Background: an optimization exercise with open tools, aiming at small area. Do not read the settings as production practice.
The RTL was checked by simulation tests, not by an equivalence proof against the original design.
The series may have gaps, and a smaller design here may also do less where the tests do not look.

==> run_1/floorplan.png <==
Pins as bars on the die edge. Tap cells in grey.
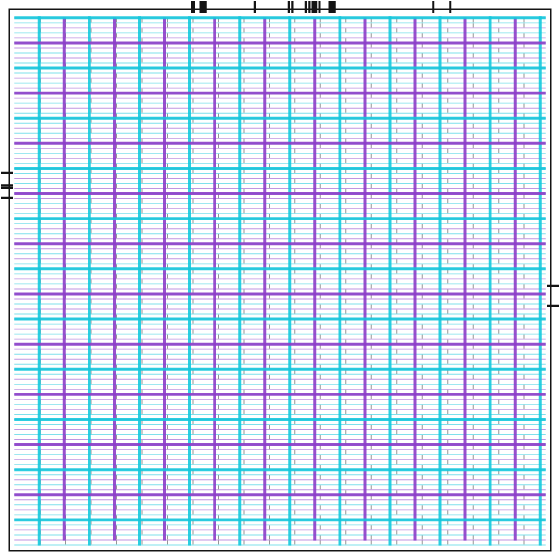
==> run_1/class_map.png <==
The bar under the picture is 100 um long.
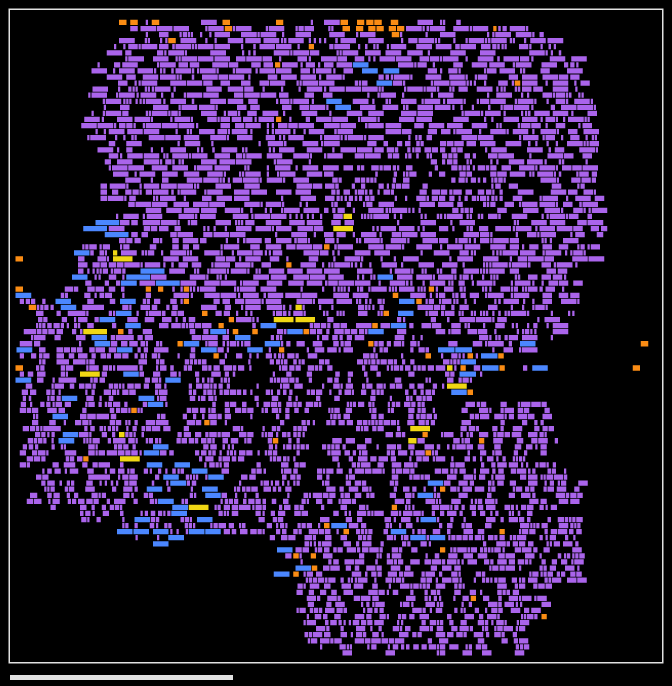
==> run_1/clock_wires.png <==
The bar under the picture is 100 um long.
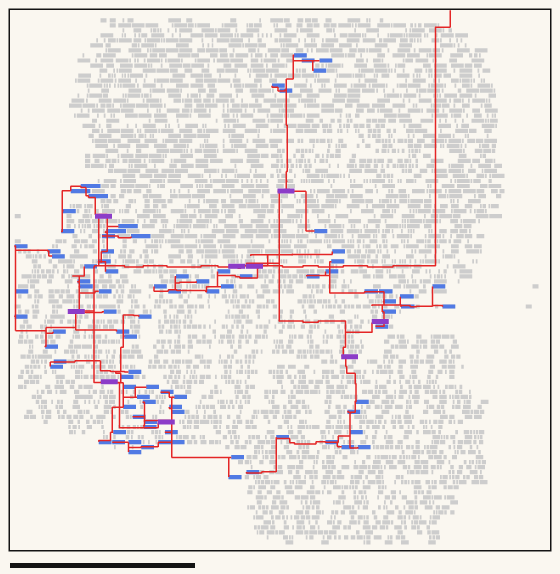
--- flow/run.sh ---
#!/bin/bash
# synth_recipe.tcl (not shown) runs the flow's synth.tcl, then flattens the netlist and writes it again
# the make line also repeats each setting of config.mk as NAME=value (left out here)
make -C /OpenROAD-flow-scripts/flow DESIGN_CONFIG=/design/flow/config.mk WORK_HOME=/design/flow/orfs CLKGATE_MAP_FILE= SYNTH_SCRIPT=/design/flow/synth_recipe.tcl finish
--- flow/constraint.sdc ---
create_clock -name core_clock -period 20.0 [get_ports {clk}]
set_input_delay 4.0000 -clock core_clock [delete_from_list [all_inputs] [get_ports {clk}]]
set_output_delay 4.0000 -clock core_clock [all_outputs]
set_load 0.01 [all_outputs]
--- flow/design.v ---
module avance(clk_25, rst, button1, button2, button3, button4, Px, Py, i, centro_x, centro_y,rombo1, rombo2, rombo3, rombo4, rombo5, rombo6, rombo7, rombo8,rombo9, rombo10, rombo11,rombo12, rombo13, rombo14, rombo15, rombo16, rombo17, rombo18, rombo19, rombo20, rombo21, led, lost, ganar);
input clk_25;
input rst;
input button1, button2, button3, button4;
output reg[0:9] Px;
output reg[0:9] Py;
output reg[0:9] i;
output reg[9:0] centro_x;
output reg[9:0] centro_y;
output reg rombo1, rombo2, rombo3, rombo4, rombo5, rombo6, rombo7, rombo8, rombo9, rombo10, rombo11, rombo12, rombo13, rombo14, rombo15, rombo16, rombo17, rombo18, rombo19, rombo20, rombo21;  
output reg [0:6] led;
output reg lost, ganar;
reg [2:0] lives; 
reg button1_last;
reg button2_last;
reg button3_last; 
reg button4_last;
reg state;
reg reinicio;
parameter x = 464;
parameter xa= 484;
parameter xb= 504;
parameter xc= 524;
parameter xd= 544;
parameter xe= 564;
parameter xf= 584;
parameter oa= 444;
parameter ob= 424;
parameter oc= 404;
parameter od= 384;
parameter oe= 364;
parameter of= 344;
parameter ya=100;
parameter yb=120;
parameter yc=140;
parameter yd=160;
parameter ye=180;
parameter yf=200;
parameter yg=220;
parameter yh=240;
parameter yi=260;
parameter yj=280;
parameter yk=300;
parameter yl=320;
parameter ym=340;
reg [0:9] Px_v, Py_v, i_v;
reg [9:0] centro_x_v, centro_y_v;
reg rombo1_v, rombo2_v, rombo3_v, rombo4_v, rombo5_v, rombo6_v, rombo7_v, rombo8_v, rombo9_v, rombo10_v, rombo11_v, rombo12_v, rombo13_v, rombo14_v, rombo15_v, rombo16_v, rombo17_v, rombo18_v, rombo19_v, rombo20_v, rombo21_v;
reg [0:6] led_v;
reg lost_v, ganar_v;
always @(posedge clk_25) begin
  Px_v = Px;
  Py_v = Py;
  i_v = i;
  centro_x_v = centro_x;
  centro_y_v = centro_y;
  rombo1_v = rombo1;
  rombo2_v = rombo2;
  rombo3_v = rombo3;
  rombo4_v = rombo4;
  rombo5_v = rombo5;
  rombo6_v = rombo6;
  rombo7_v = rombo7;
  rombo8_v = rombo8;
  rombo9_v = rombo9;
  rombo10_v = rombo10;
  rombo11_v = rombo11;
  rombo12_v = rombo12;
  rombo13_v = rombo13;
  rombo14_v = rombo14;
  rombo15_v = rombo15;
  rombo16_v = rombo16;
  rombo17_v = rombo17;
  rombo18_v = rombo18;
  rombo19_v = rombo19;
  rombo20_v = rombo20;
  rombo21_v = rombo21;
  led_v = led;
  lost_v = lost;
  ganar_v = ganar;
  if (rst) begin
    Px_v = 0;
    Py_v = 0;
    i_v = 0;
    centro_x_v = x;
    centro_y_v = ya;
	 rombo1_v = 0;
	 rombo2_v = 0;
	 rombo3_v = 0;
	 rombo4_v = 0;
	 rombo5_v = 0;
	 rombo6_v = 0;
	 rombo7_v = 0;
	 rombo8_v = 0;
	 rombo9_v = 0;
	 rombo10_v = 0;
	 rombo11_v = 0;
	 rombo12_v = 0;
	 rombo13_v = 0;
	 rombo14_v = 0;
	 rombo15_v = 0;
	 rombo16_v = 0;
	 rombo17_v = 0;
	 rombo18_v = 0;
	 rombo19_v = 0;
	 rombo20_v = 0;
	 rombo21_v = 0;
    button1_last = 1; 
    button2_last = 1;
    button3_last = 1;
    button4_last = 1;
	 state = 0;
	 lives = 5;
	 ganar_v=0;
	 lost_v =0;
	 reinicio= 0;
  end
  else begin
    if ((Py_v > 100 || Py_v < 400) && ((Py_v % 20) == 0)) begin
        i_v = 0;
    end
    if (Px_v < 800) begin
        Px_v = Px_v + 1;
    end else begin
        Px_v = 0;
        i_v = i_v + 1;
        if (Py_v < 525) begin
            Py_v = Py_v + 1;
        end else begin
            Py_v = 0;
        end
    end
	 if (button1 != button1_last) begin
        button1_last = button1;
        if (button1 == 0) begin
            centro_x_v = centro_x_v + 20;
            centro_y_v = centro_y_v - 40;
        end
    end
    if (button2 != button2_last) begin
        button2_last = button2;
        if (button2 == 0) begin
            centro_x_v = centro_x_v + 20;
            centro_y_v = centro_y_v + 40;
        end
    end
    if (button3 != button3_last) begin
        button3_last = button3;
        if (button3 == 0) begin
            centro_x_v = centro_x_v - 20;
            centro_y_v = centro_y_v + 40;
        end
    end
    if (button4 != button4_last) begin
        button4_last = button4;
        if (button4 == 0) begin
            centro_x_v = centro_x_v - 20;
            centro_y_v = centro_y_v - 40;
        end
    end
	 if(centro_x_v==x && centro_y_v == yb)begin
		state = 1;
		end
	 else if(centro_x_v==oa && centro_y_v == yd)begin
		state = 1;
		end
	 else if(centro_x_v==xa && centro_y_v == yd)begin
		state = 1;
		end
	else if(centro_x_v==ob && centro_y_v == yf)begin
		state = 1;
		end
	else if(centro_x_v==x && centro_y_v == yf)begin
		state = 1;
		end
	else if(centro_x_v==xb && centro_y_v == yf)begin
		state = 1;
		end
	else if(centro_x_v==oc && centro_y_v == yh)begin
		state = 1;
		end
	else if(centro_x_v==oa && centro_y_v == yh)begin
		state = 1;
		end
	else if(centro_x_v==xa && centro_y_v == yh)begin
		state = 1;
		end
	else if(centro_x_v==xc && centro_y_v == yh)begin
		state = 1;
		end
	else if(centro_x_v==od && centro_y_v == yj)begin
		state = 1;
		end
	else if(centro_x_v==ob && centro_y_v == yj)begin
		state = 1;
		end
	else if(centro_x_v==x && centro_y_v == yj)begin
		state = 1;
		end
	else if(centro_x_v==xb && centro_y_v == yj)begin
		state = 1;
		end
	else if(centro_x_v==xd && centro_y_v == yj)begin
		state = 1;
		end
	else if(centro_x_v==oe && centro_y_v == yl)begin
		state = 1;
		end
	else if(centro_x_v==oc && centro_y_v == yl)begin
		state = 1;
		end
	else if(centro_x_v==oa && centro_y_v == yl)begin
		state = 1;
		end
	else if(centro_x_v==xa && centro_y_v == yl)begin
		state = 1;
		end
	else if(centro_x_v==xc && centro_y_v == yl)begin
		state = 1;
		end
	else if(centro_x_v==xe && centro_y_v == yl)begin
		state = 1;
		end
	else begin
		state = 0;
		end
	 if(centro_x_v==x && centro_y_v == yb)begin
		rombo1_v = 1;
		end
	 else begin
		rombo1_v = rombo1_v;
		end
	 if(centro_x_v==oa && centro_y_v == yd)begin
		rombo2_v = 1;
		end
	 else begin
		rombo2_v = rombo2_v;
		end
	 if(centro_x_v==xa && centro_y_v == yd)begin
		rombo3_v = 1;
		end
	 else begin
		rombo3_v = rombo3_v;
		end
	if(centro_x_v==ob && centro_y_v == yf)begin
		rombo4_v = 1;
		end
	 else begin
		rombo4_v = rombo4_v;
		end
	if(centro_x_v==x && centro_y_v == yf)begin
		rombo5_v = 1;
		end
	else begin
		rombo5_v = rombo5_v;
		end
	if(centro_x_v==xb && centro_y_v == yf)begin
		rombo6_v = 1;
		end
	else begin
		rombo6_v = rombo6_v;
		end
	if(centro_x_v==oc && centro_y_v == yh)begin
		rombo7_v = 1;
		end
	else begin
		rombo7_v = rombo7_v;
		end
	if(centro_x_v==oa && centro_y_v == yh)begin
		rombo8_v = 1;
		end
	else begin
		rombo8_v = rombo8_v;
		end
	if(centro_x_v==xa && centro_y_v == yh)begin
		rombo9_v = 1;
		end
	else begin
		rombo9_v = rombo9_v;
		end
	if(centro_x_v==xc && centro_y_v == yh)begin
		rombo10_v = 1;
		end
	else begin
		rombo10_v = rombo10_v;
		end
	if(centro_x_v==od && centro_y_v == yj)begin
		rombo11_v = 1;
		end
	else begin
		rombo11_v = rombo11_v;
		end
	if(centro_x_v==ob && centro_y_v == yj)begin
		rombo12_v = 1;
		end
	else begin
		rombo12_v = rombo12_v;
		end
	if(centro_x_v==x && centro_y_v == yj)begin
		rombo13_v = 1;
		end
	else begin
		rombo13_v = rombo13_v;
		end
	if(centro_x_v==xb && centro_y_v == yj)begin
		rombo14_v = 1;
		end
	else begin
		rombo14_v = rombo14_v;
		end
	if(centro_x_v==xd && centro_y_v == yj)begin
		rombo15_v = 1;
		end
	else begin
		rombo15_v = rombo15_v;
		end
	if(centro_x_v==oe && centro_y_v == yl)begin
		rombo16_v = 1;
		end
	else begin
		rombo16_v = rombo16_v;
		end
	if(centro_x_v==oc && centro_y_v == yl)begin
		rombo17_v = 1;
		end
	else begin
		rombo17_v = rombo17_v;
		end
	if(centro_x_v==oa && centro_y_v == yl)begin
		rombo18_v = 1;
		end
	else begin
		rombo18_v = rombo18_v;
		end
	if(centro_x_v==xa && centro_y_v == yl)begin
		rombo19_v = 1;
		end
	else begin
		rombo19_v = rombo19_v;
		end
	if(centro_x_v==xc && centro_y_v == yl)begin
		rombo20_v = 1;
		end
	else begin
		rombo20_v = rombo20_v;
		end
	if(centro_x_v==xe && centro_y_v == yl)begin
		rombo21_v = 1;
		end
	else begin
		rombo21_v = rombo21_v;
		end
	if(state == 0)begin
		lives = lives-1;
		centro_x_v = x;
		centro_y_v = yb;
		end
	else begin
		lives= lives;
		end
	if (lives < 1) begin
       led_v = 7'b0000001;  
		 lost_v = 1;
		 reinicio =1;
    end
    else if (lives == 1) begin
      led_v = 7'b1001111;  
		lost_v = 0;
    end
    else if (lives == 2) begin
      led_v = 7'b0010010;  
		lost_v = 0;
    end
    else if (lives == 3) begin
      led_v = 7'b0000110;  
		lost_v = 0;
    end
		else if (lives == 5) begin
      led_v = 7'b0000110;  
		lost_v = 0;
		end
    else begin
      led_v = 7'b1111111;
    end
	 if(rombo1_v==1 && rombo2_v==1 && rombo3_v==1 && rombo4_v==1 && rombo5_v==1 && rombo6_v==1 && rombo7_v==1 && rombo8_v==1 && rombo9_v==1 
		 && rombo10_v==1 && rombo11_v==1 && rombo12_v==1 && rombo13_v==1 && rombo14_v==1 && rombo15_v==1 && rombo16_v==1 && rombo17_v==1 
		 && rombo18_v==1 && rombo19_v==1 && rombo20_v==1 && rombo21_v==1 && lives!=0)begin
		 ganar_v = 1;
		 reinicio=1;
		 end
	 end
  Px <= Px_v;
  Py <= Py_v;
  i <= i_v;
  centro_x <= centro_x_v;
  centro_y <= centro_y_v;
  rombo1 <= rombo1_v;
  rombo2 <= rombo2_v;
  rombo3 <= rombo3_v;
  rombo4 <= rombo4_v;
  rombo5 <= rombo5_v;
  rombo6 <= rombo6_v;
  rombo7 <= rombo7_v;
  rombo8 <= rombo8_v;
  rombo9 <= rombo9_v;
  rombo10 <= rombo10_v;
  rombo11 <= rombo11_v;
  rombo12 <= rombo12_v;
  rombo13 <= rombo13_v;
  rombo14 <= rombo14_v;
  rombo15 <= rombo15_v;
  rombo16 <= rombo16_v;
  rombo17 <= rombo17_v;
  rombo18 <= rombo18_v;
  rombo19 <= rombo19_v;
  rombo20 <= rombo20_v;
  rombo21 <= rombo21_v;
  led <= led_v;
  lost <= lost_v;
  ganar <= ganar_v;
end
endmodule
module piramide(clk_25, Px, Py, i, centro_x, centro_y, rombo1, rombo2, rombo3, rombo4, rombo5, rombo6, rombo7, rombo8,rombo9, rombo10, rombo11,rombo12, rombo13, rombo14, rombo15, rombo16, rombo17, rombo18, rombo19, rombo20, rombo21, lost, ganar, sync_h, sync_v, r, g, b);
input clk_25;
input [9:0] Px, Py, i, centro_x, centro_y;
input rombo1, rombo2, rombo3, rombo4, rombo5, rombo6, rombo7, rombo8,rombo9, rombo10, rombo11,rombo12, rombo13, rombo14, rombo15, rombo16, rombo17, rombo18, rombo19, rombo20, rombo21;
input lost, ganar;
output reg sync_h, sync_v;
output reg [3:0] r, g, b;
parameter x = 464;
parameter xa= 484;
parameter xb= 504;
parameter xc= 524;
parameter xd= 544;
parameter xe= 564;
parameter xf= 584;
parameter oa= 444;
parameter ob= 424;
parameter oc= 404;
parameter od= 384;
parameter oe= 364;
parameter of= 344;
parameter ya=100;
parameter yb=120;
parameter yc=140;
parameter yd=160;
parameter ye=180;
parameter yf=200;
parameter yg=220;
parameter yh=240;
parameter yi=260;
parameter yj=280;
parameter yk=300;
parameter yl=320;
parameter ym=340;
wire sync_h_next;
assign sync_h_next =
  ((Px >= 0 && Px <= 96) ? 1'd1 : 1'd0);
wire sync_v_next;
assign sync_v_next =
  ((Py >= 0 && Py <= 2) ? 1'd1 : 1'd0);
wire [3:0] r_next;
assign r_next =
  ((( ( ( Px - centro_x ) * ( Px - centro_x ) ) + ( ( Py - centro_y ) * ( Py - centro_y ) ) < 100 )) ? 4'd15 :
  ((Py >= ya && Py < yb && Px >= ( x - i ) && Px <= ( x + i )) ? 4'd0 :
  ((Py >= yb && Py < yc && Px >= ( ( x - 20 ) + i ) && Px <= ( ( x + 20 ) - i )) ? 4'd0 :
  ((Py >= yc && Py < yd && Px >= ( oa - i ) && Px <= ( oa + i )) ? 4'd0 :
  ((Py >= yd && Py < ye && Px >= ( ( oa - 20 ) + i ) && Px <= ( ( oa + 20 ) - i )) ? 4'd0 :
  ((Py >= yc && Py < yd && Px >= ( xa - i ) && Px <= ( xa + i )) ? 4'd0 :
  ((Py >= yd && Py < ye && Px >= ( ( xa - 20 ) + i ) && Px <= ( ( xa + 20 ) - i )) ? 4'd0 :
  ((Py >= ye && Py < yf && Px >= ( ob - i ) && Px <= ( ob + i )) ? 4'd0 :
  ((Py >= yf && Py < yg && Px >= ( ( ob - 20 ) + i ) && Px <= ( ( ob + 20 ) - i )) ? 4'd0 :
  ((Py >= ye && Py < yf && Px >= ( x - i ) && Px <= ( x + i )) ? 4'd0 :
  ((Py >= yf && Py < yg && Px >= ( ( x - 20 ) + i ) && Px <= ( ( x + 20 ) - i )) ? 4'd0 :
  ((Py >= ye && Py < yf && Px >= ( xb - i ) && Px <= ( xb + i )) ? 4'd0 :
  ((Py >= yf && Py < yg && Px >= ( ( xb - 20 ) + i ) && Px <= ( ( xb + 20 ) - i )) ? 4'd0 :
  ((Py >= yg && Py < yh && Px >= ( oc - i ) && Px <= ( oc + i )) ? 4'd0 :
  ((Py >= yh && Py < yi && Px >= ( ( oc - 20 ) + i ) && Px <= ( ( oc + 20 ) - i )) ? 4'd0 :
  ((Py >= yg && Py < yh && Px >= ( oa - i ) && Px <= ( oa + i )) ? 4'd0 :
  ((Py >= yh && Py < yi && Px >= ( ( oa - 20 ) + i ) && Px <= ( ( oa + 20 ) - i )) ? 4'd0 :
  ((Py >= yg && Py < yh && Px >= ( xa - i ) && Px <= ( xa + i )) ? 4'd0 :
  ((Py >= yh && Py < yi && Px >= ( ( xa - 20 ) + i ) && Px <= ( ( xa + 20 ) - i )) ? 4'd0 :
  ((Py >= yg && Py < yh && Px >= ( xc - i ) && Px <= ( xc + i )) ? 4'd0 :
  ((Py >= yh && Py < yi && Px >= ( ( xc - 20 ) + i ) && Px <= ( ( xc + 20 ) - i )) ? 4'd0 :
  ((Py >= yi && Py < yj && Px >= ( od - i ) && Px <= ( od + i )) ? 4'd0 :
  ((Py >= yj && Py < yk && Px >= ( ( od - 20 ) + i ) && Px <= ( ( od + 20 ) - i )) ? 4'd0 :
  ((Py >= yi && Py < yj && Px >= ( ob - i ) && Px <= ( ob + i )) ? 4'd0 :
  ((Py >= yj && Py < yk && Px >= ( ( ob - 20 ) + i ) && Px <= ( ( ob + 20 ) - i )) ? 4'd0 :
  ((Py >= yi && Py < yj && Px >= ( x - i ) && Px <= ( x + i )) ? 4'd0 :
  ((Py >= yj && Py < yk && Px >= ( ( x - 20 ) + i ) && Px <= ( ( x + 20 ) - i )) ? 4'd0 :
  ((Py >= yi && Py < yj && Px >= ( xb - i ) && Px <= ( xb + i )) ? 4'd0 :
  ((Py >= yj && Py < yk && Px >= ( ( xb - 20 ) + i ) && Px <= ( ( xb + 20 ) - i )) ? 4'd0 :
  ((Py >= yi && Py < yj && Px >= ( xd - i ) && Px <= ( xd + i )) ? 4'd0 :
  ((Py >= yj && Py < yk && Px >= ( ( xd - 20 ) + i ) && Px <= ( ( xd + 20 ) - i )) ? 4'd0 :
  ((Py >= yk && Py < yl && Px >= ( oe - i ) && Px <= ( oe + i )) ? 4'd0 :
  ((Py >= yl && Py < ym && Px >= ( ( oe - 20 ) + i ) && Px <= ( ( oe + 20 ) - i )) ? 4'd0 :
  ((Py >= yk && Py < yl && Px >= ( oc - i ) && Px <= ( oc + i )) ? 4'd0 :
  ((Py >= yl && Py < ym && Px >= ( ( oc - 20 ) + i ) && Px <= ( ( oc + 20 ) - i )) ? 4'd0 :
  ((Py >= yk && Py < yl && Px >= ( oa - i ) && Px <= ( oa + i )) ? 4'd0 :
  ((Py >= yl && Py < ym && Px >= ( ( oa - 20 ) + i ) && Px <= ( ( oa + 20 ) - i )) ? 4'd0 :
  ((Py >= yk && Py < yl && Px >= ( xa - i ) && Px <= ( xa + i )) ? 4'd0 :
  ((Py >= yl && Py < ym && Px >= ( ( xa - 20 ) + i ) && Px <= ( ( xa + 20 ) - i )) ? 4'd0 :
  ((Py >= yk && Py < yl && Px >= ( xc - i ) && Px <= ( xc + i )) ? 4'd0 :
  ((Py >= yl && Py < ym && Px >= ( ( xc - 20 ) + i ) && Px <= ( ( xc + 20 ) - i )) ? 4'd0 :
  ((Py >= yk && Py < yl && Px >= ( xe - i ) && Px <= ( xe + i )) ? 4'd0 :
  ((Py >= yl && Py < ym && Px >= ( ( xe - 20 ) + i ) && Px <= ( ( xe + 20 ) - i )) ? 4'd0 :
  ((Py > yb && Py < yd && Px < x && Px >= oa) ? 4'd10 :
  ((Py > yd && Py < yf && Px < oa && Px >= ob) ? 4'd10 :
  ((Py > yd && Py < yf && Px < xa && Px >= x) ? 4'd10 :
  ((Py > yf && Py < yh && Px < ob && Px >= oc) ? 4'd10 :
  ((Py > yf && Py < yh && Px < x && Px >= oa) ? 4'd10 :
  ((Py > yf && Py < yh && Px < xb && Px >= xa) ? 4'd10 :
  ((Py > yh && Py < yj && Px < oc && Px >= od) ? 4'd10 :
  ((Py > yh && Py < yj && Px < oa && Px >= ob) ? 4'd10 :
  ((Py > yh && Py < yj && Px < xa && Px >= x) ? 4'd10 :
  ((Py > yh && Py < yj && Px < xc && Px >= xb) ? 4'd10 :
  ((Py > yj && Py < yl && Px < od && Px >= oe) ? 4'd10 :
  ((Py > yj && Py < yl && Px < ob && Px >= oc) ? 4'd10 :
  ((Py > yj && Py < yl && Px < x && Px >= oa) ? 4'd10 :
  ((Py > yj && Py < yl && Px < xb && Px >= xa) ? 4'd10 :
  ((Py > yj && Py < yl && Px < xd && Px >= xc) ? 4'd10 :
  ((Py > yl && Py < ym && Px < oe && Px >= of) ? 4'd10 :
  ((Py > yl && Py < ym && Px < oc && Px >= od) ? 4'd10 :
  ((Py > yl && Py < ym && Px < oa && Px >= ob) ? 4'd10 :
  ((Py > yl && Py < ym && Px < xa && Px >= x) ? 4'd10 :
  ((Py > yl && Py < ym && Px < xc && Px >= xb) ? 4'd10 :
  ((Py > yl && Py < ym && Px < xe && Px >= xd) ? 4'd10 :
  ((Py > yb && Py < yd && Px <= xa && Px >= x) ? 4'd5 :
  ((Py > yd && Py < yf && Px <= x && Px >= oa) ? 4'd5 :
  ((Py > yd && Py < yf && Px <= xb && Px >= xa) ? 4'd5 :
  ((Py > yf && Py < yh && Px <= oa && Px >= ob) ? 4'd5 :
  ((Py > yf && Py < yh && Px <= xa && Px >= x) ? 4'd5 :
  ((Py > yf && Py < yh && Px <= xc && Px >= xb) ? 4'd5 :
  ((Py > yh && Py < yj && Px <= ob && Px >= oc) ? 4'd5 :
  ((Py > yh && Py < yj && Px <= x && Px >= oa) ? 4'd5 :
  ((Py > yh && Py < yj && Px <= xb && Px >= xa) ? 4'd5 :
  ((Py > yh && Py < yj && Px <= xd && Px >= xc) ? 4'd5 :
  ((Py > yj && Py < yl && Px <= oc && Px >= od) ? 4'd5 :
  ((Py > yj && Py < yl && Px <= oa && Px >= ob) ? 4'd5 :
  ((Py > yj && Py < yl && Px <= xa && Px >= x) ? 4'd5 :
  ((Py > yj && Py < yl && Px <= xc && Px >= xb) ? 4'd5 :
  ((Py > yj && Py < yl && Px <= xe && Px >= xd) ? 4'd5 :
  ((Py > yl && Py < ym && Px < od && Px >= oe) ? 4'd5 :
  ((Py > yl && Py < ym && Px < ob && Px >= oc) ? 4'd5 :
  ((Py > yl && Py < ym && Px < x && Px >= oa) ? 4'd5 :
  ((Py > yl && Py < ym && Px < xb && Px >= xa) ? 4'd5 :
  ((Py > yl && Py < ym && Px < xd && Px >= xc) ? 4'd5 :
  ((Py > yl && Py < ym && Px < xf && Px >= xe) ? 4'd5 :
  ((Px >= oe && Px <= od && Py > 380 && Py < 460 && ganar == 1) ? 4'd15 :
  ((Px >= oc && Px <= ob && Py > 400 && Py < 460 && ganar == 1) ? 4'd15 :
  ((Px >= oa && Px <= x && Py > 380 && Py < 460 && ganar == 1) ? 4'd15 :
  ((Px > od && Px < oc && Py > 440 && Py < 460 && ganar == 1) ? 4'd15 :
  ((Px > ob && Px < oa && Py > 440 && Py < 460 && ganar == 1) ? 4'd15 :
  ((Px >= ( x + 10 ) && Px <= ( xb - 10 ) && Py > 380 && Py < 460 && ganar == 1) ? 4'd15 :
  ((Px >= xb && Px <= xc && Py > 380 && Py < 460 && ganar == 1) ? 4'd15 :
  ((Px >= xd && Px <= xe && Py > 380 && Py < 460 && ganar == 1) ? 4'd15 :
  ((Px > xc && Px < xd && Py > 380 && Py < 400 && ganar == 1) ? 4'd15 :
  ((Px >= of && Px <= oe && Py > 380 && Py < 460 && lost == 1) ? 4'd15 :
  ((Px >= od && Px <= oc && Py > 380 && Py < 460 && lost == 1) ? 4'd15 :
  ((Px >= ob && Px <= oa && Py > 380 && Py < 460 && lost == 1) ? 4'd15 :
  ((Px > oc && Px < ob && Py > 380 && Py < 400 && lost == 1) ? 4'd15 :
  ((Px > oc && Px < ob && Py > 440 && Py < 460 && lost == 1) ? 4'd15 :
  ((Px >= x && Px <= xb && Py > 380 && Py < 390 && lost == 1) ? 4'd15 :
  ((Px >= x && Px <= xb && Py > 410 && Py < 420 && lost == 1) ? 4'd15 :
  ((Px > x && Px <= xb && Py > 450 && Py <= 460 && lost == 1) ? 4'd15 :
  ((Px >= x && Px <= ( x + 10 ) && Py >= 390 && Py <= 410 && lost == 1) ? 4'd15 :
  ((Px >= ( xb - 10 ) && Px <= xb && Py > 410 && Py <= 450 && lost == 1) ? 4'd15 :
  ((Px >= xc && Px <= xf && Py > 380 && Py < 400 && lost == 1) ? 4'd15 :
  ((Px >= xd && Px <= xe && Py >= 400 && Py < 460 && lost == 1) ? 4'd15 : 4'd0))))))))))))))))))))))))))))))))))))))))))))))))))))))))))))))))))))))))))))))))))))))))))))))))))))))))));
wire [3:0] g_next;
assign g_next =
  ((( ( ( Px - centro_x ) * ( Px - centro_x ) ) + ( ( Py - centro_y ) * ( Py - centro_y ) ) < 100 )) ? 4'd0 :
  ((Py >= ya && Py < yb && Px >= ( x - i ) && Px <= ( x + i )) ? ((rombo1 == 0) ? 4'd15 : 4'd0) :
  ((Py >= yb && Py < yc && Px >= ( ( x - 20 ) + i ) && Px <= ( ( x + 20 ) - i )) ? ((rombo1 == 0) ? 4'd15 : 4'd0) :
  ((Py >= yc && Py < yd && Px >= ( oa - i ) && Px <= ( oa + i )) ? ((rombo2 == 0) ? 4'd15 : 4'd0) :
  ((Py >= yd && Py < ye && Px >= ( ( oa - 20 ) + i ) && Px <= ( ( oa + 20 ) - i )) ? ((rombo2 == 0) ? 4'd15 : 4'd0) :
  ((Py >= yc && Py < yd && Px >= ( xa - i ) && Px <= ( xa + i )) ? ((rombo3 == 0) ? 4'd15 : 4'd0) :
  ((Py >= yd && Py < ye && Px >= ( ( xa - 20 ) + i ) && Px <= ( ( xa + 20 ) - i )) ? ((rombo3 == 0) ? 4'd15 : 4'd0) :
  ((Py >= ye && Py < yf && Px >= ( ob - i ) && Px <= ( ob + i )) ? ((rombo4 == 0) ? 4'd15 : 4'd0) :
  ((Py >= yf && Py < yg && Px >= ( ( ob - 20 ) + i ) && Px <= ( ( ob + 20 ) - i )) ? ((rombo4 == 0) ? 4'd15 : 4'd0) :
  ((Py >= ye && Py < yf && Px >= ( x - i ) && Px <= ( x + i )) ? ((rombo5 == 0) ? 4'd15 : 4'd0) :
  ((Py >= yf && Py < yg && Px >= ( ( x - 20 ) + i ) && Px <= ( ( x + 20 ) - i )) ? ((rombo5 == 0) ? 4'd15 : 4'd0) :
  ((Py >= ye && Py < yf && Px >= ( xb - i ) && Px <= ( xb + i )) ? ((rombo6 == 0) ? 4'd15 : 4'd0) :
  ((Py >= yf && Py < yg && Px >= ( ( xb - 20 ) + i ) && Px <= ( ( xb + 20 ) - i )) ? ((rombo6 == 0) ? 4'd15 : 4'd0) :
  ((Py >= yg && Py < yh && Px >= ( oc - i ) && Px <= ( oc + i )) ? ((rombo7 == 0) ? 4'd15 : 4'd0) :
  ((Py >= yh && Py < yi && Px >= ( ( oc - 20 ) + i ) && Px <= ( ( oc + 20 ) - i )) ? ((rombo7 == 0) ? 4'd15 : 4'd0) :
  ((Py >= yg && Py < yh && Px >= ( oa - i ) && Px <= ( oa + i )) ? ((rombo8 == 0) ? 4'd15 : 4'd0) :
  ((Py >= yh && Py < yi && Px >= ( ( oa - 20 ) + i ) && Px <= ( ( oa + 20 ) - i )) ? ((rombo8 == 0) ? 4'd15 : 4'd0) :
  ((Py >= yg && Py < yh && Px >= ( xa - i ) && Px <= ( xa + i )) ? ((rombo9 == 0) ? 4'd15 : 4'd0) :
  ((Py >= yh && Py < yi && Px >= ( ( xa - 20 ) + i ) && Px <= ( ( xa + 20 ) - i )) ? ((rombo9 == 0) ? 4'd15 : 4'd0) :
  ((Py >= yg && Py < yh && Px >= ( xc - i ) && Px <= ( xc + i )) ? ((rombo10 == 0) ? 4'd15 : 4'd0) :
  ((Py >= yh && Py < yi && Px >= ( ( xc - 20 ) + i ) && Px <= ( ( xc + 20 ) - i )) ? ((rombo10 == 0) ? 4'd15 : 4'd0) :
  ((Py >= yi && Py < yj && Px >= ( od - i ) && Px <= ( od + i )) ? ((rombo11 == 0) ? 4'd15 : 4'd0) :
  ((Py >= yj && Py < yk && Px >= ( ( od - 20 ) + i ) && Px <= ( ( od + 20 ) - i )) ? ((rombo11 == 0) ? 4'd15 : 4'd0) :
  ((Py >= yi && Py < yj && Px >= ( ob - i ) && Px <= ( ob + i )) ? ((rombo12 == 0) ? 4'd15 : 4'd0) :
  ((Py >= yj && Py < yk && Px >= ( ( ob - 20 ) + i ) && Px <= ( ( ob + 20 ) - i )) ? ((rombo12 == 0) ? 4'd15 : 4'd0) :
  ((Py >= yi && Py < yj && Px >= ( x - i ) && Px <= ( x + i )) ? ((rombo13 == 0) ? 4'd15 : 4'd0) :
  ((Py >= yj && Py < yk && Px >= ( ( x - 20 ) + i ) && Px <= ( ( x + 20 ) - i )) ? ((rombo13 == 0) ? 4'd15 : 4'd0) :
  ((Py >= yi && Py < yj && Px >= ( xb - i ) && Px <= ( xb + i )) ? ((rombo14 == 0) ? 4'd15 : 4'd0) :
  ((Py >= yj && Py < yk && Px >= ( ( xb - 20 ) + i ) && Px <= ( ( xb + 20 ) - i )) ? ((rombo14 == 0) ? 4'd15 : 4'd0) :
  ((Py >= yi && Py < yj && Px >= ( xd - i ) && Px <= ( xd + i )) ? ((rombo15 == 0) ? 4'd15 : 4'd0) :
  ((Py >= yj && Py < yk && Px >= ( ( xd - 20 ) + i ) && Px <= ( ( xd + 20 ) - i )) ? ((rombo15 == 0) ? 4'd15 : 4'd0) :
  ((Py >= yk && Py < yl && Px >= ( oe - i ) && Px <= ( oe + i )) ? ((rombo16 == 0) ? 4'd15 : 4'd0) :
  ((Py >= yl && Py < ym && Px >= ( ( oe - 20 ) + i ) && Px <= ( ( oe + 20 ) - i )) ? ((rombo16 == 0) ? 4'd15 : 4'd0) :
  ((Py >= yk && Py < yl && Px >= ( oc - i ) && Px <= ( oc + i )) ? ((rombo17 == 0) ? 4'd15 : 4'd0) :
  ((Py >= yl && Py < ym && Px >= ( ( oc - 20 ) + i ) && Px <= ( ( oc + 20 ) - i )) ? ((rombo17 == 0) ? 4'd15 : 4'd0) :
  ((Py >= yk && Py < yl && Px >= ( oa - i ) && Px <= ( oa + i )) ? ((rombo18 == 0) ? 4'd15 : 4'd0) :
  ((Py >= yl && Py < ym && Px >= ( ( oa - 20 ) + i ) && Px <= ( ( oa + 20 ) - i )) ? ((rombo18 == 0) ? 4'd15 : 4'd0) :
  ((Py >= yk && Py < yl && Px >= ( xa - i ) && Px <= ( xa + i )) ? ((rombo19 == 0) ? 4'd15 : 4'd0) :
  ((Py >= yl && Py < ym && Px >= ( ( xa - 20 ) + i ) && Px <= ( ( xa + 20 ) - i )) ? ((rombo19 == 0) ? 4'd15 : 4'd0) :
  ((Py >= yk && Py < yl && Px >= ( xc - i ) && Px <= ( xc + i )) ? ((rombo20 == 0) ? 4'd15 : 4'd0) :
  ((Py >= yl && Py < ym && Px >= ( ( xc - 20 ) + i ) && Px <= ( ( xc + 20 ) - i )) ? ((rombo20 == 0) ? 4'd15 : 4'd0) :
  ((Py >= yk && Py < yl && Px >= ( xe - i ) && Px <= ( xe + i )) ? ((rombo21 == 0) ? 4'd15 : 4'd0) :
  ((Py >= yl && Py < ym && Px >= ( ( xe - 20 ) + i ) && Px <= ( ( xe + 20 ) - i )) ? ((rombo21 == 0) ? 4'd15 : 4'd0) :
  ((Py > yb && Py < yd && Px < x && Px >= oa) ? 4'd10 :
  ((Py > yd && Py < yf && Px < oa && Px >= ob) ? 4'd10 :
  ((Py > yd && Py < yf && Px < xa && Px >= x) ? 4'd10 :
  ((Py > yf && Py < yh && Px < ob && Px >= oc) ? 4'd10 :
  ((Py > yf && Py < yh && Px < x && Px >= oa) ? 4'd10 :
  ((Py > yf && Py < yh && Px < xb && Px >= xa) ? 4'd10 :
  ((Py > yh && Py < yj && Px < oc && Px >= od) ? 4'd10 :
  ((Py > yh && Py < yj && Px < oa && Px >= ob) ? 4'd10 :
  ((Py > yh && Py < yj && Px < xa && Px >= x) ? 4'd10 :
  ((Py > yh && Py < yj && Px < xc && Px >= xb) ? 4'd10 :
  ((Py > yj && Py < yl && Px < od && Px >= oe) ? 4'd10 :
  ((Py > yj && Py < yl && Px < ob && Px >= oc) ? 4'd10 :
  ((Py > yj && Py < yl && Px < x && Px >= oa) ? 4'd10 :
  ((Py > yj && Py < yl && Px < xb && Px >= xa) ? 4'd10 :
  ((Py > yj && Py < yl && Px < xd && Px >= xc) ? 4'd10 :
  ((Py > yl && Py < ym && Px < oe && Px >= of) ? 4'd10 :
  ((Py > yl && Py < ym && Px < oc && Px >= od) ? 4'd10 :
  ((Py > yl && Py < ym && Px < oa && Px >= ob) ? 4'd10 :
  ((Py > yl && Py < ym && Px < xa && Px >= x) ? 4'd10 :
  ((Py > yl && Py < ym && Px < xc && Px >= xb) ? 4'd10 :
  ((Py > yl && Py < ym && Px < xe && Px >= xd) ? 4'd10 :
  ((Py > yb && Py < yd && Px <= xa && Px >= x) ? 4'd5 :
  ((Py > yd && Py < yf && Px <= x && Px >= oa) ? 4'd5 :
  ((Py > yd && Py < yf && Px <= xb && Px >= xa) ? 4'd5 :
  ((Py > yf && Py < yh && Px <= oa && Px >= ob) ? 4'd5 :
  ((Py > yf && Py < yh && Px <= xa && Px >= x) ? 4'd5 :
  ((Py > yf && Py < yh && Px <= xc && Px >= xb) ? 4'd5 :
  ((Py > yh && Py < yj && Px <= ob && Px >= oc) ? 4'd5 :
  ((Py > yh && Py < yj && Px <= x && Px >= oa) ? 4'd5 :
  ((Py > yh && Py < yj && Px <= xb && Px >= xa) ? 4'd5 :
  ((Py > yh && Py < yj && Px <= xd && Px >= xc) ? 4'd5 :
  ((Py > yj && Py < yl && Px <= oc && Px >= od) ? 4'd5 :
  ((Py > yj && Py < yl && Px <= oa && Px >= ob) ? 4'd5 :
  ((Py > yj && Py < yl && Px <= xa && Px >= x) ? 4'd5 :
  ((Py > yj && Py < yl && Px <= xc && Px >= xb) ? 4'd5 :
  ((Py > yj && Py < yl && Px <= xe && Px >= xd) ? 4'd5 :
  ((Py > yl && Py < ym && Px < od && Px >= oe) ? 4'd5 :
  ((Py > yl && Py < ym && Px < ob && Px >= oc) ? 4'd5 :
  ((Py > yl && Py < ym && Px < x && Px >= oa) ? 4'd5 :
  ((Py > yl && Py < ym && Px < xb && Px >= xa) ? 4'd5 :
  ((Py > yl && Py < ym && Px < xd && Px >= xc) ? 4'd5 :
  ((Py > yl && Py < ym && Px < xf && Px >= xe) ? 4'd5 :
  ((Px >= oe && Px <= od && Py > 380 && Py < 460 && ganar == 1) ? 4'd15 :
  ((Px >= oc && Px <= ob && Py > 400 && Py < 460 && ganar == 1) ? 4'd15 :
  ((Px >= oa && Px <= x && Py > 380 && Py < 460 && ganar == 1) ? 4'd15 :
  ((Px > od && Px < oc && Py > 440 && Py < 460 && ganar == 1) ? 4'd15 :
  ((Px > ob && Px < oa && Py > 440 && Py < 460 && ganar == 1) ? 4'd15 :
  ((Px >= ( x + 10 ) && Px <= ( xb - 10 ) && Py > 380 && Py < 460 && ganar == 1) ? 4'd15 :
  ((Px >= xb && Px <= xc && Py > 380 && Py < 460 && ganar == 1) ? 4'd15 :
  ((Px >= xd && Px <= xe && Py > 380 && Py < 460 && ganar == 1) ? 4'd15 :
  ((Px > xc && Px < xd && Py > 380 && Py < 400 && ganar == 1) ? 4'd15 :
  ((Px >= of && Px <= oe && Py > 380 && Py < 460 && lost == 1) ? 4'd15 :
  ((Px >= od && Px <= oc && Py > 380 && Py < 460 && lost == 1) ? 4'd15 :
  ((Px >= ob && Px <= oa && Py > 380 && Py < 460 && lost == 1) ? 4'd15 :
  ((Px > oc && Px < ob && Py > 380 && Py < 400 && lost == 1) ? 4'd15 :
  ((Px > oc && Px < ob && Py > 440 && Py < 460 && lost == 1) ? 4'd15 :
  ((Px >= x && Px <= xb && Py > 380 && Py < 390 && lost == 1) ? 4'd15 :
  ((Px >= x && Px <= xb && Py > 410 && Py < 420 && lost == 1) ? 4'd15 :
  ((Px > x && Px <= xb && Py > 450 && Py <= 460 && lost == 1) ? 4'd15 :
  ((Px >= x && Px <= ( x + 10 ) && Py >= 390 && Py <= 410 && lost == 1) ? 4'd15 :
  ((Px >= ( xb - 10 ) && Px <= xb && Py > 410 && Py <= 450 && lost == 1) ? 4'd15 :
  ((Px >= xc && Px <= xf && Py > 380 && Py < 400 && lost == 1) ? 4'd15 :
  ((Px >= xd && Px <= xe && Py >= 400 && Py < 460 && lost == 1) ? 4'd15 : 4'd0))))))))))))))))))))))))))))))))))))))))))))))))))))))))))))))))))))))))))))))))))))))))))))))))))))))))));
wire [3:0] b_next;
assign b_next =
  ((( ( ( Px - centro_x ) * ( Px - centro_x ) ) + ( ( Py - centro_y ) * ( Py - centro_y ) ) < 100 )) ? 4'd0 :
  ((Py >= ya && Py < yb && Px >= ( x - i ) && Px <= ( x + i )) ? 4'd15 :
  ((Py >= yb && Py < yc && Px >= ( ( x - 20 ) + i ) && Px <= ( ( x + 20 ) - i )) ? 4'd15 :
  ((Py >= yc && Py < yd && Px >= ( oa - i ) && Px <= ( oa + i )) ? 4'd15 :
  ((Py >= yd && Py < ye && Px >= ( ( oa - 20 ) + i ) && Px <= ( ( oa + 20 ) - i )) ? 4'd15 :
  ((Py >= yc && Py < yd && Px >= ( xa - i ) && Px <= ( xa + i )) ? 4'd15 :
  ((Py >= yd && Py < ye && Px >= ( ( xa - 20 ) + i ) && Px <= ( ( xa + 20 ) - i )) ? 4'd15 :
  ((Py >= ye && Py < yf && Px >= ( ob - i ) && Px <= ( ob + i )) ? 4'd15 :
  ((Py >= yf && Py < yg && Px >= ( ( ob - 20 ) + i ) && Px <= ( ( ob + 20 ) - i )) ? 4'd15 :
  ((Py >= ye && Py < yf && Px >= ( x - i ) && Px <= ( x + i )) ? 4'd15 :
  ((Py >= yf && Py < yg && Px >= ( ( x - 20 ) + i ) && Px <= ( ( x + 20 ) - i )) ? 4'd15 :
  ((Py >= ye && Py < yf && Px >= ( xb - i ) && Px <= ( xb + i )) ? 4'd15 :
  ((Py >= yf && Py < yg && Px >= ( ( xb - 20 ) + i ) && Px <= ( ( xb + 20 ) - i )) ? 4'd15 :
  ((Py >= yg && Py < yh && Px >= ( oc - i ) && Px <= ( oc + i )) ? 4'd15 :
  ((Py >= yh && Py < yi && Px >= ( ( oc - 20 ) + i ) && Px <= ( ( oc + 20 ) - i )) ? 4'd15 :
  ((Py >= yg && Py < yh && Px >= ( oa - i ) && Px <= ( oa + i )) ? 4'd15 :
  ((Py >= yh && Py < yi && Px >= ( ( oa - 20 ) + i ) && Px <= ( ( oa + 20 ) - i )) ? 4'd15 :
  ((Py >= yg && Py < yh && Px >= ( xa - i ) && Px <= ( xa + i )) ? 4'd15 :
  ((Py >= yh && Py < yi && Px >= ( ( xa - 20 ) + i ) && Px <= ( ( xa + 20 ) - i )) ? 4'd15 :
  ((Py >= yg && Py < yh && Px >= ( xc - i ) && Px <= ( xc + i )) ? 4'd15 :
  ((Py >= yh && Py < yi && Px >= ( ( xc - 20 ) + i ) && Px <= ( ( xc + 20 ) - i )) ? 4'd15 :
  ((Py >= yi && Py < yj && Px >= ( od - i ) && Px <= ( od + i )) ? 4'd15 :
  ((Py >= yj && Py < yk && Px >= ( ( od - 20 ) + i ) && Px <= ( ( od + 20 ) - i )) ? 4'd15 :
  ((Py >= yi && Py < yj && Px >= ( ob - i ) && Px <= ( ob + i )) ? 4'd15 :
  ((Py >= yj && Py < yk && Px >= ( ( ob - 20 ) + i ) && Px <= ( ( ob + 20 ) - i )) ? 4'd15 :
  ((Py >= yi && Py < yj && Px >= ( x - i ) && Px <= ( x + i )) ? 4'd15 :
  ((Py >= yj && Py < yk && Px >= ( ( x - 20 ) + i ) && Px <= ( ( x + 20 ) - i )) ? 4'd15 :
  ((Py >= yi && Py < yj && Px >= ( xb - i ) && Px <= ( xb + i )) ? 4'd15 :
  ((Py >= yj && Py < yk && Px >= ( ( xb - 20 ) + i ) && Px <= ( ( xb + 20 ) - i )) ? 4'd15 :
  ((Py >= yi && Py < yj && Px >= ( xd - i ) && Px <= ( xd + i )) ? 4'd15 :
  ((Py >= yj && Py < yk && Px >= ( ( xd - 20 ) + i ) && Px <= ( ( xd + 20 ) - i )) ? 4'd15 :
  ((Py >= yk && Py < yl && Px >= ( oe - i ) && Px <= ( oe + i )) ? 4'd15 :
  ((Py >= yl && Py < ym && Px >= ( ( oe - 20 ) + i ) && Px <= ( ( oe + 20 ) - i )) ? 4'd15 :
  ((Py >= yk && Py < yl && Px >= ( oc - i ) && Px <= ( oc + i )) ? 4'd15 :
  ((Py >= yl && Py < ym && Px >= ( ( oc - 20 ) + i ) && Px <= ( ( oc + 20 ) - i )) ? 4'd15 :
  ((Py >= yk && Py < yl && Px >= ( oa - i ) && Px <= ( oa + i )) ? 4'd15 :
  ((Py >= yl && Py < ym && Px >= ( ( oa - 20 ) + i ) && Px <= ( ( oa + 20 ) - i )) ? 4'd15 :
  ((Py >= yk && Py < yl && Px >= ( xa - i ) && Px <= ( xa + i )) ? 4'd15 :
  ((Py >= yl && Py < ym && Px >= ( ( xa - 20 ) + i ) && Px <= ( ( xa + 20 ) - i )) ? 4'd15 :
  ((Py >= yk && Py < yl && Px >= ( xc - i ) && Px <= ( xc + i )) ? 4'd15 :
  ((Py >= yl && Py < ym && Px >= ( ( xc - 20 ) + i ) && Px <= ( ( xc + 20 ) - i )) ? 4'd15 :
  ((Py >= yk && Py < yl && Px >= ( xe - i ) && Px <= ( xe + i )) ? 4'd15 :
  ((Py >= yl && Py < ym && Px >= ( ( xe - 20 ) + i ) && Px <= ( ( xe + 20 ) - i )) ? 4'd15 :
  ((Py > yb && Py < yd && Px < x && Px >= oa) ? 4'd10 :
  ((Py > yd && Py < yf && Px < oa && Px >= ob) ? 4'd10 :
  ((Py > yd && Py < yf && Px < xa && Px >= x) ? 4'd10 :
  ((Py > yf && Py < yh && Px < ob && Px >= oc) ? 4'd10 :
  ((Py > yf && Py < yh && Px < x && Px >= oa) ? 4'd10 :
  ((Py > yf && Py < yh && Px < xb && Px >= xa) ? 4'd10 :
  ((Py > yh && Py < yj && Px < oc && Px >= od) ? 4'd10 :
  ((Py > yh && Py < yj && Px < oa && Px >= ob) ? 4'd10 :
  ((Py > yh && Py < yj && Px < xa && Px >= x) ? 4'd10 :
  ((Py > yh && Py < yj && Px < xc && Px >= xb) ? 4'd10 :
  ((Py > yj && Py < yl && Px < od && Px >= oe) ? 4'd10 :
  ((Py > yj && Py < yl && Px < ob && Px >= oc) ? 4'd10 :
  ((Py > yj && Py < yl && Px < x && Px >= oa) ? 4'd10 :
  ((Py > yj && Py < yl && Px < xb && Px >= xa) ? 4'd10 :
  ((Py > yj && Py < yl && Px < xd && Px >= xc) ? 4'd10 :
  ((Py > yl && Py < ym && Px < oe && Px >= of) ? 4'd10 :
  ((Py > yl && Py < ym && Px < oc && Px >= od) ? 4'd10 :
  ((Py > yl && Py < ym && Px < oa && Px >= ob) ? 4'd10 :
  ((Py > yl && Py < ym && Px < xa && Px >= x) ? 4'd10 :
  ((Py > yl && Py < ym && Px < xc && Px >= xb) ? 4'd10 :
  ((Py > yl && Py < ym && Px < xe && Px >= xd) ? 4'd10 :
  ((Py > yb && Py < yd && Px <= xa && Px >= x) ? 4'd5 :
  ((Py > yd && Py < yf && Px <= x && Px >= oa) ? 4'd5 :
  ((Py > yd && Py < yf && Px <= xb && Px >= xa) ? 4'd5 :
  ((Py > yf && Py < yh && Px <= oa && Px >= ob) ? 4'd5 :
  ((Py > yf && Py < yh && Px <= xa && Px >= x) ? 4'd5 :
  ((Py > yf && Py < yh && Px <= xc && Px >= xb) ? 4'd5 :
  ((Py > yh && Py < yj && Px <= ob && Px >= oc) ? 4'd5 :
  ((Py > yh && Py < yj && Px <= x && Px >= oa) ? 4'd5 :
  ((Py > yh && Py < yj && Px <= xb && Px >= xa) ? 4'd5 :
  ((Py > yh && Py < yj && Px <= xd && Px >= xc) ? 4'd5 :
  ((Py > yj && Py < yl && Px <= oc && Px >= od) ? 4'd5 :
  ((Py > yj && Py < yl && Px <= oa && Px >= ob) ? 4'd5 :
  ((Py > yj && Py < yl && Px <= xa && Px >= x) ? 4'd5 :
  ((Py > yj && Py < yl && Px <= xc && Px >= xb) ? 4'd5 :
  ((Py > yj && Py < yl && Px <= xe && Px >= xd) ? 4'd5 :
  ((Py > yl && Py < ym && Px < od && Px >= oe) ? 4'd5 :
  ((Py > yl && Py < ym && Px < ob && Px >= oc) ? 4'd5 :
  ((Py > yl && Py < ym && Px < x && Px >= oa) ? 4'd5 :
  ((Py > yl && Py < ym && Px < xb && Px >= xa) ? 4'd5 :
  ((Py > yl && Py < ym && Px < xd && Px >= xc) ? 4'd5 :
  ((Py > yl && Py < ym && Px < xf && Px >= xe) ? 4'd5 :
  ((Px >= oe && Px <= od && Py > 380 && Py < 460 && ganar == 1) ? 4'd15 :
  ((Px >= oc && Px <= ob && Py > 400 && Py < 460 && ganar == 1) ? 4'd15 :
  ((Px >= oa && Px <= x && Py > 380 && Py < 460 && ganar == 1) ? 4'd15 :
  ((Px > od && Px < oc && Py > 440 && Py < 460 && ganar == 1) ? 4'd15 :
  ((Px > ob && Px < oa && Py > 440 && Py < 460 && ganar == 1) ? 4'd15 :
  ((Px >= ( x + 10 ) && Px <= ( xb - 10 ) && Py > 380 && Py < 460 && ganar == 1) ? 4'd15 :
  ((Px >= xb && Px <= xc && Py > 380 && Py < 460 && ganar == 1) ? 4'd15 :
  ((Px >= xd && Px <= xe && Py > 380 && Py < 460 && ganar == 1) ? 4'd15 :
  ((Px > xc && Px < xd && Py > 380 && Py < 400 && ganar == 1) ? 4'd15 :
  ((Px >= of && Px <= oe && Py > 380 && Py < 460 && lost == 1) ? 4'd15 :
  ((Px >= od && Px <= oc && Py > 380 && Py < 460 && lost == 1) ? 4'd15 :
  ((Px >= ob && Px <= oa && Py > 380 && Py < 460 && lost == 1) ? 4'd15 :
  ((Px > oc && Px < ob && Py > 380 && Py < 400 && lost == 1) ? 4'd15 :
  ((Px > oc && Px < ob && Py > 440 && Py < 460 && lost == 1) ? 4'd15 :
  ((Px >= x && Px <= xb && Py > 380 && Py < 390 && lost == 1) ? 4'd15 :
  ((Px >= x && Px <= xb && Py > 410 && Py < 420 && lost == 1) ? 4'd15 :
  ((Px > x && Px <= xb && Py > 450 && Py <= 460 && lost == 1) ? 4'd15 :
  ((Px >= x && Px <= ( x + 10 ) && Py >= 390 && Py <= 410 && lost == 1) ? 4'd15 :
  ((Px >= ( xb - 10 ) && Px <= xb && Py > 410 && Py <= 450 && lost == 1) ? 4'd15 :
  ((Px >= xc && Px <= xf && Py > 380 && Py < 400 && lost == 1) ? 4'd15 :
  ((Px >= xd && Px <= xe && Py >= 400 && Py < 460 && lost == 1) ? 4'd15 : 4'd0))))))))))))))))))))))))))))))))))))))))))))))))))))))))))))))))))))))))))))))))))))))))))))))))))))))))));
always @(posedge clk_25) begin
  sync_h <= sync_h_next;
  sync_v <= sync_v_next;
  r <= r_next;
  g <= g_next;
  b <= b_next;
end
endmodule
module Qbert(sync_v, sync_h, r, g, b, clk, rst, led, button1, button2, button3, button4);
output sync_v, sync_h;
output [0:3] r, g, b;
output [0:6] led;
input clk;
input rst;
input button1, button2, button3, button4;
wire [0:9]Px,Py, i, centro_x, centro_y;
wire rombo1, rombo2, rombo3, rombo4, rombo5, rombo6, rombo7, rombo8,rombo9, rombo10, rombo11,rombo12, rombo13, rombo14, rombo15;
wire rombo16, rombo17, rombo18, rombo19, rombo20, rombo21;
wire lost, ganar;
avance u_avance(clk, rst, button1, button2, button3, button4, Px, Py, i, centro_x, centro_y,rombo1, rombo2, rombo3, rombo4, rombo5, rombo6, rombo7, rombo8,rombo9, rombo10, rombo11,rombo12, rombo13, rombo14, rombo15, rombo16, rombo17, rombo18, rombo19, rombo20, rombo21, led, lost, ganar);
piramide u_piramide(clk, Px, Py, i, centro_x, centro_y, rombo1, rombo2, rombo3, rombo4, rombo5, rombo6, rombo7, rombo8,rombo9, rombo10, rombo11,rombo12, rombo13, rombo14, rombo15, rombo16, rombo17, rombo18, rombo19, rombo20, rombo21, lost, ganar, sync_h, sync_v, r, g, b);
endmodule
--- flow/config.mk ---
export PLATFORM = sky130hd
export DESIGN_NAME = Qbert
export DESIGN_NICKNAME = Qbert
export VERILOG_FILES = /design/flow/design.v
export SDC_FILE = /design/flow/constraint.sdc
export NUM_CORES = 4
export LEC_CHECK = 0
export CAP_MARGIN = 20
export CORE_MARGIN = 2
export CORE_UTILIZATION = 40
export SLEW_MARGIN = 20
==> run summary, run 1 <==
Floorplanning
The die footprint is about 86000 sq um. The floorplan die height is around 290 um. The core footprint is 82200 sq um. The top-level port count is 27. The initialized floorplan defines between 100 and 150 standard-cell rows. The x dimension of the die is just under 300 um.

GRT
Entering global routing, the biggest net connects between 50 and 60 pins. The first global-routing pass estimated around 160 mm of wire. The number of global-route vias before repair was 27500. Global routing finished with a remaining overflow of 0. The global-route usage over all layers is 0.242.

Cells and area
The fraction of final layout cells sized beyond drive strength 1 is 0.0398. The filler-free cell count of the finished design is ~5000. The final layout contains 4781 nets.

The total non-filler cell area in the finished layout is about 35000 sq um. The final core area utilization is 0.427. From synthesis to final layout, the design area changed by 5.52%. The number of antenna repair diodes is 0. The count of filler cells inserted in the layout is between 8000 and 9000.

Clocking
TritonCTS created 9 clock buffers. Counting along the longest clock path gives a buffer depth of 2. The latest clock arrival within the worst-skew pair is between 0.3 and 0.4 ns. The cell sitting at the root of the clock tree is a clkbuf_16. The number of resized instances in the post-cts repair step is 0.

The clock net in this run drives a total of 90 sinks. The post-CTS setup-driven buffer insertion count is 0. TritonCTS built the clock tree. The clock transition at the registers of the reported paths is around 0.070 ns.

The hold buffer count at cts is 0.

Worst setup path
Data on the critical path arrives at its endpoint at about 14 ns. The critical path is of the reg2reg type. The required time of the critical path is about 20 ns.

Of all nets on the critical path, the largest fanout is 22. The count of buffer and inverter cells on the critical path is 8. The worst setup path is captured at a flip-flop. Counting stages on the worst path, the most repeated cell is fa_1.

The delay of the slowest cell on the worst path is about 0.72 ns. The library cell contributing the largest single delay on the critical path is fa_1. The worst setup path is launched from a flip-flop.

Route
After the first detailed-routing iteration, the DRC count stood at 2026. The routed layout has roughly 27000 vias. The detail-routed via count per cell is ~5.6. The sum of routed wire length over all layers is between 100 and 150 mm.

The count of nets left with antenna violations once routing finished came out at 0. Dividing the detail-routed wire length by the instance count gives between 20 and 25 um. The pre-antenna-repair detailed-routing pass consisted of 5 iterations. The remaining routing DRC violations is 0.

Placement
The post-detailed-placement half-perimeter wirelength is around 84 mm. The number of cells after detailed placement is 4901. Summing all placed instances gives a cell area of approximately 35000 sq um.

Input and output buffers added on the ports amount to 26. The congestion estimate from routability-driven global placement came to 0.955.

Yosys
The library cell with the highest instance count after synthesis is inv_1. Counting instances in the post-synthesis netlist gives the leading cell types as 723 x inv_1, 512 x fa_1, 421 x ha_1, 256 x nand2_1, 243 x nor2_1. The fraction of registers with async set/reset is 0. The most instantiated flip-flop cell in the synthesis netlist is dfxtp_1. The top-area cell type share of the netlist area is 0.308. The total number of yosys warnings is 2. Synthesis produced a netlist whose cell count is between 3000 and 4000.

By area the synthesized netlist is led by fa_1 31%, ha_1 16%, inv_1 8.1%. The biggest area consumer among synthesized cells is fa_1. The number of synthesized flops with an enable pin is 6. The total of flip-flops plus latches after synthesis is 90. Averaged over all synthesized cells, the footprint is roughly 8.6 sq um. The post-synth net total is 4813. Of the synthesized area, sequential elements account for 0.0559. After synthesis the cells add up to 33300 sq um.

Timing
Once routing completed, OpenROAD measured the worst setup slack at between 6 and 7 ns. Dividing the final minimum period by the clock period gives 0.690. Setup repair after global routing left no endpoint under its margin. In this run the tightest slew margin relative to its limit is 0.304. The post-route clock skew is about 0.014 ns. The transition time at the pin with the least slew margin is just over 1 ns. The final critical-path required period is 13.80 ns. The hold violation count in the final report was 0. The total count of max-transition violations in the final report came to 0. The final number of setup-violating endpoints is 0.

For this run, the top clock speed supported by timing is between 70 and 80 MHz.

Worst hold path
The classification of the worst-slack hold path is reg2reg.

Status
The flow ran to the end and the layout has no timing, DRC or antenna violations.

Flow run
Max-cap violations in this run came to 0.
Back to the opening pictures, floorplan.png:
Key: VDD = purple; VSS = cyan
27 signal pins sit on the boundary. 21 straps on met5. 106 met1 rails follow the rows. 1070 tap cells.

Back to the opening pictures, class_map.png:
Key: sequential cells = blue [cells 90, share of their area 5.5%]; clock drivers and dummy loads = yellow [cells 16, share of their area 0.91%]; remaining logic cells = purple [cells 3664, share of their area 92%]; remaining buffers and delay cells = orange [cells 77, share of their area 1.9%]

Back to the opening pictures, clock_wires.png:
Key: flip-flops = blue [count 90]; clock-net drivers = purple [count 9]; clock wires = red [length 1960 um]
There are 10 routed clock nets.

[run 1: kinds of logic after synthesis]
group | Yosys count | share of synthesized area
adder cells (fa/ha/maj) | 935 | 0.466
AND/OR/NAND/NOR | 962 | 0.147
AO/OA/AOI/OAI | 731 | 0.149
flip-flops | 90 | 0.0559
multiplexers | 33 | 0.0102
XOR/XNOR | 268 | 0.0742
other | 1 | 0.000113
buffers and inverters | 854 | 0.0974
[run 1: per-layer routing]
layer  global-route usage  vias up  share of wire
li1                     -    12800              -
met1                0.344    13600           0.46
met2                0.378      856           0.45
met3               0.0458      123          0.073
met4               0.0587        0          0.023
met5                    0        -              0
[run 1: flip-flops by register name, indices dropped and copies added, names as in the netlist, 2 cells and up]
signal             flops
u_avance.Py           10
u_avance.i            10
u_avance.lives         3
u_piramide.g           2
u_avance.centro_y      8
u_avance.led           6
u_avance.Px           10
u_piramide.r           2
u_avance.centro_x      8
u_piramide.b           2
[run 1: area by class of cell]
type | count | area (sq um) | share of cell area
multi-input cells | 2930 | 28200 | 0.803
inverters | 734 | 2760 | 0.0784
flip-flops and latches | 90 | 1870 | 0.0532
well taps | 1070 | 1340 | 0.0381
repair buffers | 77 | 638 | 0.0182
clock buffers | 9 | 225 | 0.00641
clock inverters | 7 | 82.6 | 0.00235
[run 1: path summary, 6_finish.rpt]
path	from	end	slack [ns]	cells after the start
worst max register to register	u_avance.Px[7]$_SDFF_PP0_	u_piramide.g[1]$_SDFF_PN0_	6.20	42
worst max-delay path	u_avance.Px[7]$_SDFF_PP0_	u_piramide.g[1]$_SDFF_PN0_	6.20	42
worst min-delay path	u_avance.rombo9$_SDFF_PP0_	u_avance.rombo9$_SDFF_PP0_	0.52	2
worst min register to register	u_avance.rombo9$_SDFF_PP0_	u_avance.rombo9$_SDFF_PP0_	0.52	2
[run 1: cell usage in the layout (no fill, tap or decap), drive strengths merged, types with 11 or more instances in the layout]
cell and instances:
a211oi 24, nor2 243, a21boi 20, nand4 38, or3 13, dfxtp 84, nand2 257, nor4 28
a31oi 35, or2 21, and3 29, o31ai 19, clkdlybuf4s50 25, nand3 71, buf 52, or4 11
and2 35, xor2 32, o31a 13, o21a 38, nor4b 14, o22ai 21, ha 421, o21ai 122
nand2b 40, inv 729, nor3 62, mux2i 29, fa 512, a21oi 185, o21bai 21, xnor2 231
a21o 71, nor2b 41, nor3b 11, a2111oi 12, o211ai 25
--- run 2 (changed files replaced; the others as in run 1) ---
==> flow/design.v <==
module avance(clk, rst, button1, button2, button3, button4,
              Q, m, bp, j, pk, pc, rombo, lives, ganar);
input clk, rst;
input button1, button2, button3, button4;
output reg [5:0] Q;
output reg [4:0] m;
output reg [4:0] bp;
output reg [4:0] j;
output reg [2:0] pk, pc;
output reg [20:0] rombo;
output reg [2:0] lives;
output reg ganar;
reg [3:0] last;
wire eol   = Q[5] & Q[3] & m[4] & ~m[1] & ~m[0];           
wire m_end = m[4] & m[1] & m[0];                          
wire j_end = j[4] & j[1] & j[0];                          
wire eof   = bp[4] & ~bp[3] & bp[2] & bp[0] &
             j[2] & j[0] & ~j[3] & ~j[1];                  
wire [3:0] btn = {button4, button3, button2, button1};
wire [3:0] ev = last & ~btn;
wire [3:0] nk = {1'b0, pk} - ev[0] + ev[1] + ev[2] - ev[3];
wire [2:0] nc = pc + ev[1] - ev[3];
wire valid = ~nk[3] & (nk[2:0] <= 3'd5) & (nc <= nk[2:0]);
reg [20:0] hit;
integer kk, cc;
always @* begin
  hit = 21'd0;
  for (kk = 0; kk < 6; kk = kk + 1)
    for (cc = 0; cc <= kk; cc = cc + 1)
      if (nk[2:0] == kk && nc == cc) hit[kk*(kk+1)/2 + cc] = valid;
end
wire [20:0] rombo_n = rombo | hit;
wire [2:0] lives_n = lives - {2'b00, ~valid};
always @(posedge clk) begin
  if (rst) begin
    Q <= 6'd0;
    m <= 5'd16;
    bp <= 5'd27;
    j <= 5'd0;
    pk <= 3'd0;
    pc <= 3'd6;
    rombo <= 21'd0;
    lives <= 3'd5;
    ganar <= 1'b0;
    last <= 4'b1111;
  end else begin
    if (eol) begin
      Q <= 6'd0;
      m <= 5'd16;
      if (eof) begin
        bp <= 5'd27;
        j <= 5'd0;
      end else if (j_end) begin
        bp <= bp + 5'd1;
        j <= 5'd0;
      end else
        j <= j + 5'd1;
    end else if (m_end) begin
      Q <= Q + 6'd1;
      m <= 5'd0;
    end else
      m <= m + 5'd1;
    last <= btn;
    pk <= valid ? nk[2:0] : 3'd0;
    pc <= valid ? nc : 3'd0;
    rombo <= rombo_n;
    lives <= lives_n;
    ganar <= ganar | ((&rombo_n) & (lives_n != 3'd0));
  end
end
endmodule
module piramide(clk, Q, m, bp, j, pk, pc, rombo, lost, ganar,
                rh, rl, gh, gl, bh, bl);
input clk;
input [5:0] Q;
input [4:0] m;
input [4:0] bp;
input [4:0] j;
input [2:0] pk, pc;
input [20:0] rombo;
input lost, ganar;
output reg rh, rl, gh, gl, bh, bl;
function integer PX(input integer n);
  PX = ((n + 16) / 20) * 32 + (n + 16) % 20;
endfunction
function integer PY(input integer n);
  PY = (n / 20 - 5) * 32 + n % 20;
endfunction
wire [10:0] qm = {Q, m};
wire [9:0] yj = {bp, j};
wire tband = ~bp[4] & ~(bp[3] & bp[2]);       
wire [2:0] k = bp[3:1];
wire lower = bp[0];
wire [5:0] W = Q + {3'b000, k} + 6'd41;       
wire We = ~W[0];
wire [5:0] k2 = {2'b00, k, 1'b0};
wire m0 = (m == 5'd0);
wire j0 = (j == 5'd0);
wire [5:0] mj = m + j;
reg dia, f10, f5;
always @* begin
  dia = 1'b0; f10 = 1'b0; f5 = 1'b0;
  if (tband) begin
    if (!lower) begin
      if (W <= k2 + 6'd1) begin
        if (We) begin
          dia = (mj >= 6'd20);
          f5 = ~dia & (W >= 6'd2);
        end else begin
          dia = (m <= j);
          f10 = ~dia & (W + 6'd1 <= k2);
        end
      end
    end else begin
      if (W <= k2 + 6'd1) begin
        if (We) begin
          dia = (m >= j);
          f10 = ~dia;
        end else begin
          dia = (mj <= 6'd20);
          f5 = ~dia;
        end
      end else if (W == k2 + 6'd2) begin
        dia = m0 & j0;
        f5 = m0 & ~j0 & (k != 3'd5);
      end
    end
  end
end
wire [2:0] cs = W[3:1] - {2'b00, lower & We & m0 & j0 & (W != 6'd0)};
reg vis;
integer kk, cc;
always @* begin
  vis = 1'b0;
  for (kk = 0; kk < 6; kk = kk + 1)
    for (cc = 0; cc <= kk; cc = cc + 1)
      if (k == kk && cs == cc) vis = rombo[kk*(kk+1)/2 + cc];
end
wire [4:0] dxa = We ? 5'd20 - m : m;
wire [4:0] dya = lower ? j : 5'd20 - j;
reg disk;
always @* begin
  disk = 1'b0;
  if (dxa <= 5'd9 && dya <= 5'd9)
    disk = (dxa * dxa + dya * dya) < 100;
end
wire ball = tband & (k == pk) & (W[5:1] == {2'b00, pc}) & disk;
wire lband = (bp >= 5'd14) & (bp <= 5'd18);
wire win =
  (qm >= PX(364) && qm <= PX(384) && yj > PY(380) && yj < PY(460)) ||
  (qm >= PX(404) && qm <= PX(424) && yj > PY(400) && yj < PY(460)) ||
  (qm >= PX(444) && qm <= PX(464) && yj > PY(380) && yj < PY(460)) ||
  (qm >  PX(384) && qm <  PX(404) && yj > PY(440) && yj < PY(460)) ||
  (qm >  PX(424) && qm <  PX(444) && yj > PY(440) && yj < PY(460)) ||
  (qm >= PX(474) && qm <= PX(494) && yj > PY(380) && yj < PY(460)) ||
  (qm >= PX(504) && qm <= PX(524) && yj > PY(380) && yj < PY(460)) ||
  (qm >= PX(544) && qm <= PX(564) && yj > PY(380) && yj < PY(460)) ||
  (qm >  PX(524) && qm <  PX(544) && yj > PY(380) && yj < PY(400));
wire lose =
  (qm >= PX(344) && qm <= PX(364) && yj > PY(380) && yj < PY(460)) ||
  (qm >= PX(384) && qm <= PX(404) && yj > PY(380) && yj < PY(460)) ||
  (qm >= PX(424) && qm <= PX(444) && yj > PY(380) && yj < PY(460)) ||
  (qm >  PX(404) && qm <  PX(424) && yj > PY(380) && yj < PY(400)) ||
  (qm >  PX(404) && qm <  PX(424) && yj > PY(440) && yj < PY(460)) ||
  (qm >= PX(464) && qm <= PX(504) && yj > PY(380) && yj < PY(390)) ||
  (qm >= PX(464) && qm <= PX(504) && yj > PY(410) && yj < PY(420)) ||
  (qm >  PX(464) && qm <= PX(504) && yj > PY(450) && yj <= PY(460)) ||
  (qm >= PX(464) && qm <= PX(474) && yj >= PY(390) && yj <= PY(410)) ||
  (qm >= PX(494) && qm <= PX(504) && yj > PY(410) && yj <= PY(450)) ||
  (qm >= PX(524) && qm <= PX(584) && yj > PY(380) && yj < PY(400)) ||
  (qm >= PX(544) && qm <= PX(564) && yj >= PY(400) && yj < PY(460));
wire letter = lband & ((ganar & win) | (lost & lose));
wire tile = dia & ~ball;
always @(posedge clk) begin
  rh <= ball | f10 | letter;
  rl <= ball | f5 | letter;
  gh <= (tile & ~vis) | f10 | letter;
  gl <= (tile & ~vis) | f5 | letter;
  bh <= tile | f10 | letter;
  bl <= tile | f5 | letter;
end
endmodule
module Qbert(sync_v, sync_h, r, g, b, clk, rst, led, button1, button2, button3, button4);
output sync_v, sync_h;
output [0:3] r, g, b;
output [0:6] led;
input clk;
input rst;
input button1, button2, button3, button4;
wire [5:0] Q;
wire [4:0] m, bp, j;
wire [2:0] pk, pc, lives;
wire [20:0] rombo;
wire ganar;
wire rh, rl, gh, gl, bh, bl;
avance u_avance(clk, rst, button1, button2, button3, button4,
                Q, m, bp, j, pk, pc, rombo, lives, ganar);
wire lost = (lives == 3'd0) | (lives[2] & lives[1]);
piramide u_piramide(clk, Q, m, bp, j, pk, pc, rombo, lost, ganar,
                    rh, rl, gh, gl, bh, bl);
assign r = {rh, rl, rh, rl};
assign g = {gh, gl, gh, gl};
assign b = {bh, bl, bh, bl};
wire [10:0] qm = {Q, m};
assign sync_h = (qm >= 11'd17) & (qm <= 11'd173);
wire px0 = (Q == 6'd0) & (m == 5'd16);
assign sync_v = (bp == 5'd27) & (px0 ? (j >= 5'd1 && j <= 5'd3) : (j <= 5'd2));
reg [0:6] led_r;
always @* begin
  case (lives)
    3'd0: led_r = 7'b0000001;
    3'd1: led_r = 7'b1001111;
    3'd2: led_r = 7'b0010010;
    3'd3: led_r = 7'b0000110;
    3'd5: led_r = 7'b0000110;
    default: led_r = 7'b1111111;
  endcase
end
assign led = led_r;
endmodule
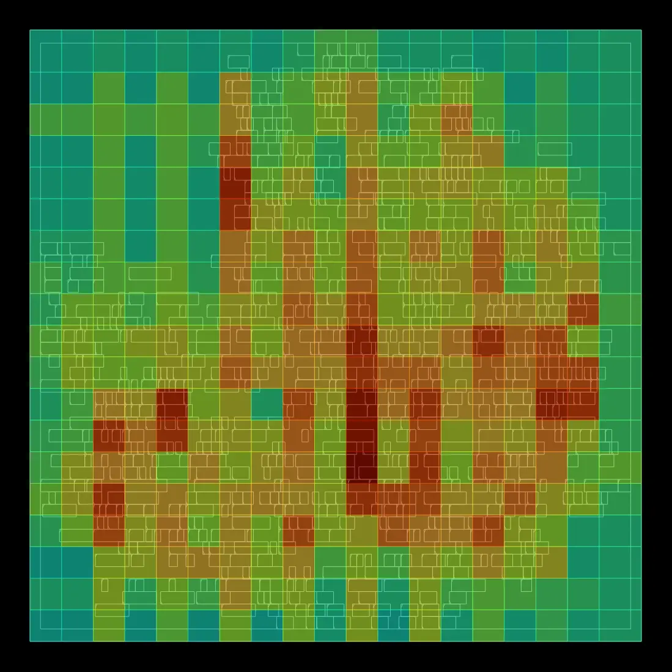
(run_2/congestion_map.png)
final routed wire length divided by cell count: 16.1 um
global-route met1 utilization: 0.285
most used routing layer in global routing: met2
met2 track demand over resource in global routing: 0.305

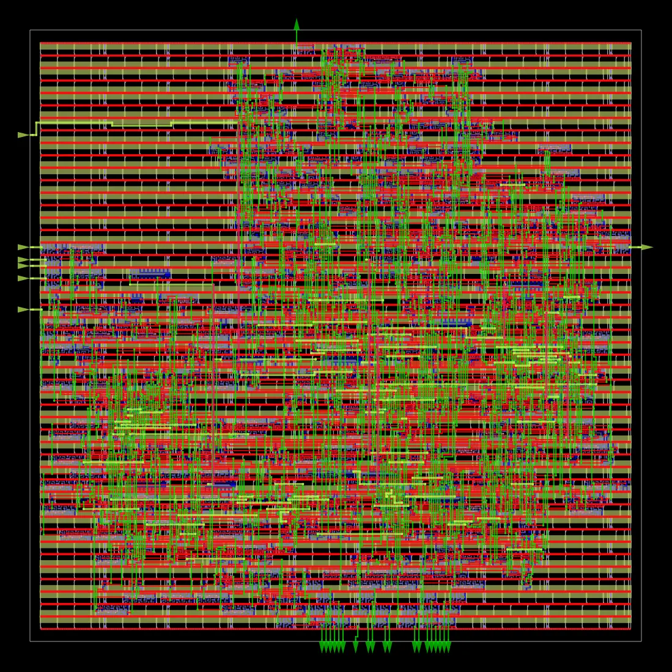
(run_2/routed.png)
top layer used by detailed routing: met4
count of vias placed by the detailed router: 6126

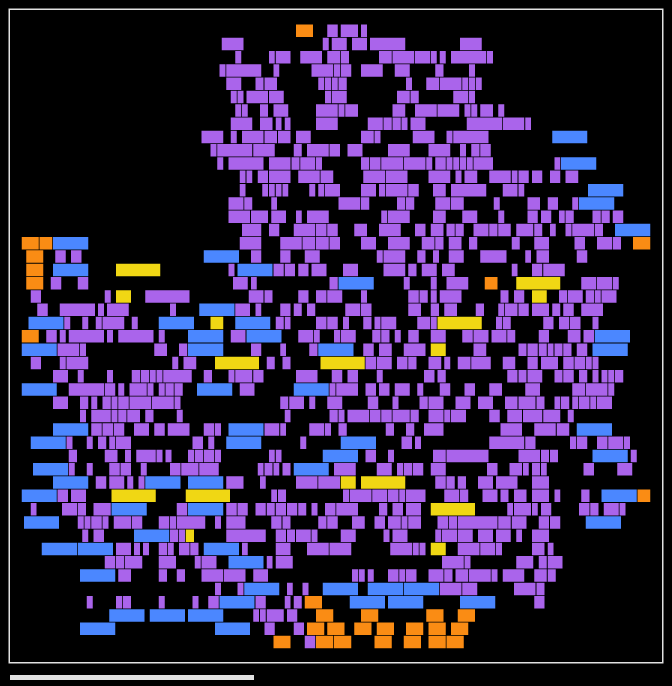
(run_2/class_map.png)
The bar under the picture is 50 um long.
Key: remaining logic cells = purple [cells 750, share of their area 74%]; remaining buffers and delay cells = orange [cells 29, share of their area 4.0%]; clock drivers and dummy loads = yellow [cells 16, share of their area 4.0%]; sequential cells = blue [cells 62, share of their area 18%]

==> run 2 against run 1 <==
Against the previous run: synthesized area decreased by 80%; worst setup slack improved by 5.3 ns; synthesized cell count is 78% lower; utilization up 1.6 points; via count decreased by 78%; critical endpoint is now u_avance.ganar$_SDFF_PP0_.
==> run summary, run 2 <==
Status
The flow ran to the end and the layout has no timing, DRC or antenna violations.

Timing
Headroom to the max-slew limit came out at 0.384. Setup repair after global routing left no endpoint under its margin. The timing-limited maximum frequency is ~120 MHz.

For the pin with the worst max-slew slack, the measured transition is approximately 0.92 ns. The routed design could run at a clock period as short as approximately 8.5 ns. The total count of max-transition violations in the final report is 0.

On the final layout, the worst clock skew is about 0.006 ns. The share of the clock period used by the worst path after layout is 0.423.

Cells and area
In the final layout, the share of cells above drive strength 1 is 0.0677. Summing all multi-input logic gate instances after layout gives ~4900 sq um. The area added between synthesis and finish is 9.02%.

The sequential cell area is 1240 sq um. The largest registers in the layout are u_avance.rombo x21, u_avance.Q x6. The total non-filler cell area in the finished layout is roughly 7300 sq um.

Once layout is complete, the cells apart from fillers number roughly 1100. The count of filler cells inserted in the layout is roughly 1700. The library cell used most frequently in the layout, excluding fill and tap cells, is ha_1. The register with the most flip-flops is u_avance.rombo. The layout net count is 950.

Worst setup path
The delay of the slowest cell on the worst path is ~0.54 ns. The register-to-register setup slack is 12.97 ns. The worst register-to-register path begins at u_avance.bp[1]$_SDFFE_PP1P_.

The maximum fanout encountered on the critical timing path is 9. For this design, the slowest cell found on the critical path is fa_1. The type of element capturing the critical path is a flip-flop. The worst setup path is of the in2reg kind. The worst register-to-register path ends at u_piramide.bh$_DFF_P_.

The worst setup path is launched from an input pin.

Yosys
Of the post-synthesis cell area, the dominant cell type holds 0.185. Sorting the synthesized cells by area gives the leading types as dfxtp_1 19%, ha_1 15%, xnor2_1 5.5%. In this run the mean area of a mapped cell was about 7.8 sq um. The sequential cell area fraction in the yosys report is 0.185. Of the total synthesized cell area, the portion taken by full adders, half adders and majority gates is 0.186. The synthesized design contains between 60 and 70 register bits. Counting every net in the synthesized netlist gives approximately 960. The fraction of registers with async set/reset is 0. The largest total area in the synthesized netlist belongs to dfxtp_1.

In this run the cell area of the synthesized design comes to between 6000 and 7000 sq um. Yosys mapped a number of flops with a built-in enable equal to 0. The simple-gate share of the synthesized area is 0.239. During synthesis, Yosys emitted a total of 3 warnings.

Counting instances in the post-synthesis netlist gives the leading cell types as 79 x ha_1, 78 x inv_1, 74 x nor2_1, 62 x dfxtp_1, 60 x nand2_1. The number of instances in the synthesized netlist is between 800 and 900. In the post-synthesis netlist, the cell with the most instances is ha_1. The most instantiated flip-flop cell in the synthesis netlist is dfxtp_1.

GRT
For this run the aggregate overflow at the end of global routing stands at 0. The number of global-route vias before repair is about 5500. The pin count of the biggest net entering global routing is between 40 and 50.

Worst hold path
The classification of the worst-slack hold path is reg2reg. The number of instances on the worst hold path is 2. The path with the worst hold slack has its endpoint at u_avance.rombo[6]$_SDFF_PP0_. The startpoint identified for the worst hold timing path is u_avance.rombo[6]$_SDFF_PP0_.

Floorplanning
The top-level port count is 27. The die covers ~18000 sq um. The core footprint is between 15000 and 20000 sq um. The x dimension of the die is roughly 130 um. The floorplan has 47 rows.

Flow run
The number of violations of the max-capacitance limit is 0.

Clocking
The clock tree from TritonCTS is done. After clock tree synthesis, the setup repair step added 0 buffers. After clock tree synthesis, the clock-pin slew on the worst setup and hold paths is roughly 0.06 ns. The number of resized instances in the post-cts repair step is 0. The cell chosen for the clock root is clkbuf_16. The TritonCTS sink count is between 60 and 70.

Placement
The placer's final routability congestion estimate is 0.937. The standard cell area after detailed placement is 7020 sq um. The post-detailed-placement half-perimeter wirelength is ~13 mm. The number of cells after detailed placement is approximately 1100.

Route
The detailed-routing iteration count for the pre-antenna-repair pass is 5. In the routed layout, each cell is associated on average with a via count of ~5.7. The remaining routing DRC violations is 0. The first routing iteration left roughly 350 violations. Summed over all layers, the routed wires come to 17.3 mm.
==> run 2: how the worst max path moves through the flow <==
| stage | from | end | slack [ns] |
|---|---|---|---|
| after global routing | button1 | u_avance.ganar$_SDFF_PP0_ | 11.34 |
| after global placement | button1 | u_avance.ganar$_SDFF_PP0_ | 11.28 |
| after CTS | button1 | u_avance.ganar$_SDFF_PP0_ | 11.57 |
| after floorplan | button1 | u_avance.ganar$_SDFF_PP0_ | 11.99 |
| after detailed placement | button1 | u_avance.ganar$_SDFF_PP0_ | 11.21 |
| final | button1 | u_avance.ganar$_SDFF_PP0_ | 11.54 |
==> run 2: cell families after synthesis <==
family / Yosys count
multiplexers: 12
buffers and inverters: 132
AO/OA/AOI/OAI: 205
flip-flops: 62
AND/OR/NAND/NOR: 305
adder cells (fa/ha/maj): 92
XOR/XNOR: 53
==> run 2: layer usage <==
layer,up-vias,routed length (um),global-route usage
li1,3068,-,-
met1,2882,8570,0.285
met2,160,7780,0.305
met3,16,755,0.0323
met4,0,218,0.0479
met5,-,0,0
==> run 2: layout make-up <==
type / instances / area share
timing repair buffer: 29 / 0.0387
tap: 220 / 0.0377
clock buffer: 9 / 0.0308
multi-input combinational: 667 / 0.672
inverter: 83 / 0.0427
clock inverter: 7 / 0.00771
sequential: 62 / 0.170
==> run 2: worst max-delay path: cells and delay by family <==
kind	cells	cell delay, ns
buffers and inverters	4	0.66
and+or+nand+nor	4	1.35
AOI/OAI and AO/OA	4	0.87
adders and majority gates	5	1.80
==> run 2: metrics by stage <==
| step | setup WS [ns] | utilization | hold slack, ns |
|---|---|---|---|
| 2_1_floorplan | 11.99 | - | 0.438 |
| 3_3_place_gp | 11.28 | 0.427 | 0.474 |
| 3_5_place_dp | 11.21 | 0.427 | 0.474 |
| 4_1_cts | 11.57 | 0.444 | 0.485 |
| 5_1_grt | 11.34 | 0.444 | 0.497 |
| 6_report | 11.54 | 0.444 | 0.482 |

afterwards: timing with drivers on the ports:
In the flow no input, the clock included, has a driving cell. The finished layouts below were timed again as built, in two steps.
Step 1 (the two cells are an assumption about what drives the block):
set clk [get_ports {clk}]
set_driving_cell -lib_cell sky130_fd_sc_hd__clkbuf_16 $clk
set_driving_cell -lib_cell sky130_fd_sc_hd__buf_2 [delete_from_list [all_inputs] $clk]
Step 2 moves the port delays by t, midway between the first and last clock arrival at a register: inputs arrive t later, outputs are due t later. That takes back most of the time a late clock gives input paths.
Three values: ideal ports, drivers, drivers and shift; two values: the first two.
run	t, ns	slack for setup (ns)	latest minus earliest clock arrival (ns)	cell pins on the clock port's net
run 1	0.454	6.203 / 6.203 / 6.203	0.014 / 0.013	1
run 2	0.380	11.542 / 11.564 / 11.185	0.007 / 0.007	1
After both steps every run listed still meets setup and hold. For run 2, which loses most, drivers alone change the setup slack by +0.022 ns; drivers and shift together by -0.357 ns.
